Background: an optimization exercise with open tools, aiming at small area. Do not read the settings as production practice.
Function was checked by simulation only, so behaviour that the tests miss may differ from the original.
The series may have gaps, and a smaller design here may also do less where the tests do not look.
Power figures rest on the tool's default switching activity, not on a simulated workload.

**design/flow/design.v**
```verilog
`timescale 1ns / 1ps
module PC (
    input logic clk,
    input logic enable,
    input logic reset,
    input logic [4:0] next_inst_addr,
    input logic pc_src,
    input logic halt,
    output logic [4:0] curr_inst_addr
);
  always_ff @(posedge clk)
    if (reset) begin
      curr_inst_addr <= 5'b0;
    end else if ((enable || pc_src) && !halt) begin
      curr_inst_addr <= next_inst_addr;
    end
endmodule
`timescale 1ns / 1ps
module adder #(
    parameter int WIDTH = 8
) (
    input  logic [WIDTH - 1:0] a,
    input  logic [WIDTH - 1:0] b,
    output logic [WIDTH - 1:0] c
);
  assign c = a + b;
endmodule
`timescale 1ns / 1ps
module subtractor (
    input  logic [7:0] a,
    input  logic [7:0] b,
    output logic [7:0] c
);
  assign c = a - b;
endmodule
`timescale 1ns / 1ps
module mux2 #(
    parameter int WIDTH = 8
) (
    input logic [WIDTH - 1:0] d0,
    input logic [WIDTH - 1:0] d1,
    input logic s,
    output logic [WIDTH - 1:0] y
);
  assign y = s ? d1 : d0;
endmodule
`timescale 1ns / 1ps
module ALU (
    input logic [7:0] a,
    input logic [7:0] b,
    input logic f,
    output logic [7:0] y,
    output logic zero
);
  logic [7:0] p, q;
  adder add (
      .a(a),
      .b(b),
      .c(p)
  );
  subtractor sub (
      .a(a),
      .b(b),
      .c(q)
  );
  always_comb
    case (f)
      0: y = p;   
      1: y = q;   
      default: y = {8{1'bx}};
    endcase
  assign zero = (q == 0);
endmodule
`timescale 1ns / 1ps
module controller (
    input logic [2:0] op,
    output logic memW,
    output logic regW,
    output logic aluF,
    output logic mem_to_reg,
    output logic addition,
    output logic branch,
    output logic halt
);
  logic [6:0] controls;
  assign {regW, memW, mem_to_reg, addition, aluF, branch, halt} = controls;
  always_comb
    case (op)
      3'b000:  controls = 7'b0100000;   
      3'b001:  controls = 7'b1010000;   
      3'b010:  controls = 7'b1001000;   
      3'b101:  controls = 7'b0000110;   
      3'b111:  controls = 7'b0000001;   
      default: controls = 7'b0000000;   
    endcase
endmodule
`timescale 1ns / 1ps
module regfile (
    input logic clk,
    input logic write_enable,
    input logic reset,
    input logic [3:0] write_addr,
    input logic [7:0] write_data,
    input logic [3:0] read_addr_1,
    input logic [3:0] read_addr_2,
    output logic [7:0] read_data_1,
    output logic [7:0] read_data_2
);
  logic [7:0] registers[16];
  always_ff @(posedge clk)
    if (reset) begin
      for (int i = 0; i < 16; i = i + 1) begin
        registers[i] <= 8'b0;
      end
    end else if (write_enable) registers[write_addr] <= write_data;
  assign read_data_1 = registers[read_addr_1];
  assign read_data_2 = registers[read_addr_2];
endmodule
`timescale 1ns / 1ps
module dmem (
    input logic clk,
    input logic write_enable,
    input logic reset,
    input logic [3:0] write_addr,
    input logic [7:0] write_data,
    input logic [3:0] read_addr_1,
    input logic [3:0] read_addr_2,
    output logic [7:0] read_data_1,
    output logic [7:0] read_data_2
);
  logic [7:0] memory[16];
  always_ff @(posedge clk)
    if (reset) begin
      for (int i = 0; i < 16; i = i + 1) begin
        memory[i] <= 8'b0;
      end
    end else if (write_enable) memory[write_addr] <= write_data;
  assign read_data_1 = memory[read_addr_1];
  assign read_data_2 = memory[read_addr_2];
endmodule
`timescale 1ns / 1ps
module datapath (
    input logic clk,
    input logic reset,
    input logic [15:0] curr_inst,
    input logic regW,
    input logic [7:0] read_data_dmem,
    input logic mem_to_reg,
    input logic aluF,
    input logic addition,
    input logic branch,
    input logic [4:0] curr_inst_addr,
    output logic [3:0] read_addr_dmem,
    output logic [3:0] write_addr_dmem,
    output logic [4:0] next_inst_addr,
    output logic pc_branch,
    output logic [7:0] write_data_dmem
);
  logic immbit;
  assign immbit = curr_inst[12];
  logic [7:0] aluA, aluB, aluR;
  mux2 #(4) wa_dmem_mux (
      .d0(curr_inst[7:4]),
      .d1(curr_inst[11:8]),
      .s (immbit),
      .y (write_addr_dmem)
  );
  mux2 #(8) wd_dmem_mux (
      .d0(aluB),
      .d1(curr_inst[7:0]),
      .s (immbit),
      .y (write_data_dmem)
  );
  logic zero;
  assign pc_branch = zero & branch;
  logic immbit_addition;
  always_comb
    if (immbit || addition) immbit_addition = 1;
    else immbit_addition = 0;
  logic immbit_not_addition;
  assign immbit_not_addition = immbit && !addition;
  logic [7:0] res_mux_out;
  logic [7:0] write_data_rf;
  logic [3:0] write_addr_rf;
  logic [4:0] cur_addr_plus_1;
  adder #(5) a1 (
      .a(curr_inst_addr),
      .b(5'b00001),
      .c(cur_addr_plus_1)
  );
  mux2 #(5) pc_mux (
      .d0(cur_addr_plus_1),
      .d1(curr_inst[12:8]),
      .s (pc_branch),
      .y (next_inst_addr)
  );
  regfile rf (
      .clk(clk),
      .write_enable(regW),
      .reset(reset),
      .write_addr(write_addr_rf),
      .write_data(write_data_rf),
      .read_addr_1(curr_inst[7:4]),
      .read_addr_2(curr_inst[3:0]),
      .read_data_1(aluA),
      .read_data_2(aluB)
  );
  mux2 #(4) wa_rf_mux (
      .d0(curr_inst[7:4]),
      .d1(curr_inst[11:8]),
      .s (immbit_addition),
      .y (write_addr_rf)
  );
  mux2 #(8) wd_rf_mux (
      .d0(res_mux_out),
      .d1(curr_inst[7:0]),
      .s (immbit_not_addition),
      .y (write_data_rf)
  );
  mux2 #(8) res_mux (
      .d0(aluR),
      .d1(read_data_dmem),
      .s (mem_to_reg),
      .y (res_mux_out)
  );
  ALU alu (
      .a(aluA),
      .b(aluB),
      .f(aluF),
      .y(aluR),
      .zero(zero)
  );
  assign read_addr_dmem = curr_inst[3:0];
endmodule
`timescale 1ns / 1ps
module mips (
    input logic clk,
    input logic reset,
    input logic [15:0] curr_inst,
    input logic [7:0] read_data_dmem,
    input logic [4:0] curr_inst_addr,
    output logic [4:0] next_inst_addr,
    output logic memW,
    output logic [3:0] read_addr_dmem,
    output logic [3:0] write_addr_dmem,
    output logic pc_branch,
    output logic halt,
    output logic [7:0] write_data_dmem
);
  logic regW, aluF, mem_to_reg, addition, branch;
  controller cc (
      .op(curr_inst[15:13]),
      .memW(memW),
      .regW(regW),
      .aluF(aluF),
      .mem_to_reg(mem_to_reg),
      .addition(addition),
      .branch(branch),
      .halt(halt)
  );
  datapath dp (
      .clk(clk),
      .reset(reset),
      .curr_inst(curr_inst),
      .regW(regW),
      .read_data_dmem(read_data_dmem),
      .mem_to_reg(mem_to_reg),
      .aluF(aluF),
      .addition(addition),
      .branch(branch),
      .curr_inst_addr(curr_inst_addr),
      .read_addr_dmem(read_addr_dmem),
      .write_addr_dmem(write_addr_dmem),
      .next_inst_addr(next_inst_addr),
      .pc_branch(pc_branch),
      .write_data_dmem(write_data_dmem)
  );
endmodule
`timescale 1ns / 1ps
module top (
    input logic clk,
    input logic reset,
    output logic [4:0] curr_inst_addr,
    input logic [15:0] curr_inst,
    output logic write_enable_dmem,
    output logic [3:0] write_addr_dmem,
    output logic [7:0] write_data_dmem,
    output logic halted
);
  logic memW;
  logic halt;
  logic [4:0] next_inst_addr;
  logic pc_branch;
  logic [3:0] read_addr_dmem;
  logic [7:0] read_data_dmem;
  logic [3:0] read_addr_dummy;
  logic [7:0] read_data_dummy;
  assign read_addr_dummy = 4'b0;
  assign write_enable_dmem = memW;
  assign halted = halt;
  PC pc (
      .clk(clk),
      .enable(1'b1),
      .reset(reset),
      .next_inst_addr(next_inst_addr),
      .pc_src(pc_branch),
      .halt(halt),
      .curr_inst_addr(curr_inst_addr)
  );
  mips processor (
      .clk(clk),
      .reset(reset),
      .curr_inst(curr_inst),
      .read_data_dmem(read_data_dmem),
      .curr_inst_addr(curr_inst_addr),
      .next_inst_addr(next_inst_addr),
      .memW(memW),
      .read_addr_dmem(read_addr_dmem),
      .write_addr_dmem(write_addr_dmem),
      .pc_branch(pc_branch),
      .halt(halt),
      .write_data_dmem(write_data_dmem)
  );
  dmem dmem (
      .clk(clk),
      .write_enable(memW),
      .reset(reset),
      .write_addr(write_addr_dmem),
      .write_data(write_data_dmem),
      .read_addr_1(read_addr_dmem),
      .read_addr_2(read_addr_dummy),
      .read_data_1(read_data_dmem),
      .read_data_2(read_data_dummy)
  );
endmodule
```
**design/flow/run.sh**
```bash
#!/bin/bash
# synth_recipe.tcl (not shown) runs the flow's synth.tcl, then flattens the netlist and writes it again
# the make line also repeats each setting of config.mk as NAME=value (left out here)
make -C /OpenROAD-flow-scripts/flow DESIGN_CONFIG=/design/flow/config.mk WORK_HOME=/design/flow/orfs CLKGATE_MAP_FILE= SYNTH_SCRIPT=/design/flow/synth_recipe.tcl finish
```
**design/flow/config.mk**
```make
export PLATFORM = sky130hd
export DESIGN_NAME = top
export DESIGN_NICKNAME = top
export VERILOG_FILES = /design/flow/design.v
export SDC_FILE = /design/flow/constraint.sdc
export NUM_CORES = 8
export LEC_CHECK = 0
export CAP_MARGIN = 20
export CORE_MARGIN = 2
export CORE_UTILIZATION = 40
export SLEW_MARGIN = 20
```
**design/flow/constraint.sdc**
```tcl
create_clock -name core_clock -period 5.0 [get_ports {clk}]
set_input_delay 1.0000 -clock core_clock [delete_from_list [all_inputs] [get_ports {clk}]]
set_output_delay 1.0000 -clock core_clock [all_outputs]
set_load 0.01 [all_outputs]
```
Fig. 1: run 1, sizing map
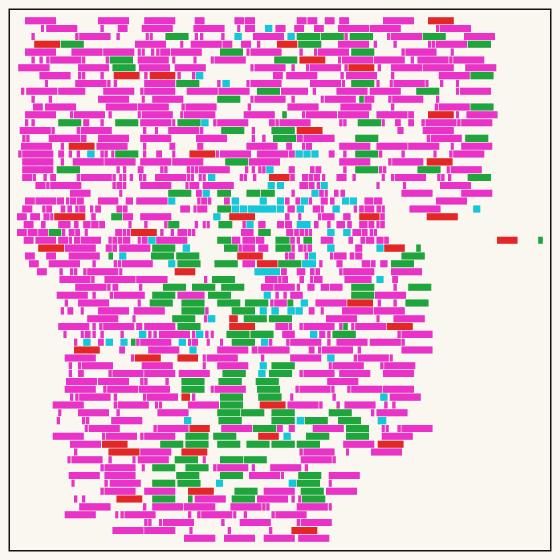
| color | size | cells | share |
|---|---|---|---|
| red | drive 6 and up | 42 | 3.9% |
| cyan | drive 3 to 4 | 72 | 6.7% |
| green | drive 2 | 139 | 13% |
| magenta | drive 1 or less | 827 | 77% |
Area Overhead vs Synth: 17.0%
worst setup margin: 0.309 ns

Fig. 2: run 1, wiring heat map
The bar under the picture is 50 um long. The die is cut into 37 by 37 equal tiles; white is low, dark blue is high, scaled to the fullest tile. Values are wire area over tile area, all layers added.
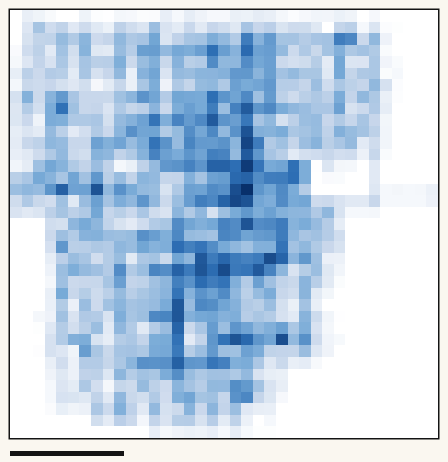
tiles over half the peak: 17%
fullest tile: 0.64
nearly empty tiles: 26%

==> results.yml, run 1 <==
clock_network:
  clk_pin_slew_ns: 0.06
  h-tree-depth: 1
  cts_resized: 0
  clock_sinks: 261
  cts_buffers: 27
  post_cts_buffers: 0
  clkLatencyLatePin_ns: 0.56
  clock-root-buffer: "clkbuf_16"
  cts_tree: "done"
  hold_buffers: 0
  cts_buffer_depth: 3
setup_path:
  crit_fanout: 12
  rr_endpoint: "processor.dp.rf.registers[15][7]"
  critPathKind: "primary input to output port"
  r2r_cells: 13
  arrival_ns: 3.69
  critPathCaptureType: "output port"
  rr_startpoint: "processor.dp.rf.registers[3][1]"
  worstSetupStartpointType: "primary input"
  crit_required_ns: 4.00
  r2r_setup_slack_ns: 0.99
global_route:
  antenna_found_initial: 1
  grt_pass1_vias: 8462
  gr-total-overflow: 0
  grt_max_degree: 39
  grt_pass1_wl_um: 54500
  grt_usage_pct: 20.9
logic_synthesis:
  ys_seq_area_share_pct: 57.9
  syn_area_per_cell_um2: 13.8
  synth_top_area_share_pct: 57.2
  yosysUniqueCellTypes: 51
  ys_warn_count: 6
  ys.flop_type: "edfxtp_1"
  synthArstFlopShare_pct: 0
  yosys-top-cells-area: "edfxtp_1 (57%), mux4_2 (19%), nor2_1 (7.9%)"
  yosysMostFrequentCell: "nor2_1"
  yosys-top-cells-count: "nor2_1 (284), edfxtp_1 (256), mux4_2 (115), nand2_1 (51), nand2b_1 (42)"
  synth_area_leader_cell: "edfxtp_1"
  synth-seq-cells: 261
  synth_edf_count: 256
  synth.cell_area_um2: 13400
  synth_nets: 1011
  syn-instance-count: 975
power_and_ir_drop:
  sequentialPowerShare_pct: 46.1
  power.share.clock_pct: 36.7
  irDropWorstVdd_mv: 0.284
  p_per_area_nw_per_um2: 348
  finalPower_mw: 5.47
  leakage_nw: 5.64
  internal_power_mw: 4.02
  combPwrFrac_pct: 17.2
  p_switching_mw: 1.45
  switching_share_pct: 26.4
routing:
  ant_nets: 0
  routed_wl_um: 36800
  num_vias: 8804
  drc: 0
  drt_iter0_drc: 1051
  avgRoutedWirePerCell_um: 24.1
  viasPerCell: 5.76
  drt-pass1-iter-count: 5
timing:
  rsz0062_at_grt: "false"
  maxSlewHeadroom_pct: 40.8
  hold_viol: 0
  maxSlewViolCount: 0
  finalSetupViolations: 0
  hold_ws_ns: 0.524
  timing.fmax_mhz: 213
  setup_tns_ns: 0
  skew_ns: 0.0205
  tightest_slew_ns: 0.880
  finalCriticalPeriod_ns: 4.69
  period_share_pct: 93.8
cells_and_area:
  nets: 1095
  fillers: 2913
  ff_latch_area_um2: 7790
  layout-drive-gt1-share_pct: 23.4
  multi_input_area_um2: 5380
  final_cells: 1528
  n_antenna_cell: 0
job:
  maxCapViolations: 0
hold_path:
  whs_endpoint: "pc.curr_inst_addr[4]"
  hp-start: "pc.curr_inst_addr[4]"
  hold_path_class: "flop to flop"
  min_path_cells: 2
floorplanning:
  pin_count: 37
  rows: 67
  die_w_um: 187
  coreArea_um2: 33300
  die-area_um2: 35100
  die_h_um: 187
  start_util_pct: 40.4
placement:
  portBuffers: 36
  dp_hpwl_um: 26800
  placed_cells_incl_taps: 1478
  gp_congestion: 0.900
status:
  status: "no timing/DRC/antenna violations"
Fig. 3: run 1, where the registers sit
The bar under the picture is 50 um long.
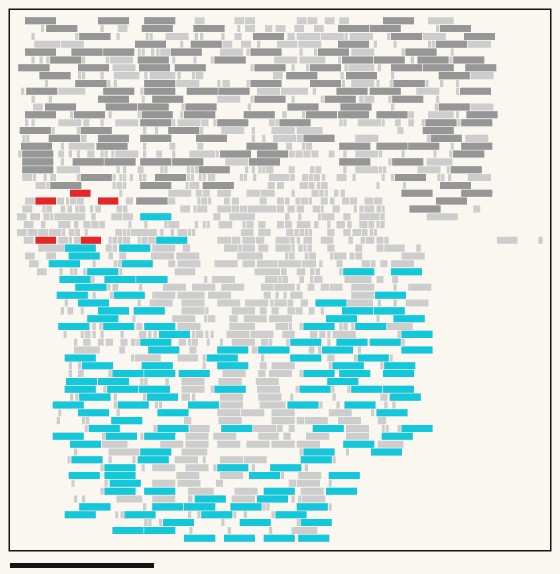
| color | name in the netlist | flops |
|---|---|---|
| cyan | processor.dp.rf.registers | 128 |
| red | pc.curr_inst_addr | 5 |
not colored: 128

run 1: sequential cells by signal, summed over array words and instances, names as in the netlist:
| register | flops |
|---|---|
| dmem.memory | 128 |
| processor.dp.rf.registers | 128 |
| pc.curr_inst_addr | 5 |
run 1: cell families (layout without fill, tap and decap cells):
kind of cell / Yosys count / count (layout) / share of synthesized area (%)
flip-flops: 261 / 261 / 57.9
multiplexers: 137 / 137 / 21.4
XOR/XNOR: 7 / 7 / 0.456
AND/OR/NAND/NOR: 411 / 411 / 12.8
AO/OA/AOI/OAI: 58 / 58 / 3.02
adder cells (fa/ha/maj): 18 / 18 / 1.79
buffers and inverters: 83 / 188 / 2.56
run 1: metal layers:
metal | vias up | wire length, um | GRT usage, %
li1 | 3826 | - | -
met1 | 4506 | 16100 | 31.3
met2 | 415 | 16600 | 31.4
met3 | 57 | 2950 | 3.53
met4 | 0 | 1030 | 6.23
met5 | - | 0 | 0
run 1: cell type report:
type / count / area share, %
inverter: 27 / 0.644
sequential: 261 / 49.5
multi-input combinational: 631 / 34.2
timing repair buffer: 111 / 6.56
tap: 448 / 3.56
clock inverter: 18 / 1.09
clock buffer: 32 / 4.42
run 1: through the flow:
stage	setup slack (ns)	util, %	instance area (um^2)
5_1_grt	0.223	47.2	15700
4_1_cts	0.277	47.2	15700
6_report	0.309	47.2	15700
3_3_place_gp	0.0881	44.6	14900
2_1_floorplan	0.000419	-	13600
3_5_place_dp	0.0607	44.6	14900
run 1: power by group through the flow:
stage / Combinational, mW / Sequential [mW] / Clock [mW]
after global routing: 0.999 / 2.53 / 2.11
final: 0.940 / 2.52 / 2.01
after global placement: 0.930 / 2.56 / 0
after floorplan: 0.569 / 2.54 / 0
after detailed placement: 0.934 / 2.56 / 0
after CTS: 0.938 / 2.52 / 2.03
run 1: cells in the final DEF (no fill, tap or decap), types with 3 or more instances in the layout:
cell and count:
nor2_1 284, inv_1 27, buf_12 10, nand3_1 10, a21oi_1 13, a211oi_1 5, o21bai_1 3, nand3b_1 4
a21o_1 3, clkinv_2 5, buf_4 66, dfxtp_1 5, clkbuf_16 27, edfxtp_1 256, nor3_1 6, mux2i_1 8
nand2_1 51, mux4_2 115, bufinv_16 3, o21ai_1 4, a31oi_1 4, o22ai_1 4, nor2b_1 3, buf_2 3
clkinv_1 6, o21ai_0 6, ha_1 15, nand2b_1 41, clkdlybuf4s50_1 32, mux2i_2 8, xnor2_1 5, mux4_1 4
or3_1 3, clkbuf_1 5
run 1: worst max-delay path by stage:
stage	startpoint	slack (ns)	endpoint
floorplan	curr_inst[0]	0.0004	processor.dp.rf.registers[9][7]
global placement	curr_inst[4]	0.09	pc.curr_inst_addr[1]
detailed placement	curr_inst[4]	0.06	processor.dp.rf.registers[14][7]
CTS	curr_inst[2]	0.28	write_data_dmem[7]
global route	curr_inst[2]	0.22	write_data_dmem[7]
finish	curr_inst[2]	0.31	write_data_dmem[7]
run 1: worst max-delay path, stage by stage:
cell and delay (ns):
clkdlybuf4s50_1 0.51, buf_12 0.17, buf_4 0.26, mux4_1 0.38, mux4_2 0.52, mux2i_2 0.28, inv_1 0.08, clkdlybuf4s50_1 0.48
==> run 2, diff against run 1 <==
==> design/flow/design.v (replaced) <==
`timescale 1ns / 1ps
module regfile #(
    parameter int NR = 2
) (
    input logic clk,
    input logic clr,
    input logic write_enable,
    input logic [3:0] write_addr,
    input logic [1:0] write_data,
    input logic [4*NR-1:0] read_addr,
    output logic [2*NR-1:0] read_data
);
  logic [7:0] w[16];
  for (genvar k = 0; k < 16; k++) begin : g_word
    logic sel;
    assign sel = clr | (write_enable && write_addr == k);
    always_ff @(posedge clk) begin
      w[k][5:0] <= w[k][7:2];
      w[k][7:6] <= sel ? (write_data & {2{~clr}}) : w[k][1:0];
    end
  end
  for (genvar p = 0; p < NR; p++) begin : g_rd
    assign read_data[2*p+:2] = w[read_addr[4*p+:4]][1:0];
  end
endmodule
`timescale 1ns / 1ps
module top (
    input logic clk,
    input logic reset,
    output logic [4:0] curr_inst_addr,
    input logic [15:0] curr_inst,
    output logic write_enable_dmem,
    output logic [3:0] write_addr_dmem,
    output logic [7:0] write_data_dmem,
    output logic halted
);
  logic [1:0] ph;   
  logic run;   
  logic [4:0] pc;
  logic cy;   
  logic eq;   
  logic [5:0] sd;   
  logic [2:0] op;
  logic imm_bit;
  assign op = curr_inst[15:13];
  assign imm_bit = curr_inst[12];
  logic is_st, is_ld, is_add, is_beq, is_halt;
  assign is_st = op == 3'b000;
  assign is_ld = op == 3'b001;
  assign is_add = op == 3'b010;
  assign is_beq = op == 3'b101;
  assign is_halt = op == 3'b111;
  logic [1:0] imm;
  always_comb
    case (ph)
      2'd0: imm = curr_inst[1:0];
      2'd1: imm = curr_inst[3:2];
      2'd2: imm = curr_inst[5:4];
      default: imm = curr_inst[7:6];
    endcase
  logic [1:0] a, b, d;
  logic [1:0] sum;
  logic cout, cin, eq_now;
  assign cin = cy & (ph != 2'd0);
  assign {cout, sum} = {1'b0, a} + {1'b0, b} + {2'b0, cin};
  assign eq_now = (a == b) & (eq | (ph == 2'd0));
  logic rf_we;
  logic [3:0] rf_wa;
  logic [1:0] rf_wd;
  assign rf_we = run & (is_ld | is_add);
  assign rf_wa = (is_ld & ~imm_bit) ? curr_inst[7:4] : curr_inst[11:8];
  assign rf_wd = is_add ? sum : (imm_bit ? imm : d);
  logic dm_we;
  logic [3:0] dm_wa;
  logic [1:0] dm_wd;
  assign dm_we = run & is_st;
  assign dm_wa = imm_bit ? curr_inst[11:8] : curr_inst[7:4];
  assign dm_wd = imm_bit ? imm : b;
  regfile #(
      .NR(2)
  ) rf (
      .clk(clk),
      .clr(~run),
      .write_enable(rf_we),
      .write_addr(rf_wa),
      .write_data(rf_wd),
      .read_addr({curr_inst[3:0], curr_inst[7:4]}),
      .read_data({b, a})
  );
  regfile #(
      .NR(1)
  ) dm (
      .clk(clk),
      .clr(~run),
      .write_enable(dm_we),
      .write_addr(dm_wa),
      .write_data(dm_wd),
      .read_addr(curr_inst[3:0]),
      .read_data(d)
  );
  always_ff @(posedge clk) begin
    cy <= cout;
    eq <= eq_now;
    sd <= {dm_wd, sd[5:2]};
  end
  always_ff @(posedge clk)
    if (reset) begin
      ph  <= 2'd0;
      run <= 1'b0;
      pc  <= 5'd0;
    end else begin
      ph <= ph + 2'd1;
      if (ph == 2'd3) run <= 1'b1;
      if (run && ph == 2'd3 && !is_halt) pc <= (is_beq && eq_now) ? curr_inst[12:8] : pc + 5'd1;
    end
  assign curr_inst_addr = pc;
  assign write_enable_dmem = dm_we & (ph == 2'd3);
  assign write_addr_dmem = dm_wa;
  assign write_data_dmem = {dm_wd, sd};
  assign halted = is_halt;
endmodule
Fig. 4: run 2, routing congestion
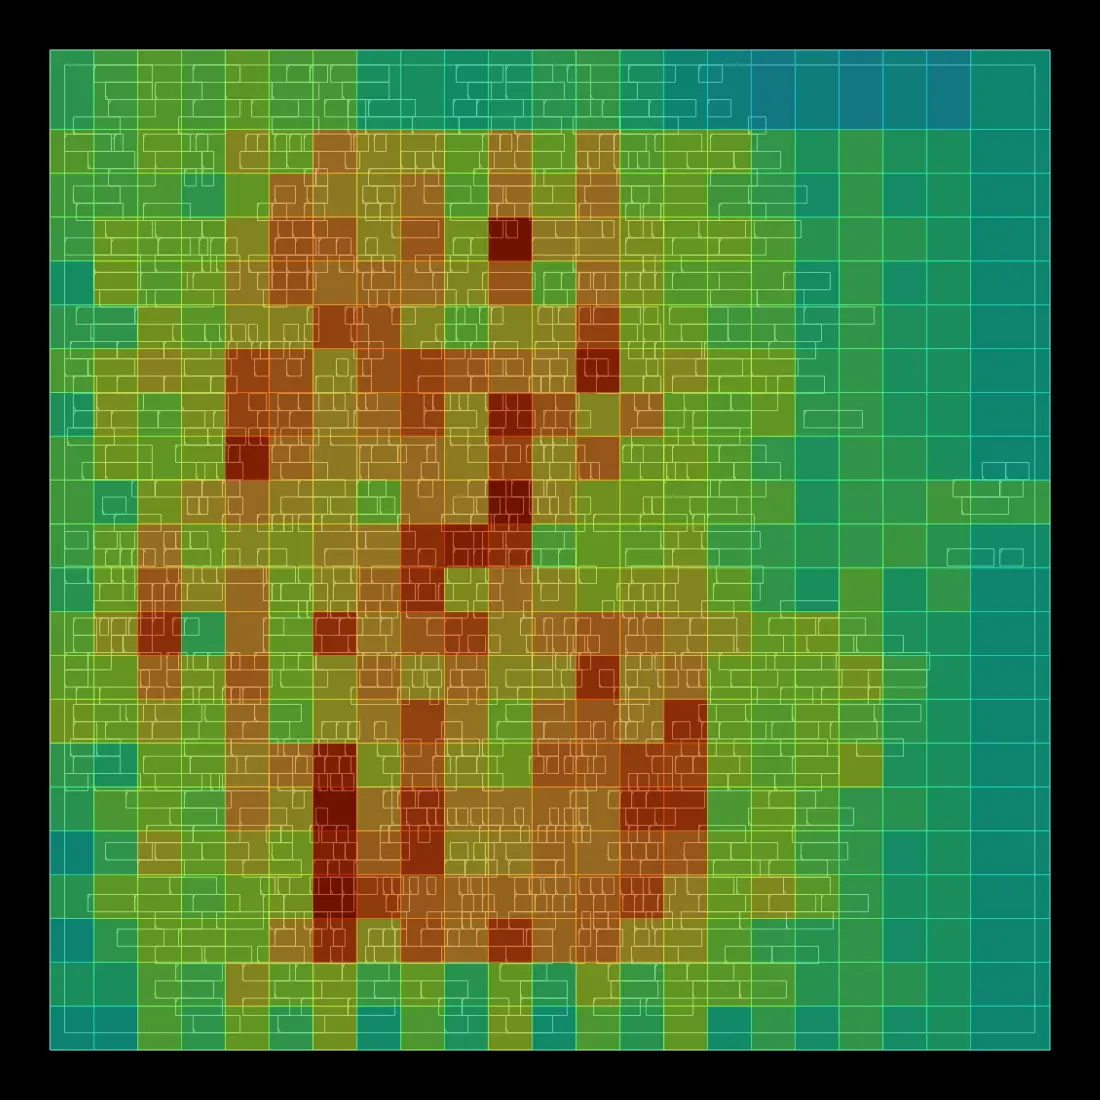
global route hottest layer: met2
GRT Overall Usage: 19.7%
met1 Use GR: 28.7%
Avg WL per Cell: 19.1 um
Finished Core Util: 47.4%

Fig. 5: run 2, sizing map
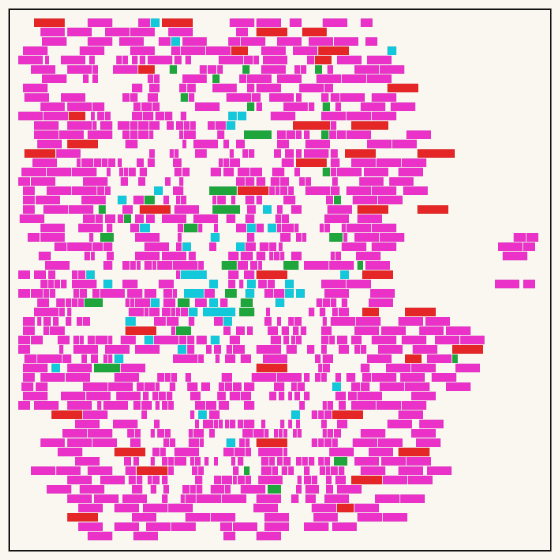
Area Overhead vs Synth: 17.2%
post-route design area: 11000 um^2
worst setup margin: 0.291 ns
Non-clk bufs: 71

==> run 2 against run 1 <==
  * Sequential power is 13% lower
  * Clock skew rose by 0.0019 ns
  * Clock power up 2%
  * Largest cell class unchanged
  * Still clean
  * Worst setup slack got worse by 0.018 ns
  * Synthesized cell count fell by 8.5%
  * Critical path type unchanged
  * Wire length shrank 34%
==> results.yml, run 2 <==
status:
  status: "no timing/DRC/antenna violations"
job:
  maxCapViolations: 0
floorplanning:
  coreArea_um2: 23300
  die_w_um: 157
  start_util_pct: 40.5
  die_h_um: 157
  rows: 56
  die-area_um2: 24800
  pin_count: 37
placement:
  portBuffers: 36
  dp_hpwl_um: 16500
  gp_congestion: 0.911
  post-place-ws_ns: 0.205
cells_and_area:
  n_antenna_cell: 0
  ff_latch_area_um2: 5450
  nets: 957
  final_common_cell: "dfxtp_1"
  layout-drive-gt1-share_pct: 11.9
  most-common-layout-cells: "dfxtp_1 (271), nand3_1 (69), nand2_1 (43), clkdlybuf4s50_1 (36)"
  multi_input_area_um2: 3570
  largestRegisters: "dm.w x128, rf.w x128, sd x6"
  fillers: 2213
timing:
  setup_tns_ns: 0
  hold_ws_ns: 0.317
  finalCriticalPeriod_ns: 4.71
  finalSetupViolations: 0
  rsz0062_at_grt: "false"
  skew_ns: 0.0224
  period_share_pct: 94.2
  tightest_slew_ns: 1.02
  hold_viol: 0
  timing.fmax_mhz: 212
  maxSlewViolCount: 0
  maxSlewHeadroom_pct: 31.4
routing:
  drc: 0
  drt_iter0_drc: 639
  ant_nets: 0
  drt-pass1-iter-count: 5
  viasPerCell: 5.45
hold_path:
  hold_path_class: "flop to flop"
global_route:
  antenna_found_initial: 0
  grt_pass1_wl_um: 37700
  gr-total-overflow: 0
  grt_max_degree: 74
  grt_pass1_vias: 6591
power_and_ir_drop:
  combPwrFrac_pct: 5.0
  sequentialPowerShare_pct: 48.9
  p_per_area_nw_per_um2: 404
  irDropWorstVdd_mv: 0.334
  leakage_nw: 4.05
  switching_share_pct: 21.4
  internal_power_mw: 3.50
  power.share.clock_pct: 46.0
  p_switching_mw: 0.956
logic_synthesis:
  ys_warn_count: 5
  yosys-top-cells-count: "dfxtp_1 (272), nand3_1 (69), nand2_1 (43)"
  yosysMostFrequentCell: "dfxtp_1"
  synth-seq-cells: 272
  yosys-top-cells-area: "dfxtp_1 (58%), nand3_1 (3.7%), a21oi_1 (1.9%)"
  synth_nets: 920
  ys_seq_area_share_pct: 57.8
  synth.cell_area_um2: 9410
  synth_area_leader_cell: "dfxtp_1"
  synth_edf_count: 0
  ys.flop_type: "dfxtp_1"
  syn-instance-count: 892
  synthArstFlopShare_pct: 0
  yosysUniqueCellTypes: 69
  synth_top_area_share_pct: 57.8
  syn_area_per_cell_um2: 10.6
setup_path:
  critPathCaptureType: "output port"
  critPathKind: "primary input to output port"
  arrival_ns: 3.71
  crit_required_ns: 4.00
  crit_fanout: 13
  worstSetupStartpointType: "primary input"
clock_network:
  h-tree-depth: 1
  cts_buffer_depth: 3
  clock-root-buffer: "clkbuf_16"
  clock_sinks: 272
  hold_buffers: 0
  clk_pin_slew_ns: 0.06
  cts_tree: "done"
  clkLatencyLatePin_ns: 0.53
  post_cts_buffers: 0
  cts_buffers: 27
Fig. 6: run 2, wiring heat map
The bar under the picture is 50 um long. The die is cut into 31 by 31 equal tiles; white is low, dark blue is high, scaled to the fullest tile. Values are wire area over tile area, all layers added.
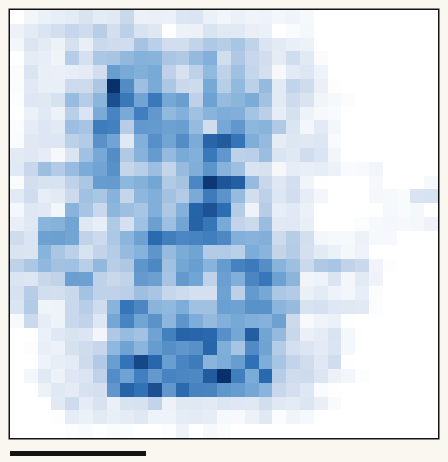
densest ninth of the die: center
emptiest ninth of the die: north-east
mean over tiles: 0.16
fullest tile: 0.68
tiles over half the peak: 16%
nearly empty tiles: 25%
drt total wl: 24200 um
total number of vias: 6906

==> run 2: cell types whose count changed in the layout (fill, tap and decap cells not counted), sizes merged, moves of 22 or more <==
cell,delta
buf,-44
o21ai,+33
edfxtp,-256
nor3,+22
nand2b,-30
mux4,-116
and3,+28
dfxtp,+267
nand3,+59
nor2,-249
==> run 2: layer usage <==
| metal | up-vias | track usage (%) | wire [um] |
|---|---|---|---|
| met5 | - | 0 | 0 |
| met3 | 52 | 3.33 | 1680 |
| li1 | 3330 | - | - |
| met4 | 0 | 6.06 | 533 |
| met2 | 295 | 29.8 | 10400 |
| met1 | 3229 | 28.7 | 11700 |
==> run 2: area by class of cell <==
class                           count  share of cell area, %
Clock buffer                       36                   7.06
Clock inverter                     11                   1.32
Inverter                           16                  0.544
Multi-Input combinational cell    541                   32.3
Sequential cell                   272                   49.4
Tap cell                          319                   3.62
Timing Repair Buffer               71                   5.76
==> run 2: critical path: stages <==
cell,delay (ns)
clkdlybuf4s50_1,0.71
nand2b_1,0.36
o22a_1,0.23
o22ai_2,0.16
a2111oi_0,0.11
a211oi_1,0.49
clkdlybuf4s50_1,0.65
==> run 2: power groups by stage <==
stage / clock network (mW) / logic [mW] / registers, mW
after floorplan: 0 / 0.130 / 2.23
after global placement: 0 / 0.218 / 2.23
after detailed placement: 0 / 0.219 / 2.23
after CTS: 2.10 / 0.220 / 2.18
after global routing: 2.19 / 0.240 / 2.18
final: 2.05 / 0.224 / 2.18
==> run 2: repair_timing <==
item,CTS,global route
setup endpoints to repair,0,1
resized for setup,0,1
endpoints found under the hold margin,0,0
==> run 2: metrics by stage <==
step                      cell area, um^2  total power [mW]  instances  util, %
after floorplan                      9410              2.36        892        -
after global placement              10100              2.45       1218     43.4
after detailed placement            10100              2.45       1219     43.4
after CTS                           11000              4.50       1266     47.4
after global routing                11000              4.61       1266     47.4
final                               11000              4.46       1266     47.4
==> run 2: worst paths after layout <==
| kind | cells past startpoint | endpoint | startpoint | slack, ns |
|---|---|---|---|---|
| worst min register to register | 0 | dm.w[9][5] | dm.w[9][7] | 0.32 |
| worst max-delay path | 7 | write_data_dmem[7] | curr_inst[0] | 0.29 |
| worst max register to register | 10 | rf.w[4][6] | rf.w[1][0] | 1.82 |
| worst min-delay path | 0 | dm.w[9][5] | dm.w[9][7] | 0.32 |
==> run 2: cells by family (layout without fill, tap and decap cells) <==
kind of cell	Yosys count	in the layout	synth area share, %
adders and majority gates	10	10	1.49
and+or+nand+nor	311	311	18.4
buffers and inverters	79	134	4.28
DFF	272	272	57.8
muxes	25	25	3.15
AOI/OAI and AO/OA	195	195	14.8
==> run 3, diff against run 2 <==
==> design/flow/design.v (replaced) <==
`timescale 1ns / 1ps
module regfile #(
    parameter int NR = 2
) (
    input logic clk,
    input logic [15:0] sel,
    input logic [1:0] write_data,
    input logic [4*NR-1:0] read_addr,
    output logic [2*NR-1:0] read_data
);
  logic [7:0] w[16];
  for (genvar k = 0; k < 16; k++) begin : g_word
    always_ff @(posedge clk) begin
      w[k][5:0] <= w[k][7:2];
      w[k][7:6] <= sel[k] ? write_data : w[k][1:0];
    end
  end
  for (genvar p = 0; p < NR; p++) begin : g_rd
    logic [3:0] ra;
    logic [1:0] l1[8], l2[4], l3[2];
    assign ra = read_addr[4*p+:4];
    for (genvar k = 0; k < 8; k++) begin : g_l1
      assign l1[k] = ra[0] ? w[2*k+1][1:0] : w[2*k][1:0];
    end
    for (genvar k = 0; k < 4; k++) begin : g_l2
      assign l2[k] = ra[1] ? l1[2*k+1] : l1[2*k];
    end
    for (genvar k = 0; k < 2; k++) begin : g_l3
      assign l3[k] = ra[2] ? l2[2*k+1] : l2[2*k];
    end
    assign read_data[2*p+:2] = ra[3] ? l3[1] : l3[0];
  end
endmodule
`timescale 1ns / 1ps
module top (
    input logic clk,
    input logic reset,
    output logic [4:0] curr_inst_addr,
    input logic [15:0] curr_inst,
    output logic write_enable_dmem,
    output logic [3:0] write_addr_dmem,
    output logic [7:0] write_data_dmem,
    output logic halted
);
  logic [1:0] ph;   
  logic run;   
  logic [4:0] pc;
  logic [5:0] sd;
  logic acc;
  assign acc = sd[5];
  logic [2:0] op;
  logic imm_bit;
  assign op = curr_inst[15:13];
  assign imm_bit = curr_inst[12];
  logic is_st, is_ld, is_add, is_beq, is_halt;
  assign is_st = op == 3'b000;
  assign is_ld = op == 3'b001;
  assign is_add = op == 3'b010;
  assign is_beq = op == 3'b101;
  assign is_halt = op == 3'b111;
  logic [1:0] imm;
  always_comb
    case (ph)
      2'd0: imm = curr_inst[1:0];
      2'd1: imm = curr_inst[3:2];
      2'd2: imm = curr_inst[5:4];
      default: imm = curr_inst[7:6];
    endcase
  logic [1:0] a, b, d;
  logic [1:0] sum;
  logic cout, ne_now;
  assign {cout, sum} = {1'b0, a} + {1'b0, b} + {2'b0, acc};
  assign ne_now = (a != b) | acc;
  logic rf_we, dm_we;
  logic [3:0] wa;
  logic [1:0] rf_wd, dm_wd;
  assign rf_we = is_ld | is_add;
  assign dm_we = is_st;
  assign wa = (imm_bit | is_add) ? curr_inst[11:8] : curr_inst[7:4];
  assign dm_wd = imm_bit ? imm : b;
  assign rf_wd = is_add ? sum : (imm_bit ? imm : d);
  logic [3:0] lo, hr, hd;
  for (genvar j = 0; j < 4; j++) begin : g_dec
    assign lo[j] = ~run | (wa[1:0] == j);
    assign hr[j] = ~run | (rf_we & (wa[3:2] == j));
    assign hd[j] = ~run | (dm_we & (wa[3:2] == j));
  end
  logic [15:0] rf_sel, dm_sel;
  for (genvar k = 0; k < 16; k++) begin : g_sel
    assign rf_sel[k] = hr[k/4] & lo[k%4];
    assign dm_sel[k] = hd[k/4] & lo[k%4];
  end
  regfile #(
      .NR(2)
  ) rf (
      .clk(clk),
      .sel(rf_sel),
      .write_data(rf_wd & {2{run}}),
      .read_addr({curr_inst[3:0], curr_inst[7:4]}),
      .read_data({b, a})
  );
  regfile #(
      .NR(1)
  ) dm (
      .clk(clk),
      .sel(dm_sel),
      .write_data(dm_wd & {2{run}}),
      .read_addr(curr_inst[3:0]),
      .read_data(d)
  );
  always_ff @(posedge clk) begin
    sd[5] <= (ph != 2'd3) & (is_st ? dm_wd[1] : (is_add ? cout : ne_now));
    sd[4] <= dm_wd[0];
    sd[3:0] <= sd[5:2];
  end
  always_ff @(posedge clk)
    if (reset) begin
      ph  <= 2'd0;
      run <= 1'b0;
      pc  <= 5'd0;
    end else begin
      ph <= ph + 2'd1;
      if (ph == 2'd3) run <= 1'b1;
      if (run && ph == 2'd3 && !is_halt) pc <= (is_beq && !ne_now) ? curr_inst[12:8] : pc + 5'd1;
    end
  assign curr_inst_addr = pc;
  assign write_enable_dmem = run & is_st & (ph == 2'd3);
  assign write_addr_dmem = wa;
  assign write_data_dmem = {dm_wd, sd};
  assign halted = is_halt;
endmodule
--- a/design/flow/config.mk
+++ b/design/flow/config.mk
@@ -5,7 +5,12 @@
 export SDC_FILE = /design/flow/constraint.sdc
 export NUM_CORES = 8
 export LEC_CHECK = 0
+export ABC_AREA = 1
 export CAP_MARGIN = 20
 export CORE_MARGIN = 2
-export CORE_UTILIZATION = 40
+export CORE_UTILIZATION = 60
+export CTS_BUF_LIST = sky130_fd_sc_hd__clkbuf_8
+export CTS_CLUSTER_DIAMETER = 60
+export CTS_CLUSTER_SIZE = 18
+export GPL_TIMING_DRIVEN = 0
 export SLEW_MARGIN = 20
Fig. 7: run 3, placement density heat map
The bar under the picture is 20 um long. The die is cut into 12 by 12 equal tiles; white is low, dark blue is high, 0 to 100% covered.
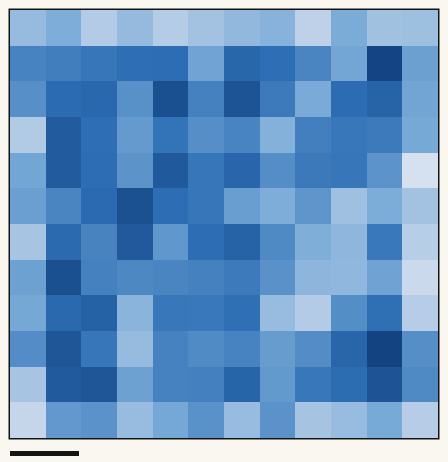
fullest tile: 92%
tiles over 75% full: 23%
mean over tiles: 60%
emptiest ninth of the die: east

Fig. 8: run 3, sizing map
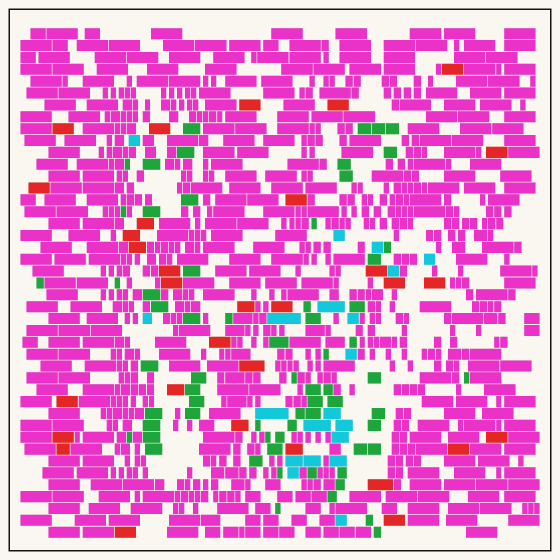
| color | size | cells | share |
|---|---|---|---|
| magenta | drive 1 or less | 816 | 87% |
| green | drive 2 | 66 | 7.1% |
| cyan | drive 3 to 4 | 20 | 2.1% |
| red | drive 6 and up | 31 | 3.3% |
Non-clk bufs: 66
Area Overhead vs Synth: 10.1%
worst setup margin: 0.592 ns
post-route design area: 9480 um^2

==> run 3 against run 2 <==
  * Combinational power increased by 56%
  * Final cell count down 12%
  * Register-to-register slack gained 0.32 ns
  * Non-clock buffer count fell by 5
  * Utilization rose by 21 points
  * Clock-buffer cell count down 15
  * Still clean
  * Critical path depth grew 5
  * Clock power decreased by 49%
  * First-iteration DRC count down 37%
  * Worst hold slack got worse by 0.0085 ns
  * Worst setup slack better by 0.30 ns
  * Highest routed layer unchanged
==> results.yml, run 3 <==
placement:
  gp_congestion: 0.942
  dp_hpwl_um: 13600
  portBuffers: 31
  place_area_um2: 9140
global_route:
  antenna_found_initial: 0
  gr-total-overflow: 0
  grt_max_degree: 19
  grt_pass1_wl_um: 29500
  grt_pass1_vias: 5731
logic_synthesis:
  synth-seq-cells: 270
  ys_warn_count: 14
  yosys-top-cells-count: "dfxtp_1 (270), nand2_1 (190), nand3_1 (89), inv_1 (66), o21ai_0 (34)"
  synth_nets: 905
  ys.flop_type: "dfxtp_1"
  yosysUniqueCellTypes: 35
  yosys-top-cells-area: "dfxtp_1 (63%), nand2_1 (8.3%), nand3_1 (5.2%)"
  synth.cell_area_um2: 8600
  synth_area_leader_cell: "dfxtp_1"
  synth_edf_count: 0
  yosysMostFrequentCell: "dfxtp_1"
  synth_top_area_share_pct: 62.8
  syn-instance-count: 877
  syn_area_per_cell_um2: 9.81
  ys_seq_area_share_pct: 62.8
  synthArstFlopShare_pct: 0
timing:
  setup_tns_ns: 0
  skew_ns: 0.0270
  timing.fmax_mhz: 227
  finalSetupViolations: 0
  tightest_slew_ns: 0.818
  hold_viol: 0
  rsz0062_at_grt: "false"
  finalCriticalPeriod_ns: 4.41
  maxSlewViolCount: 0
  period_share_pct: 88.2
  maxSlewHeadroom_pct: 45.4
cells_and_area:
  multi_input_area_um2: 2680
  nets: 958
  largestRegisters: "dm.w x128, rf.w x128, sd x6"
  n_antenna_cell: 0
  fillers: 1082
  ff_latch_area_um2: 5410
  layout-drive-gt1-share_pct: 12.5
  final_common_cell: "dfxtp_1"
  most-common-layout-cells: "dfxtp_1 (270), nand2_1 (190), nand3_1 (89), inv_1 (66), o21ai_0 (34)"
  final_util_pct: 68.0
routing:
  avgRoutedWirePerCell_um: 17.3
  drt-pass1-iter-count: 7
  viasPerCell: 5.40
  drt_iter0_drc: 401
  drc: 0
  num_vias: 6005
  routed_wl_um: 19200
  ant_nets: 0
clock_network:
  cts_buffer_depth: 3
  cts_tree: "done"
  clock_sinks: 270
  h-tree-depth: 1
  post_cts_buffers: 0
  cts_buffers: 20
  clock-root-buffer: "clkbuf_8"
  hold_buffers: 0
  clk_pin_slew_ns: 0.10
  cts_resized: 0
  clkLatencyLatePin_ns: 0.53
power_and_ir_drop:
  switching_share_pct: 24.8
  p_per_area_nw_per_um2: 389
  p_switching_mw: 0.913
  internal_power_mw: 2.77
  combPwrFrac_pct: 9.5
  leakage_nw: 4.09
  sequentialPowerShare_pct: 62.1
  irDropWorstVdd_mv: 0.330
  power.share.clock_pct: 28.3
setup_path:
  critPathCaptureType: "output port"
  arrival_ns: 3.41
  critPathKind: "primary input to output port"
  crit_fanout: 10
  worstSetupStartpointType: "primary input"
  crit_required_ns: 4.00
floorplanning:
  rows: 43
  die_w_um: 124
  pin_count: 37
  coreArea_um2: 13900
  die_h_um: 124
  start_util_pct: 61.7
  die-area_um2: 15300
hold_path:
  hold_path_class: "flop to flop"
job:
  maxCapViolations: 0
status:
  status: "no timing/DRC/antenna violations"
Fig. 9: run 3, routing congestion
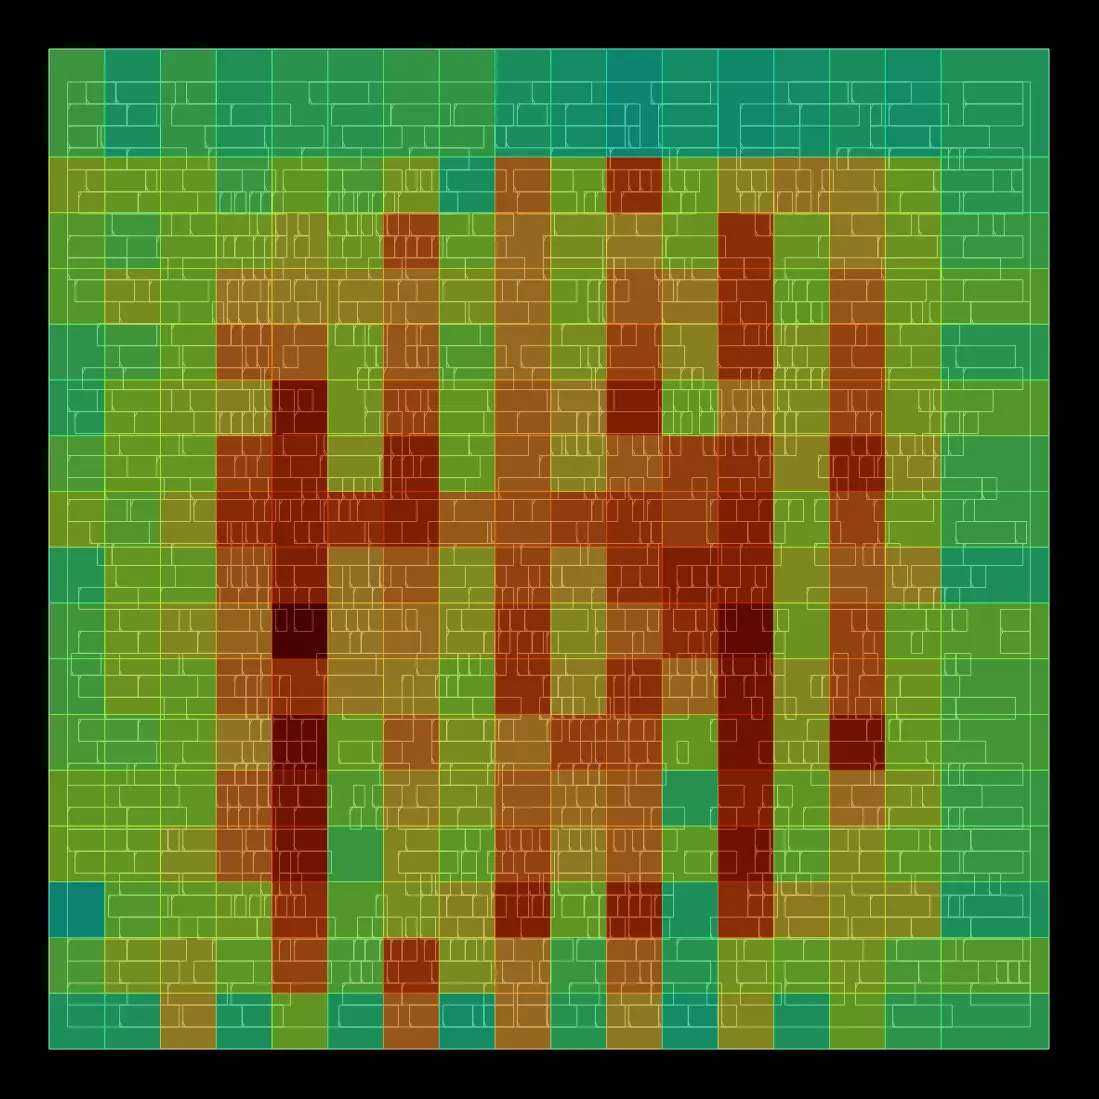
GRT Overall Usage: 25.5%
met1 Use GR: 32.4%

## run 3: cell types whose count changed in the layout (fill, tap and decap cells not counted), sizes merged, moves of 17 or more
cell / change
nand2: +160
nand3: +33
nor3: -28
o2111ai: -17
and3: -28
inv: +64
o21ai: +21
## run 3: worst paths after layout
| check | end | cells past startpoint | slack (ns) | from |
|---|---|---|---|---|
| worst max-delay path | write_data_dmem[6] | 12 | 0.59 | curr_inst[1] |
| worst min-delay path | rf.w[11][5] | 0 | 0.31 | rf.w[11][7] |
| worst max register to register | rf.w[10][7] | 15 | 2.14 | rf.w[5][0] |
| worst min register to register | rf.w[11][5] | 0 | 0.31 | rf.w[11][7] |
## run 3: metrics by stage
| stage | setup slack, ns | std cells | hold slack, ns | total power, mW |
|---|---|---|---|---|
| final | 0.592 | 1113 | 0.309 | 3.68 |
| after CTS | 0.604 | 1113 | 0.313 | 3.71 |
| after detailed placement | 0.620 | 1088 | 0.312 | 2.68 |
| after floorplan | 1.59 | 877 | 0.310 | 2.55 |
| after global routing | 0.416 | 1113 | 0.325 | 3.82 |
| after global placement | 0.640 | 1088 | 0.310 | 2.67 |
## run 3: critical path: stages
cell	delay, ns
clkdlybuf4s50_1	0.56
inv_1	0.14
buf_2	0.24
nor2_1	0.13
nand2_1	0.05
nand3_1	0.06
nand3_1	0.16
nand3_4	0.21
buf_6	0.17
nand2_1	0.06
inv_1	0.09
clkdlybuf4s50_1	0.53
## run 3: cell type report
| class | instances | area share (%) |
|---|---|---|
| flip-flops and latches | 270 | 57.0 |
| multi-input cells | 493 | 28.3 |
| repair buffers | 31 | 3.27 |
| inverters | 79 | 3.16 |
| clock buffers | 21 | 3.05 |
| well taps | 180 | 2.38 |
| plain buffers | 35 | 2.35 |
| clock inverters | 4 | 0.515 |
## run 3: power groups by stage
stage	Clock, mW	Sequential [mW]	Combinational, mW
3_5_place_dp	0	2.34	0.343
6_report	1.04	2.29	0.350
3_3_place_gp	0	2.33	0.338
4_1_cts	1.07	2.29	0.346
2_1_floorplan	0	2.33	0.221
5_1_grt	1.14	2.30	0.381
## run 3: kinds of logic after synthesis
family | share of synthesized area (%)
buffers and inverters | 6.06
xor gates and xnor gates | 0.305
AOI/OAI and AO/OA | 8.84
adders and majority gates | 1.63
DFF | 62.8
and+or+nand+nor | 20.3
## run 3: per-layer routing
layer / wire length, um / vias up / global-route usage, % / share of wire (%)
met3: 1030 / 55 / 4.35 / 5.4
li1: - / 2947 / - / -
met4: 758 / 0 / 11.1 / 3.9
met5: 0 / - / 0 / 0
met1: 8520 / 2797 / 32.4 / 44
met2: 8900 / 206 / 42.8 / 46
==> run 4, diff against run 3 <==
==> design/flow/flow/run.sh (new file) <==
#!/bin/bash
# Own layout flow: the standard ORFS flow (standard.sh) with these changes:
#  - synthesis maps the logic with the area-oriented ABC script in flow/abc_area.script
#    (run from a copy of ORFS's scripts folder in which only that file is replaced),
#    and leaves adders to ABC instead of mapping them to full/half-adder cells first;
#  - clock tree synthesis with clkbuf_8 buffers, sink clusters of at most 18 flip-flops
#    and no dummy loads;
#  - the port buffers are buf_1.
# Each step's full output goes to its own log file in this folder.
set -euo pipefail
W=$PWD
rm -rf "$W/scripts"
cp -r "$FLOW_HOME/scripts" "$W/scripts"
cp "$W/flow/abc_area.script" "$W/scripts/abc_area.script"
CTS="-sink_clustering_enable -repair_clock_nets -dont_use_dummy_load -buf_list sky130_fd_sc_hd__clkbuf_8 -sink_clustering_size 18 -sink_clustering_max_diameter 60"
bash standard.sh SCRIPTS_DIR="$W/scripts" ADDER_MAP_FILE= synth > "$W/synth.log" 2>&1
bash standard.sh SCRIPTS_DIR="$W/scripts" ADDER_MAP_FILE= "CTS_ARGS=$CTS" \
  "BUFFER_PORTS_ARGS=-buffer_cell sky130_fd_sc_hd__buf_1" finish > "$W/layout.log" 2>&1
==> design/flow/flow/abc_area.script (new file) <==
strash
fraig
rewrite
refactor
balance
rewrite -z
refactor -z
rewrite -z
balance
dch -f
map -a
==> design/flow/standard.sh (new file) <==
#!/bin/bash
# synth_recipe.tcl (not shown) runs the flow's synth.tcl, then flattens the netlist and writes it again
# the make line also repeats each setting of config.mk as NAME=value (left out here)
make -C /OpenROAD-flow-scripts/flow DESIGN_CONFIG=/design/flow/config.mk WORK_HOME=/design/flow/orfs CLKGATE_MAP_FILE= SYNTH_SCRIPT=/design/flow/synth_recipe.tcl "${@:-finish}"
==> design/flow/config.mk (replaced) <==
export PLATFORM = sky130hd
export DESIGN_NAME = top
export DESIGN_NICKNAME = top
export VERILOG_FILES = /design/flow/design.v
export SDC_FILE = /design/flow/constraint.sdc
export NUM_CORES = 8
export LEC_CHECK = 0
export ABC_AREA = 1
export CAP_MARGIN = 20
export CORE_MARGIN = 2
export CORE_UTILIZATION = 70
export GPL_TIMING_DRIVEN = 0
export SLEW_MARGIN = 20
removed: design/flow/run.sh
Fig. 10: run 4, placement density heat map
The bar under the picture is 20 um long. The die is cut into 11 by 11 equal tiles; white is low, dark blue is high, 0 to 100% covered.
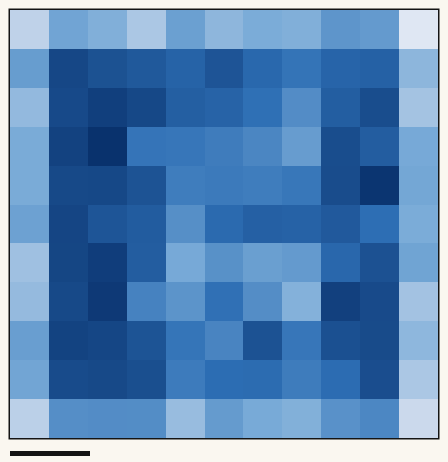
Starting Density: 72.1%
Core Region: 10300 um^2
Finished Core Util: 77.8%

Fig. 11: run 4, where the registers sit
The bar under the picture is 20 um long.
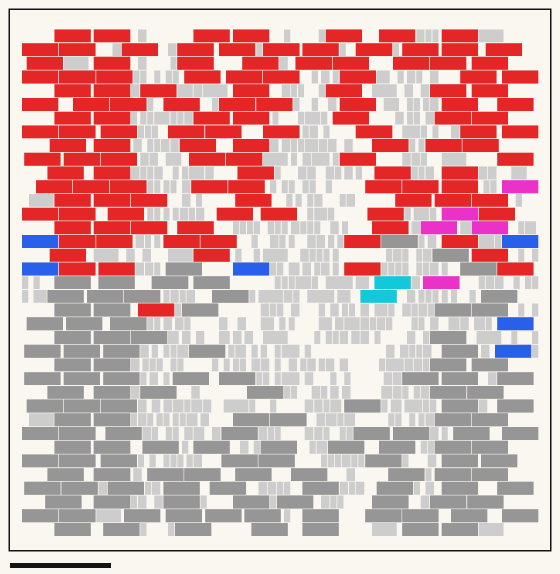
| color | name in the netlist | flops |
|---|---|---|
| blue | sd | 6 |
| magenta | pc | 5 |
| cyan | ph | 2 |
| red | dm.w | 128 |
not colored: 129

==> run 4 against run 3 <==
  * Non-clock buffer count is 27 lower
  * First-iteration DRC count decreased by 8.0%
  * Critical path depth down 3
  * Via count shrank 13%
  * Final cell count shrank 19%
  * Worst setup slack worse by 0.34 ns
  * Clock-buffer cell count fell by 3
  * Global-route usage grew 2.9 points
  * Flip-flop and latch count did not move
  * Critical path type unchanged
  * Critical endpoint unchanged
==> results.yml, run 4 <==
clock_network:
  clkLatencyLatePin_ns: 0.51
  cts_resized: 0
  h-tree-depth: 1
  post_cts_buffers: 0
  clock-root-buffer: "clkbuf_8"
  clock_sinks: 270
  clk_pin_slew_ns: 0.11
  cts_buffer_depth: 3
  cts_buffers: 18
  cts_tree: "done"
  hold_buffers: 0
logic_synthesis:
  synth.cell_area_um2: 7450
  yosysMostFrequentCell: "dfxtp_1"
  synth_area_leader_cell: "dfxtp_1"
  synthArstFlopShare_pct: 0
  yosys-top-cells-count: "dfxtp_1 (270), nand2_1 (165), o21ai_0 (125), nor2_1 (52), clkinv_1 (26)"
  ys.flop_type: "dfxtp_1"
  syn_area_per_cell_um2: 10.4
  ys_warn_count: 14
  synth_edf_count: 0
  yosys-top-cells-area: "dfxtp_1 (73%), o21ai_0 (8.4%), nand2_1 (8.3%)"
  yosysUniqueCellTypes: 25
  synth-seq-cells: 270
  synth_top_area_share_pct: 72.6
  ys_seq_area_share_pct: 72.6
  synth_nets: 733
  syn-instance-count: 715
placement:
  portBuffers: 36
  gp_congestion: 0.941
  placed_cells_incl_taps: 889
  dp_hpwl_um: 10400
  place_area_um2: 7780
setup_path:
  critPathCaptureType: "output port"
  crit_fanout: 20
  critPathKind: "primary input to output port"
  worstSetupStartpointType: "primary input"
  crit_required_ns: 4.00
  arrival_ns: 3.75
  r2r_setup_slack_ns: 1.96
global_route:
  antenna_found_initial: 0
  grt_max_degree: 35
  grt_usage_pct: 28.4
  gr-total-overflow: 0
  grt_pass1_vias: 5123
  grt_pass1_wl_um: 25300
cells_and_area:
  fillers: 662
  largestRegisters: "dm.w x128, rf.w x128, sd x6"
  final_cells: 907
  n_antenna_cell: 0
  layout-drive-gt1-share_pct: 3.89
  syn_to_final_growth_pct: 7.86
  final_common_cell: "dfxtp_1"
  nets: 791
  most-common-layout-cells: "dfxtp_1 (270), nand2_1 (165), o21ai_0 (123), nor2_1 (52), buf_1 (35)"
  final_cell_area_um2: 8030
timing:
  finalCriticalPeriod_ns: 4.75
  setup_tns_ns: 0
  finalSetupViolations: 0
  maxSlewHeadroom_pct: 39.0
  timing.fmax_mhz: 210
  rsz0062_at_grt: "false"
  period_share_pct: 95.0
  hold_viol: 0
  skew_ns: 0.0171
  tightest_slew_ns: 0.908
  maxSlewViolCount: 0
power_and_ir_drop:
  irDropWorstVdd_mv: 0.379
  finalPower_mw: 3.43
  leakage_nw: 3.15
  p_per_area_nw_per_um2: 427
floorplanning:
  die_h_um: 107
  pin_count: 37
  die_w_um: 107
  die-area_um2: 11500
  rows: 37
routing:
  viasPerCell: 5.75
  drc: 0
  drt-pass1-iter-count: 8
  num_vias: 5213
  ant_nets: 0
  avgRoutedWirePerCell_um: 17.7
  routed_wl_um: 16000
  drt_iter0_drc: 369
status:
  status: "no timing/DRC/antenna violations"
job:
  maxCapViolations: 0
hold_path:
  hold_path_class: "flop to flop"
Fig. 12: run 4, wiring heat map
The bar under the picture is 20 um long. The die is cut into 21 by 21 equal tiles; white is low, dark blue is high, scaled to the fullest tile. Values are wire area over tile area, all layers added.
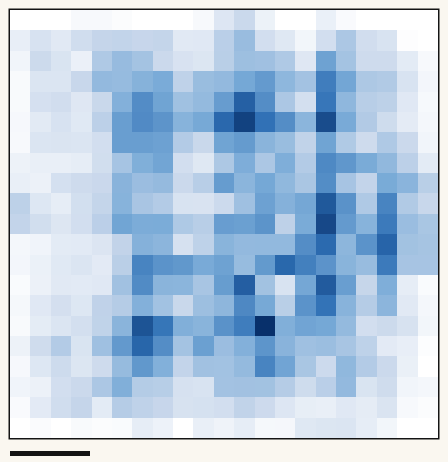
nearly empty tiles: 5.4%
mean over tiles: 0.23
tiles over half the peak: 19%
densest ninth of the die: east

## run 4: power breakdown
part | switching, mW | internal (mW)
combinational | 0.148 | 0.0622
clock | 0.598 | 0.326
sequential | 0.0441 | 2.25
total | 0.789 | 2.64
## run 4: cells by family after synthesis
| group | count (synthesis) | synth area share [%] |
|---|---|---|
| flops | 270 | 72.6 |
| xor+xnor | 3 | 0.353 |
| compound gates | 186 | 13.8 |
| buf+inv | 27 | 1.41 |
| simple gates | 229 | 11.8 |
## run 4: per-layer routing
layer,vias to the layer above,GRT usage [%],routed length (um)
li1,2491,-,-
met4,0,12.8,637
met3,56,4.62,1140
met2,253,44.3,7090
met1,2413,39.2,7160
met5,-,0,0
## run 4: worst max-delay path, cell delays in order
cell and delay (ns):
buf_1 0.64, clkinv_1 0.81, o21ai_0 0.28, o22ai_1 0.12
nand2_1 0.07, a21oi_1 0.08, a21oi_1 0.26, a21boi_0 0.29
buf_1 0.20
## run 4: cell type report
type	count	area (um^2)	area share (%)
Sequential cell	270	5410	67.3
Multi-Input combinational cell	418	1950	24.3
Clock buffer	18	248	3.08
Tap cell	136	170	2.12
Timing Repair Buffer	38	151	1.89
Inverter	26	101	1.26
Buffer	1	7.51	0.0935
## run 4: through the flow
stage	utilization [%]	hold slack, ns	worst slack (ns)
CTS	77.8	0.330	0.248
global placement	75.1	0.310	-0.945
finish	77.8	0.324	0.249
global route	77.8	0.328	0.117
detailed placement	75.4	0.312	-0.0220
floorplan	-	0.310	1.65
## run 4: final timing paths
path                              startpoint                 end  cells after the start
worst max register to register    rf.w[6][0]               pc[0]                     14
worst min register to register    dm.w[1][2]          dm.w[1][0]                      0
worst min-delay path              dm.w[1][2]          dm.w[1][0]                      0
worst max-delay path            curr_inst[1]  write_data_dmem[6]                      9
Fig. 13: run 4, sizing map
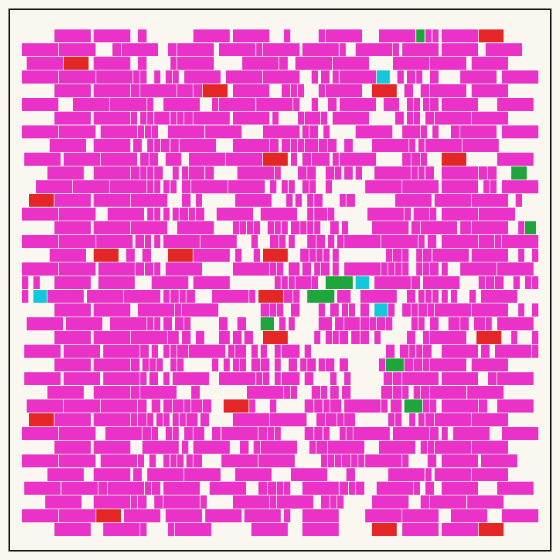

==> run 5, diff against run 4 <==
--- a/design/flow/flow/run.sh
+++ b/design/flow/flow/run.sh
@@ -1,7 +1,8 @@
 #!/bin/bash
 # Own layout flow: the standard ORFS flow (standard.sh) with these changes:
 #  - synthesis maps the logic with the area-oriented ABC script in flow/abc_area.script
-#    (run from a copy of ORFS's scripts folder in which only that file is replaced),
+#    (a deep-synthesis pass, then two rounds of choice-based area mapping;
+#    run from a copy of ORFS's scripts folder in which only that file is replaced),
 #    and leaves adders to ABC instead of mapping them to full/half-adder cells first;
 #  - clock tree synthesis with clkbuf_8 buffers, sink clusters of at most 18 flip-flops
 #    and no dummy loads;
==> design/flow/flow/abc_area.script (replaced) <==
strash
&get -n
&deepsyn -T 300
&put
dch -f
map -a
strash
dch -f
map -a
Fig. 14: run 5, sizing map
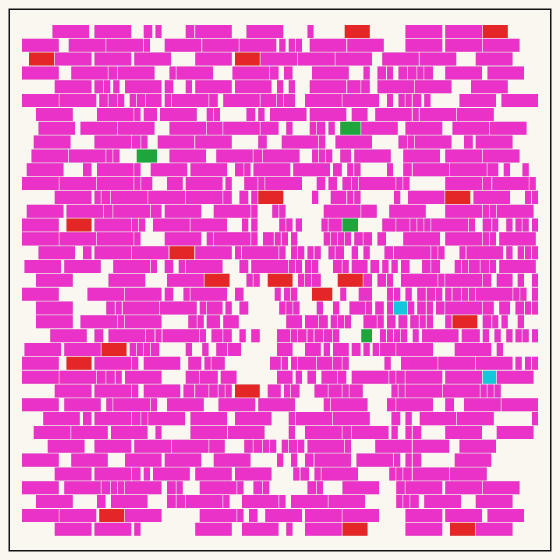
Non-clk bufs: 39
Area Overhead vs Synth: 7.87%
worst setup margin: 0.339 ns

Fig. 15: run 5, placement density heat map
The bar under the picture is 20 um long. The die is cut into 11 by 11 equal tiles; white is low, dark blue is high, 0 to 100% covered.
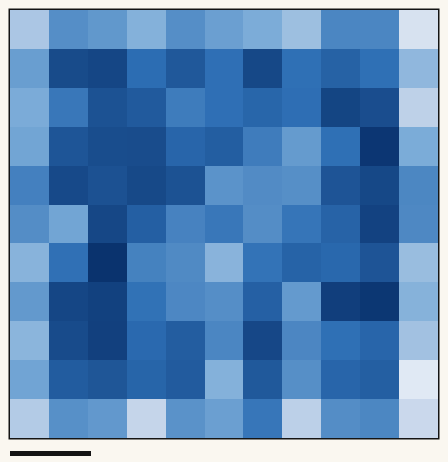
Starting Density: 71.5%
Core Region: 10200 um^2
Finished Core Util: 77.1%

Fig. 16: run 5, routing congestion
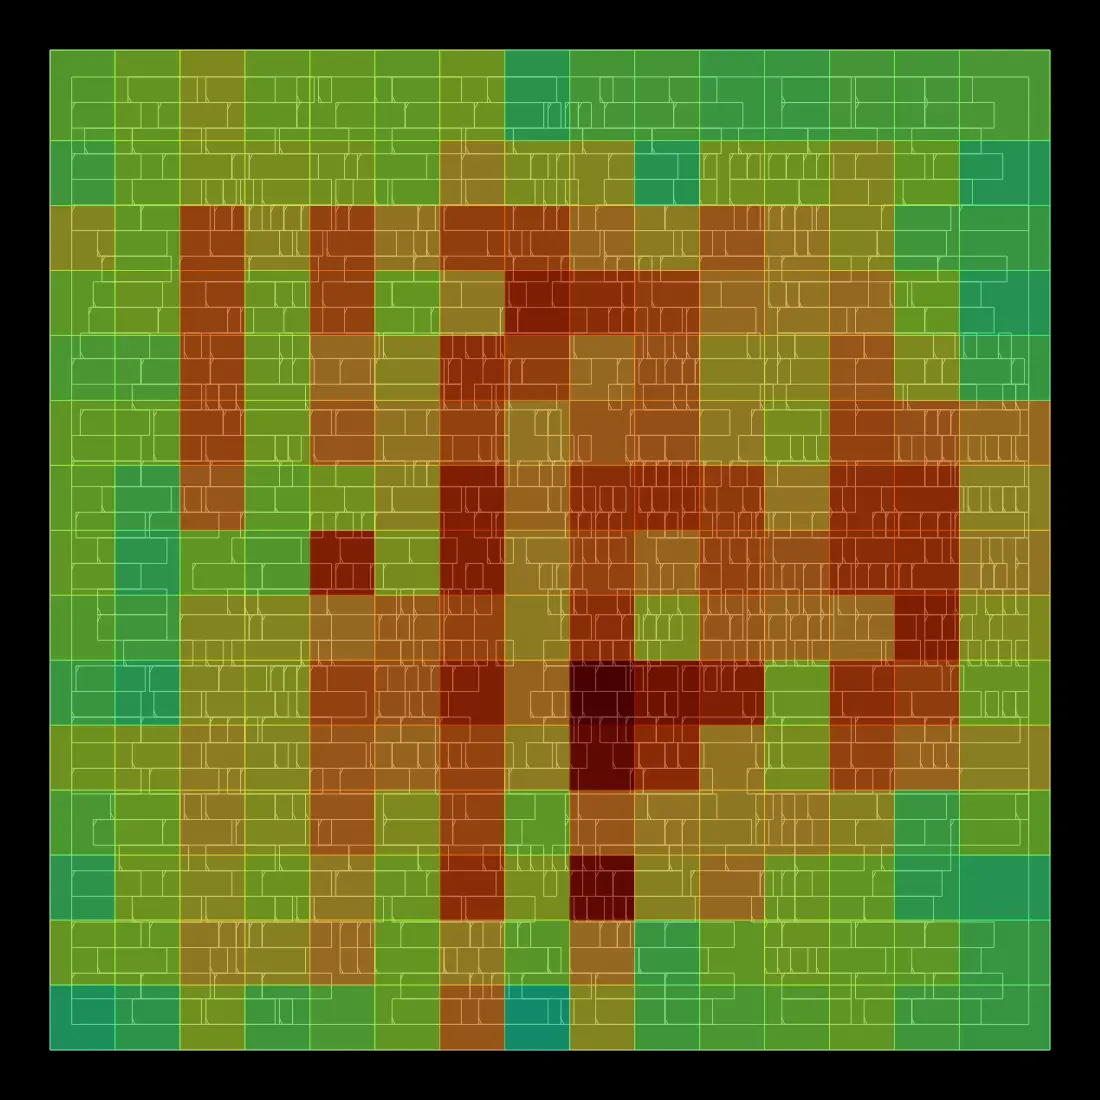
grt met3 use: 4.35%
met1 Use GR: 40.4%
met2 Use GR: 46.7%

==> run 5 against run 4 <==
  * Die area is 1.7% lower
  * Global-route usage is 0.62 points higher
  * Final cell count is 5.0% lower
  * Fmax is 1.9% higher
  * Critical endpoint is now write_data_dmem[7]
  * Highest routed layer unchanged
  * Synthesized cell count is 6.3% lower
  * Worst setup slack better by 0.090 ns
  * Critical path type unchanged
  * Design area is 1.8% lower
  * First-iteration DRC count is 24% higher
  * Synthesized area is 1.8% lower
  * Combinational power is 8% lower
==> results.yml, run 5 <==
routing:
  drt-pass1-iter-count: 6
  avgRoutedWirePerCell_um: 18.8
  drc: 0
  viasPerCell: 5.84
  ant_nets: 0
  drt_iter0_drc: 459
setup_path:
  worstSetupStartpointType: "primary input"
  arrival_ns: 3.66
  critPathKind: "primary input to output port"
  critPathCaptureType: "output port"
timing:
  timing.fmax_mhz: 215
  skew_ns: 0.0416
  hold_viol: 0
  maxSlewHeadroom_pct: 30.6
  tightest_slew_ns: 1.03
  rsz0062_at_grt: "false"
  finalCriticalPeriod_ns: 4.66
  maxSlewViolCount: 0
  period_share_pct: 93.2
placement:
  post-place-ws_ns: 0.242
  gp_congestion: 0.970
hold_path:
  hold_path_class: "flop to flop"
cells_and_area:
  nets: 746
  n_antenna_cell: 0
  largestRegisters: "dm.w x128, rf.w x128, sd x6"
  most-common-layout-cells: "dfxtp_1 (270), nand2_1 (147), o21ai_0 (83), clkinv_1 (42), buf_1 (36)"
clock_network:
  cts_resized: 0
  hold_buffers: 0
  h-tree-depth: 1
  clock-root-buffer: "clkbuf_8"
  cts_buffers: 18
  cts_tree: "done"
  clock_sinks: 270
  cts_buffer_depth: 3
  clkLatencyLatePin_ns: 0.52
  post_cts_buffers: 0
global_route:
  grt_max_degree: 19
  gr-total-overflow: 0
  grt_pass1_wl_um: 25300
  grt_pass1_vias: 4863
  grt_usage_pct: 29.0
floorplanning:
  die_w_um: 106
  pin_count: 37
  die-area_um2: 11300
  die_h_um: 106
  rows: 37
logic_synthesis:
  yosysUniqueCellTypes: 29
  synthArstFlopShare_pct: 0
  ys.flop_type: "dfxtp_1"
  yosys-top-cells-count: "dfxtp_1 (270), nand2_1 (147), o21ai_0 (86), clkinv_1 (42), nor2_1 (33)"
  synth.cell_area_um2: 7310
  ys_warn_count: 14
  synth_edf_count: 0
  synth_nets: 688
  yosys-top-cells-area: "dfxtp_1 (74%), nand2_1 (7.5%), o21ai_0 (5.9%)"
  syn-instance-count: 670
  synth_area_leader_cell: "dfxtp_1"
  synth-seq-cells: 270
power_and_ir_drop:
  p_switching_mw: 0.777
  combPwrFrac_pct: 5.7
  switching_share_pct: 22.8
  p_per_area_nw_per_um2: 432
  sequentialPowerShare_pct: 67.5
  power.share.clock_pct: 26.8
  leakage_nw: 3.09
job:
  maxCapViolations: 0
status:
  status: "no timing/DRC/antenna violations"
-- run 5: cell types whose count changed in the layout (fill, tap and decap cells not counted), sizes merged, moves of 6 or more --
cell / previous run / this run
nand2: 165 / 147
a22oi: 0 / 14
a21oi: 24 / 13
o21ai: 125 / 86
nor2: 52 / 33
clkinv: 25 / 42
a221oi: 2 / 8
-- run 5: cell type report --
type	count	area, um^2
sequential	270	5410
fill	671	2340
multi-input combinational	357	1750
clock buffer	18	248
tap	136	170
inverter	42	158
timing repair buffer	38	154
buffer	1	7.51
-- run 5: power by group through the flow --
| stage | clock [mW] | sequential [mW] | combinational [mW] |
|---|---|---|---|
| floorplan | 0 | 2.33 | 0.115 |
| global placement | 0 | 2.34 | 0.177 |
| detailed placement | 0 | 2.35 | 0.186 |
| CTS | 0.924 | 2.30 | 0.188 |
| global route | 0.995 | 2.31 | 0.211 |
| finish | 0.915 | 2.30 | 0.194 |
-- run 5: kinds of logic (layout without fill, tap and decap cells) --
kind of cell    after synthesis  in the layout  synth area share [%]
compound gates              156            156                  13.0
xor+xnor                      2              2                 0.240
buf+inv                      43             99                  2.26
flops                       270            270                  73.9
simple gates                199            199                  10.6
-- run 5: through the flow --
stage	instance area [um^2]	power, mW	hold slack (ns)	std cells
final	7890	3.41	0.326	862
after global routing	7890	3.52	0.334	862
after CTS	7890	3.41	0.330	862
after detailed placement	7640	2.54	0.312	844
after global placement	7620	2.52	0.310	842
after floorplan	7310	2.45	0.310	670
-- run 5: routing by layer --
| metal | part of all wire, % | global-route usage (%) | up-vias |
|---|---|---|---|
| met2 | 45 | 46.7 | 252 |
| met4 | 3.4 | 10.3 | 0 |
| met3 | 6.5 | 4.35 | 46 |
| li1 | - | - | 2358 |
| met5 | 0 | 0 | - |
| met1 | 45 | 40.4 | 2375 |
-- run 5: final timing paths --
kind                              startpoint                 end  slack, ns  cells past startpoint
worst max-delay path            curr_inst[1]  write_data_dmem[7]       0.34                     11
worst min register to register    dm.w[4][6]          dm.w[4][4]       0.33                      0
worst max register to register   rf.w[13][0]          rf.w[0][7]       2.20                     13
worst min-delay path              dm.w[4][6]          dm.w[4][4]       0.33                      0
-- run 5: critical path: stages --
cell      delay [ns]
buf_1           0.20
clkinv_1        0.12
nor2_1          0.77
clkinv_1        0.46
nor2_1          0.19
a211oi_1        0.07
o221ai_1        0.12
o221ai_1        0.18
nor2_1          0.21
a21oi_1         0.16
buf_1           0.18

afterwards: timing with drivers on the ports:
How much do the figures lean on ideal ports? The routed layouts below were timed once more, with nothing changed but the port constraints. Step 1: set_driving_cell puts a clkbuf_16 on clk and a buf_2 on each other input, an assumption about the parent block. Step 2 times the ports against the registers' clock, not the clock port: input delays grow and output delays shrink by t, the midpoint of the rising clock arrivals with the driver on. Slacks: no drivers / after step 1 / after step 2; pairs: no drivers / after step 1.
| run | t, ns | slack for setup (ns) | latest minus earliest clock arrival (ns) | worst slew at a driven data input, ns | cell pins on the clock port's net |
|---|---|---|---|---|---|
| run 1 | 0.597 | 0.309 / 0.281 / -0.027 | 0.021 / 0.021 | 0.06 | 1 |
| run 2 | 0.569 | 0.291 / 0.269 / 0.269 | 0.023 / 0.023 | 0.04 | 1 |
| run 3 | 0.553 | 0.592 / 0.565 / 0.565 | 0.027 / 0.027 | 0.05 | 1 |
| run 4 | 0.536 | 0.249 / 0.220 / -0.147 | 0.018 / 0.018 | 0.06 | 1 |
| run 5 | 0.535 | 0.339 / 0.316 / 0.087 | 0.041 / 0.042 | 0.04 | 1 |
With both steps, setup timing fails in run 1 and run 4, where it was met with ideal ports. The setup slack of run 4, which loses most, moves by -0.029 ns with the drivers and by -0.396 ns with both steps.
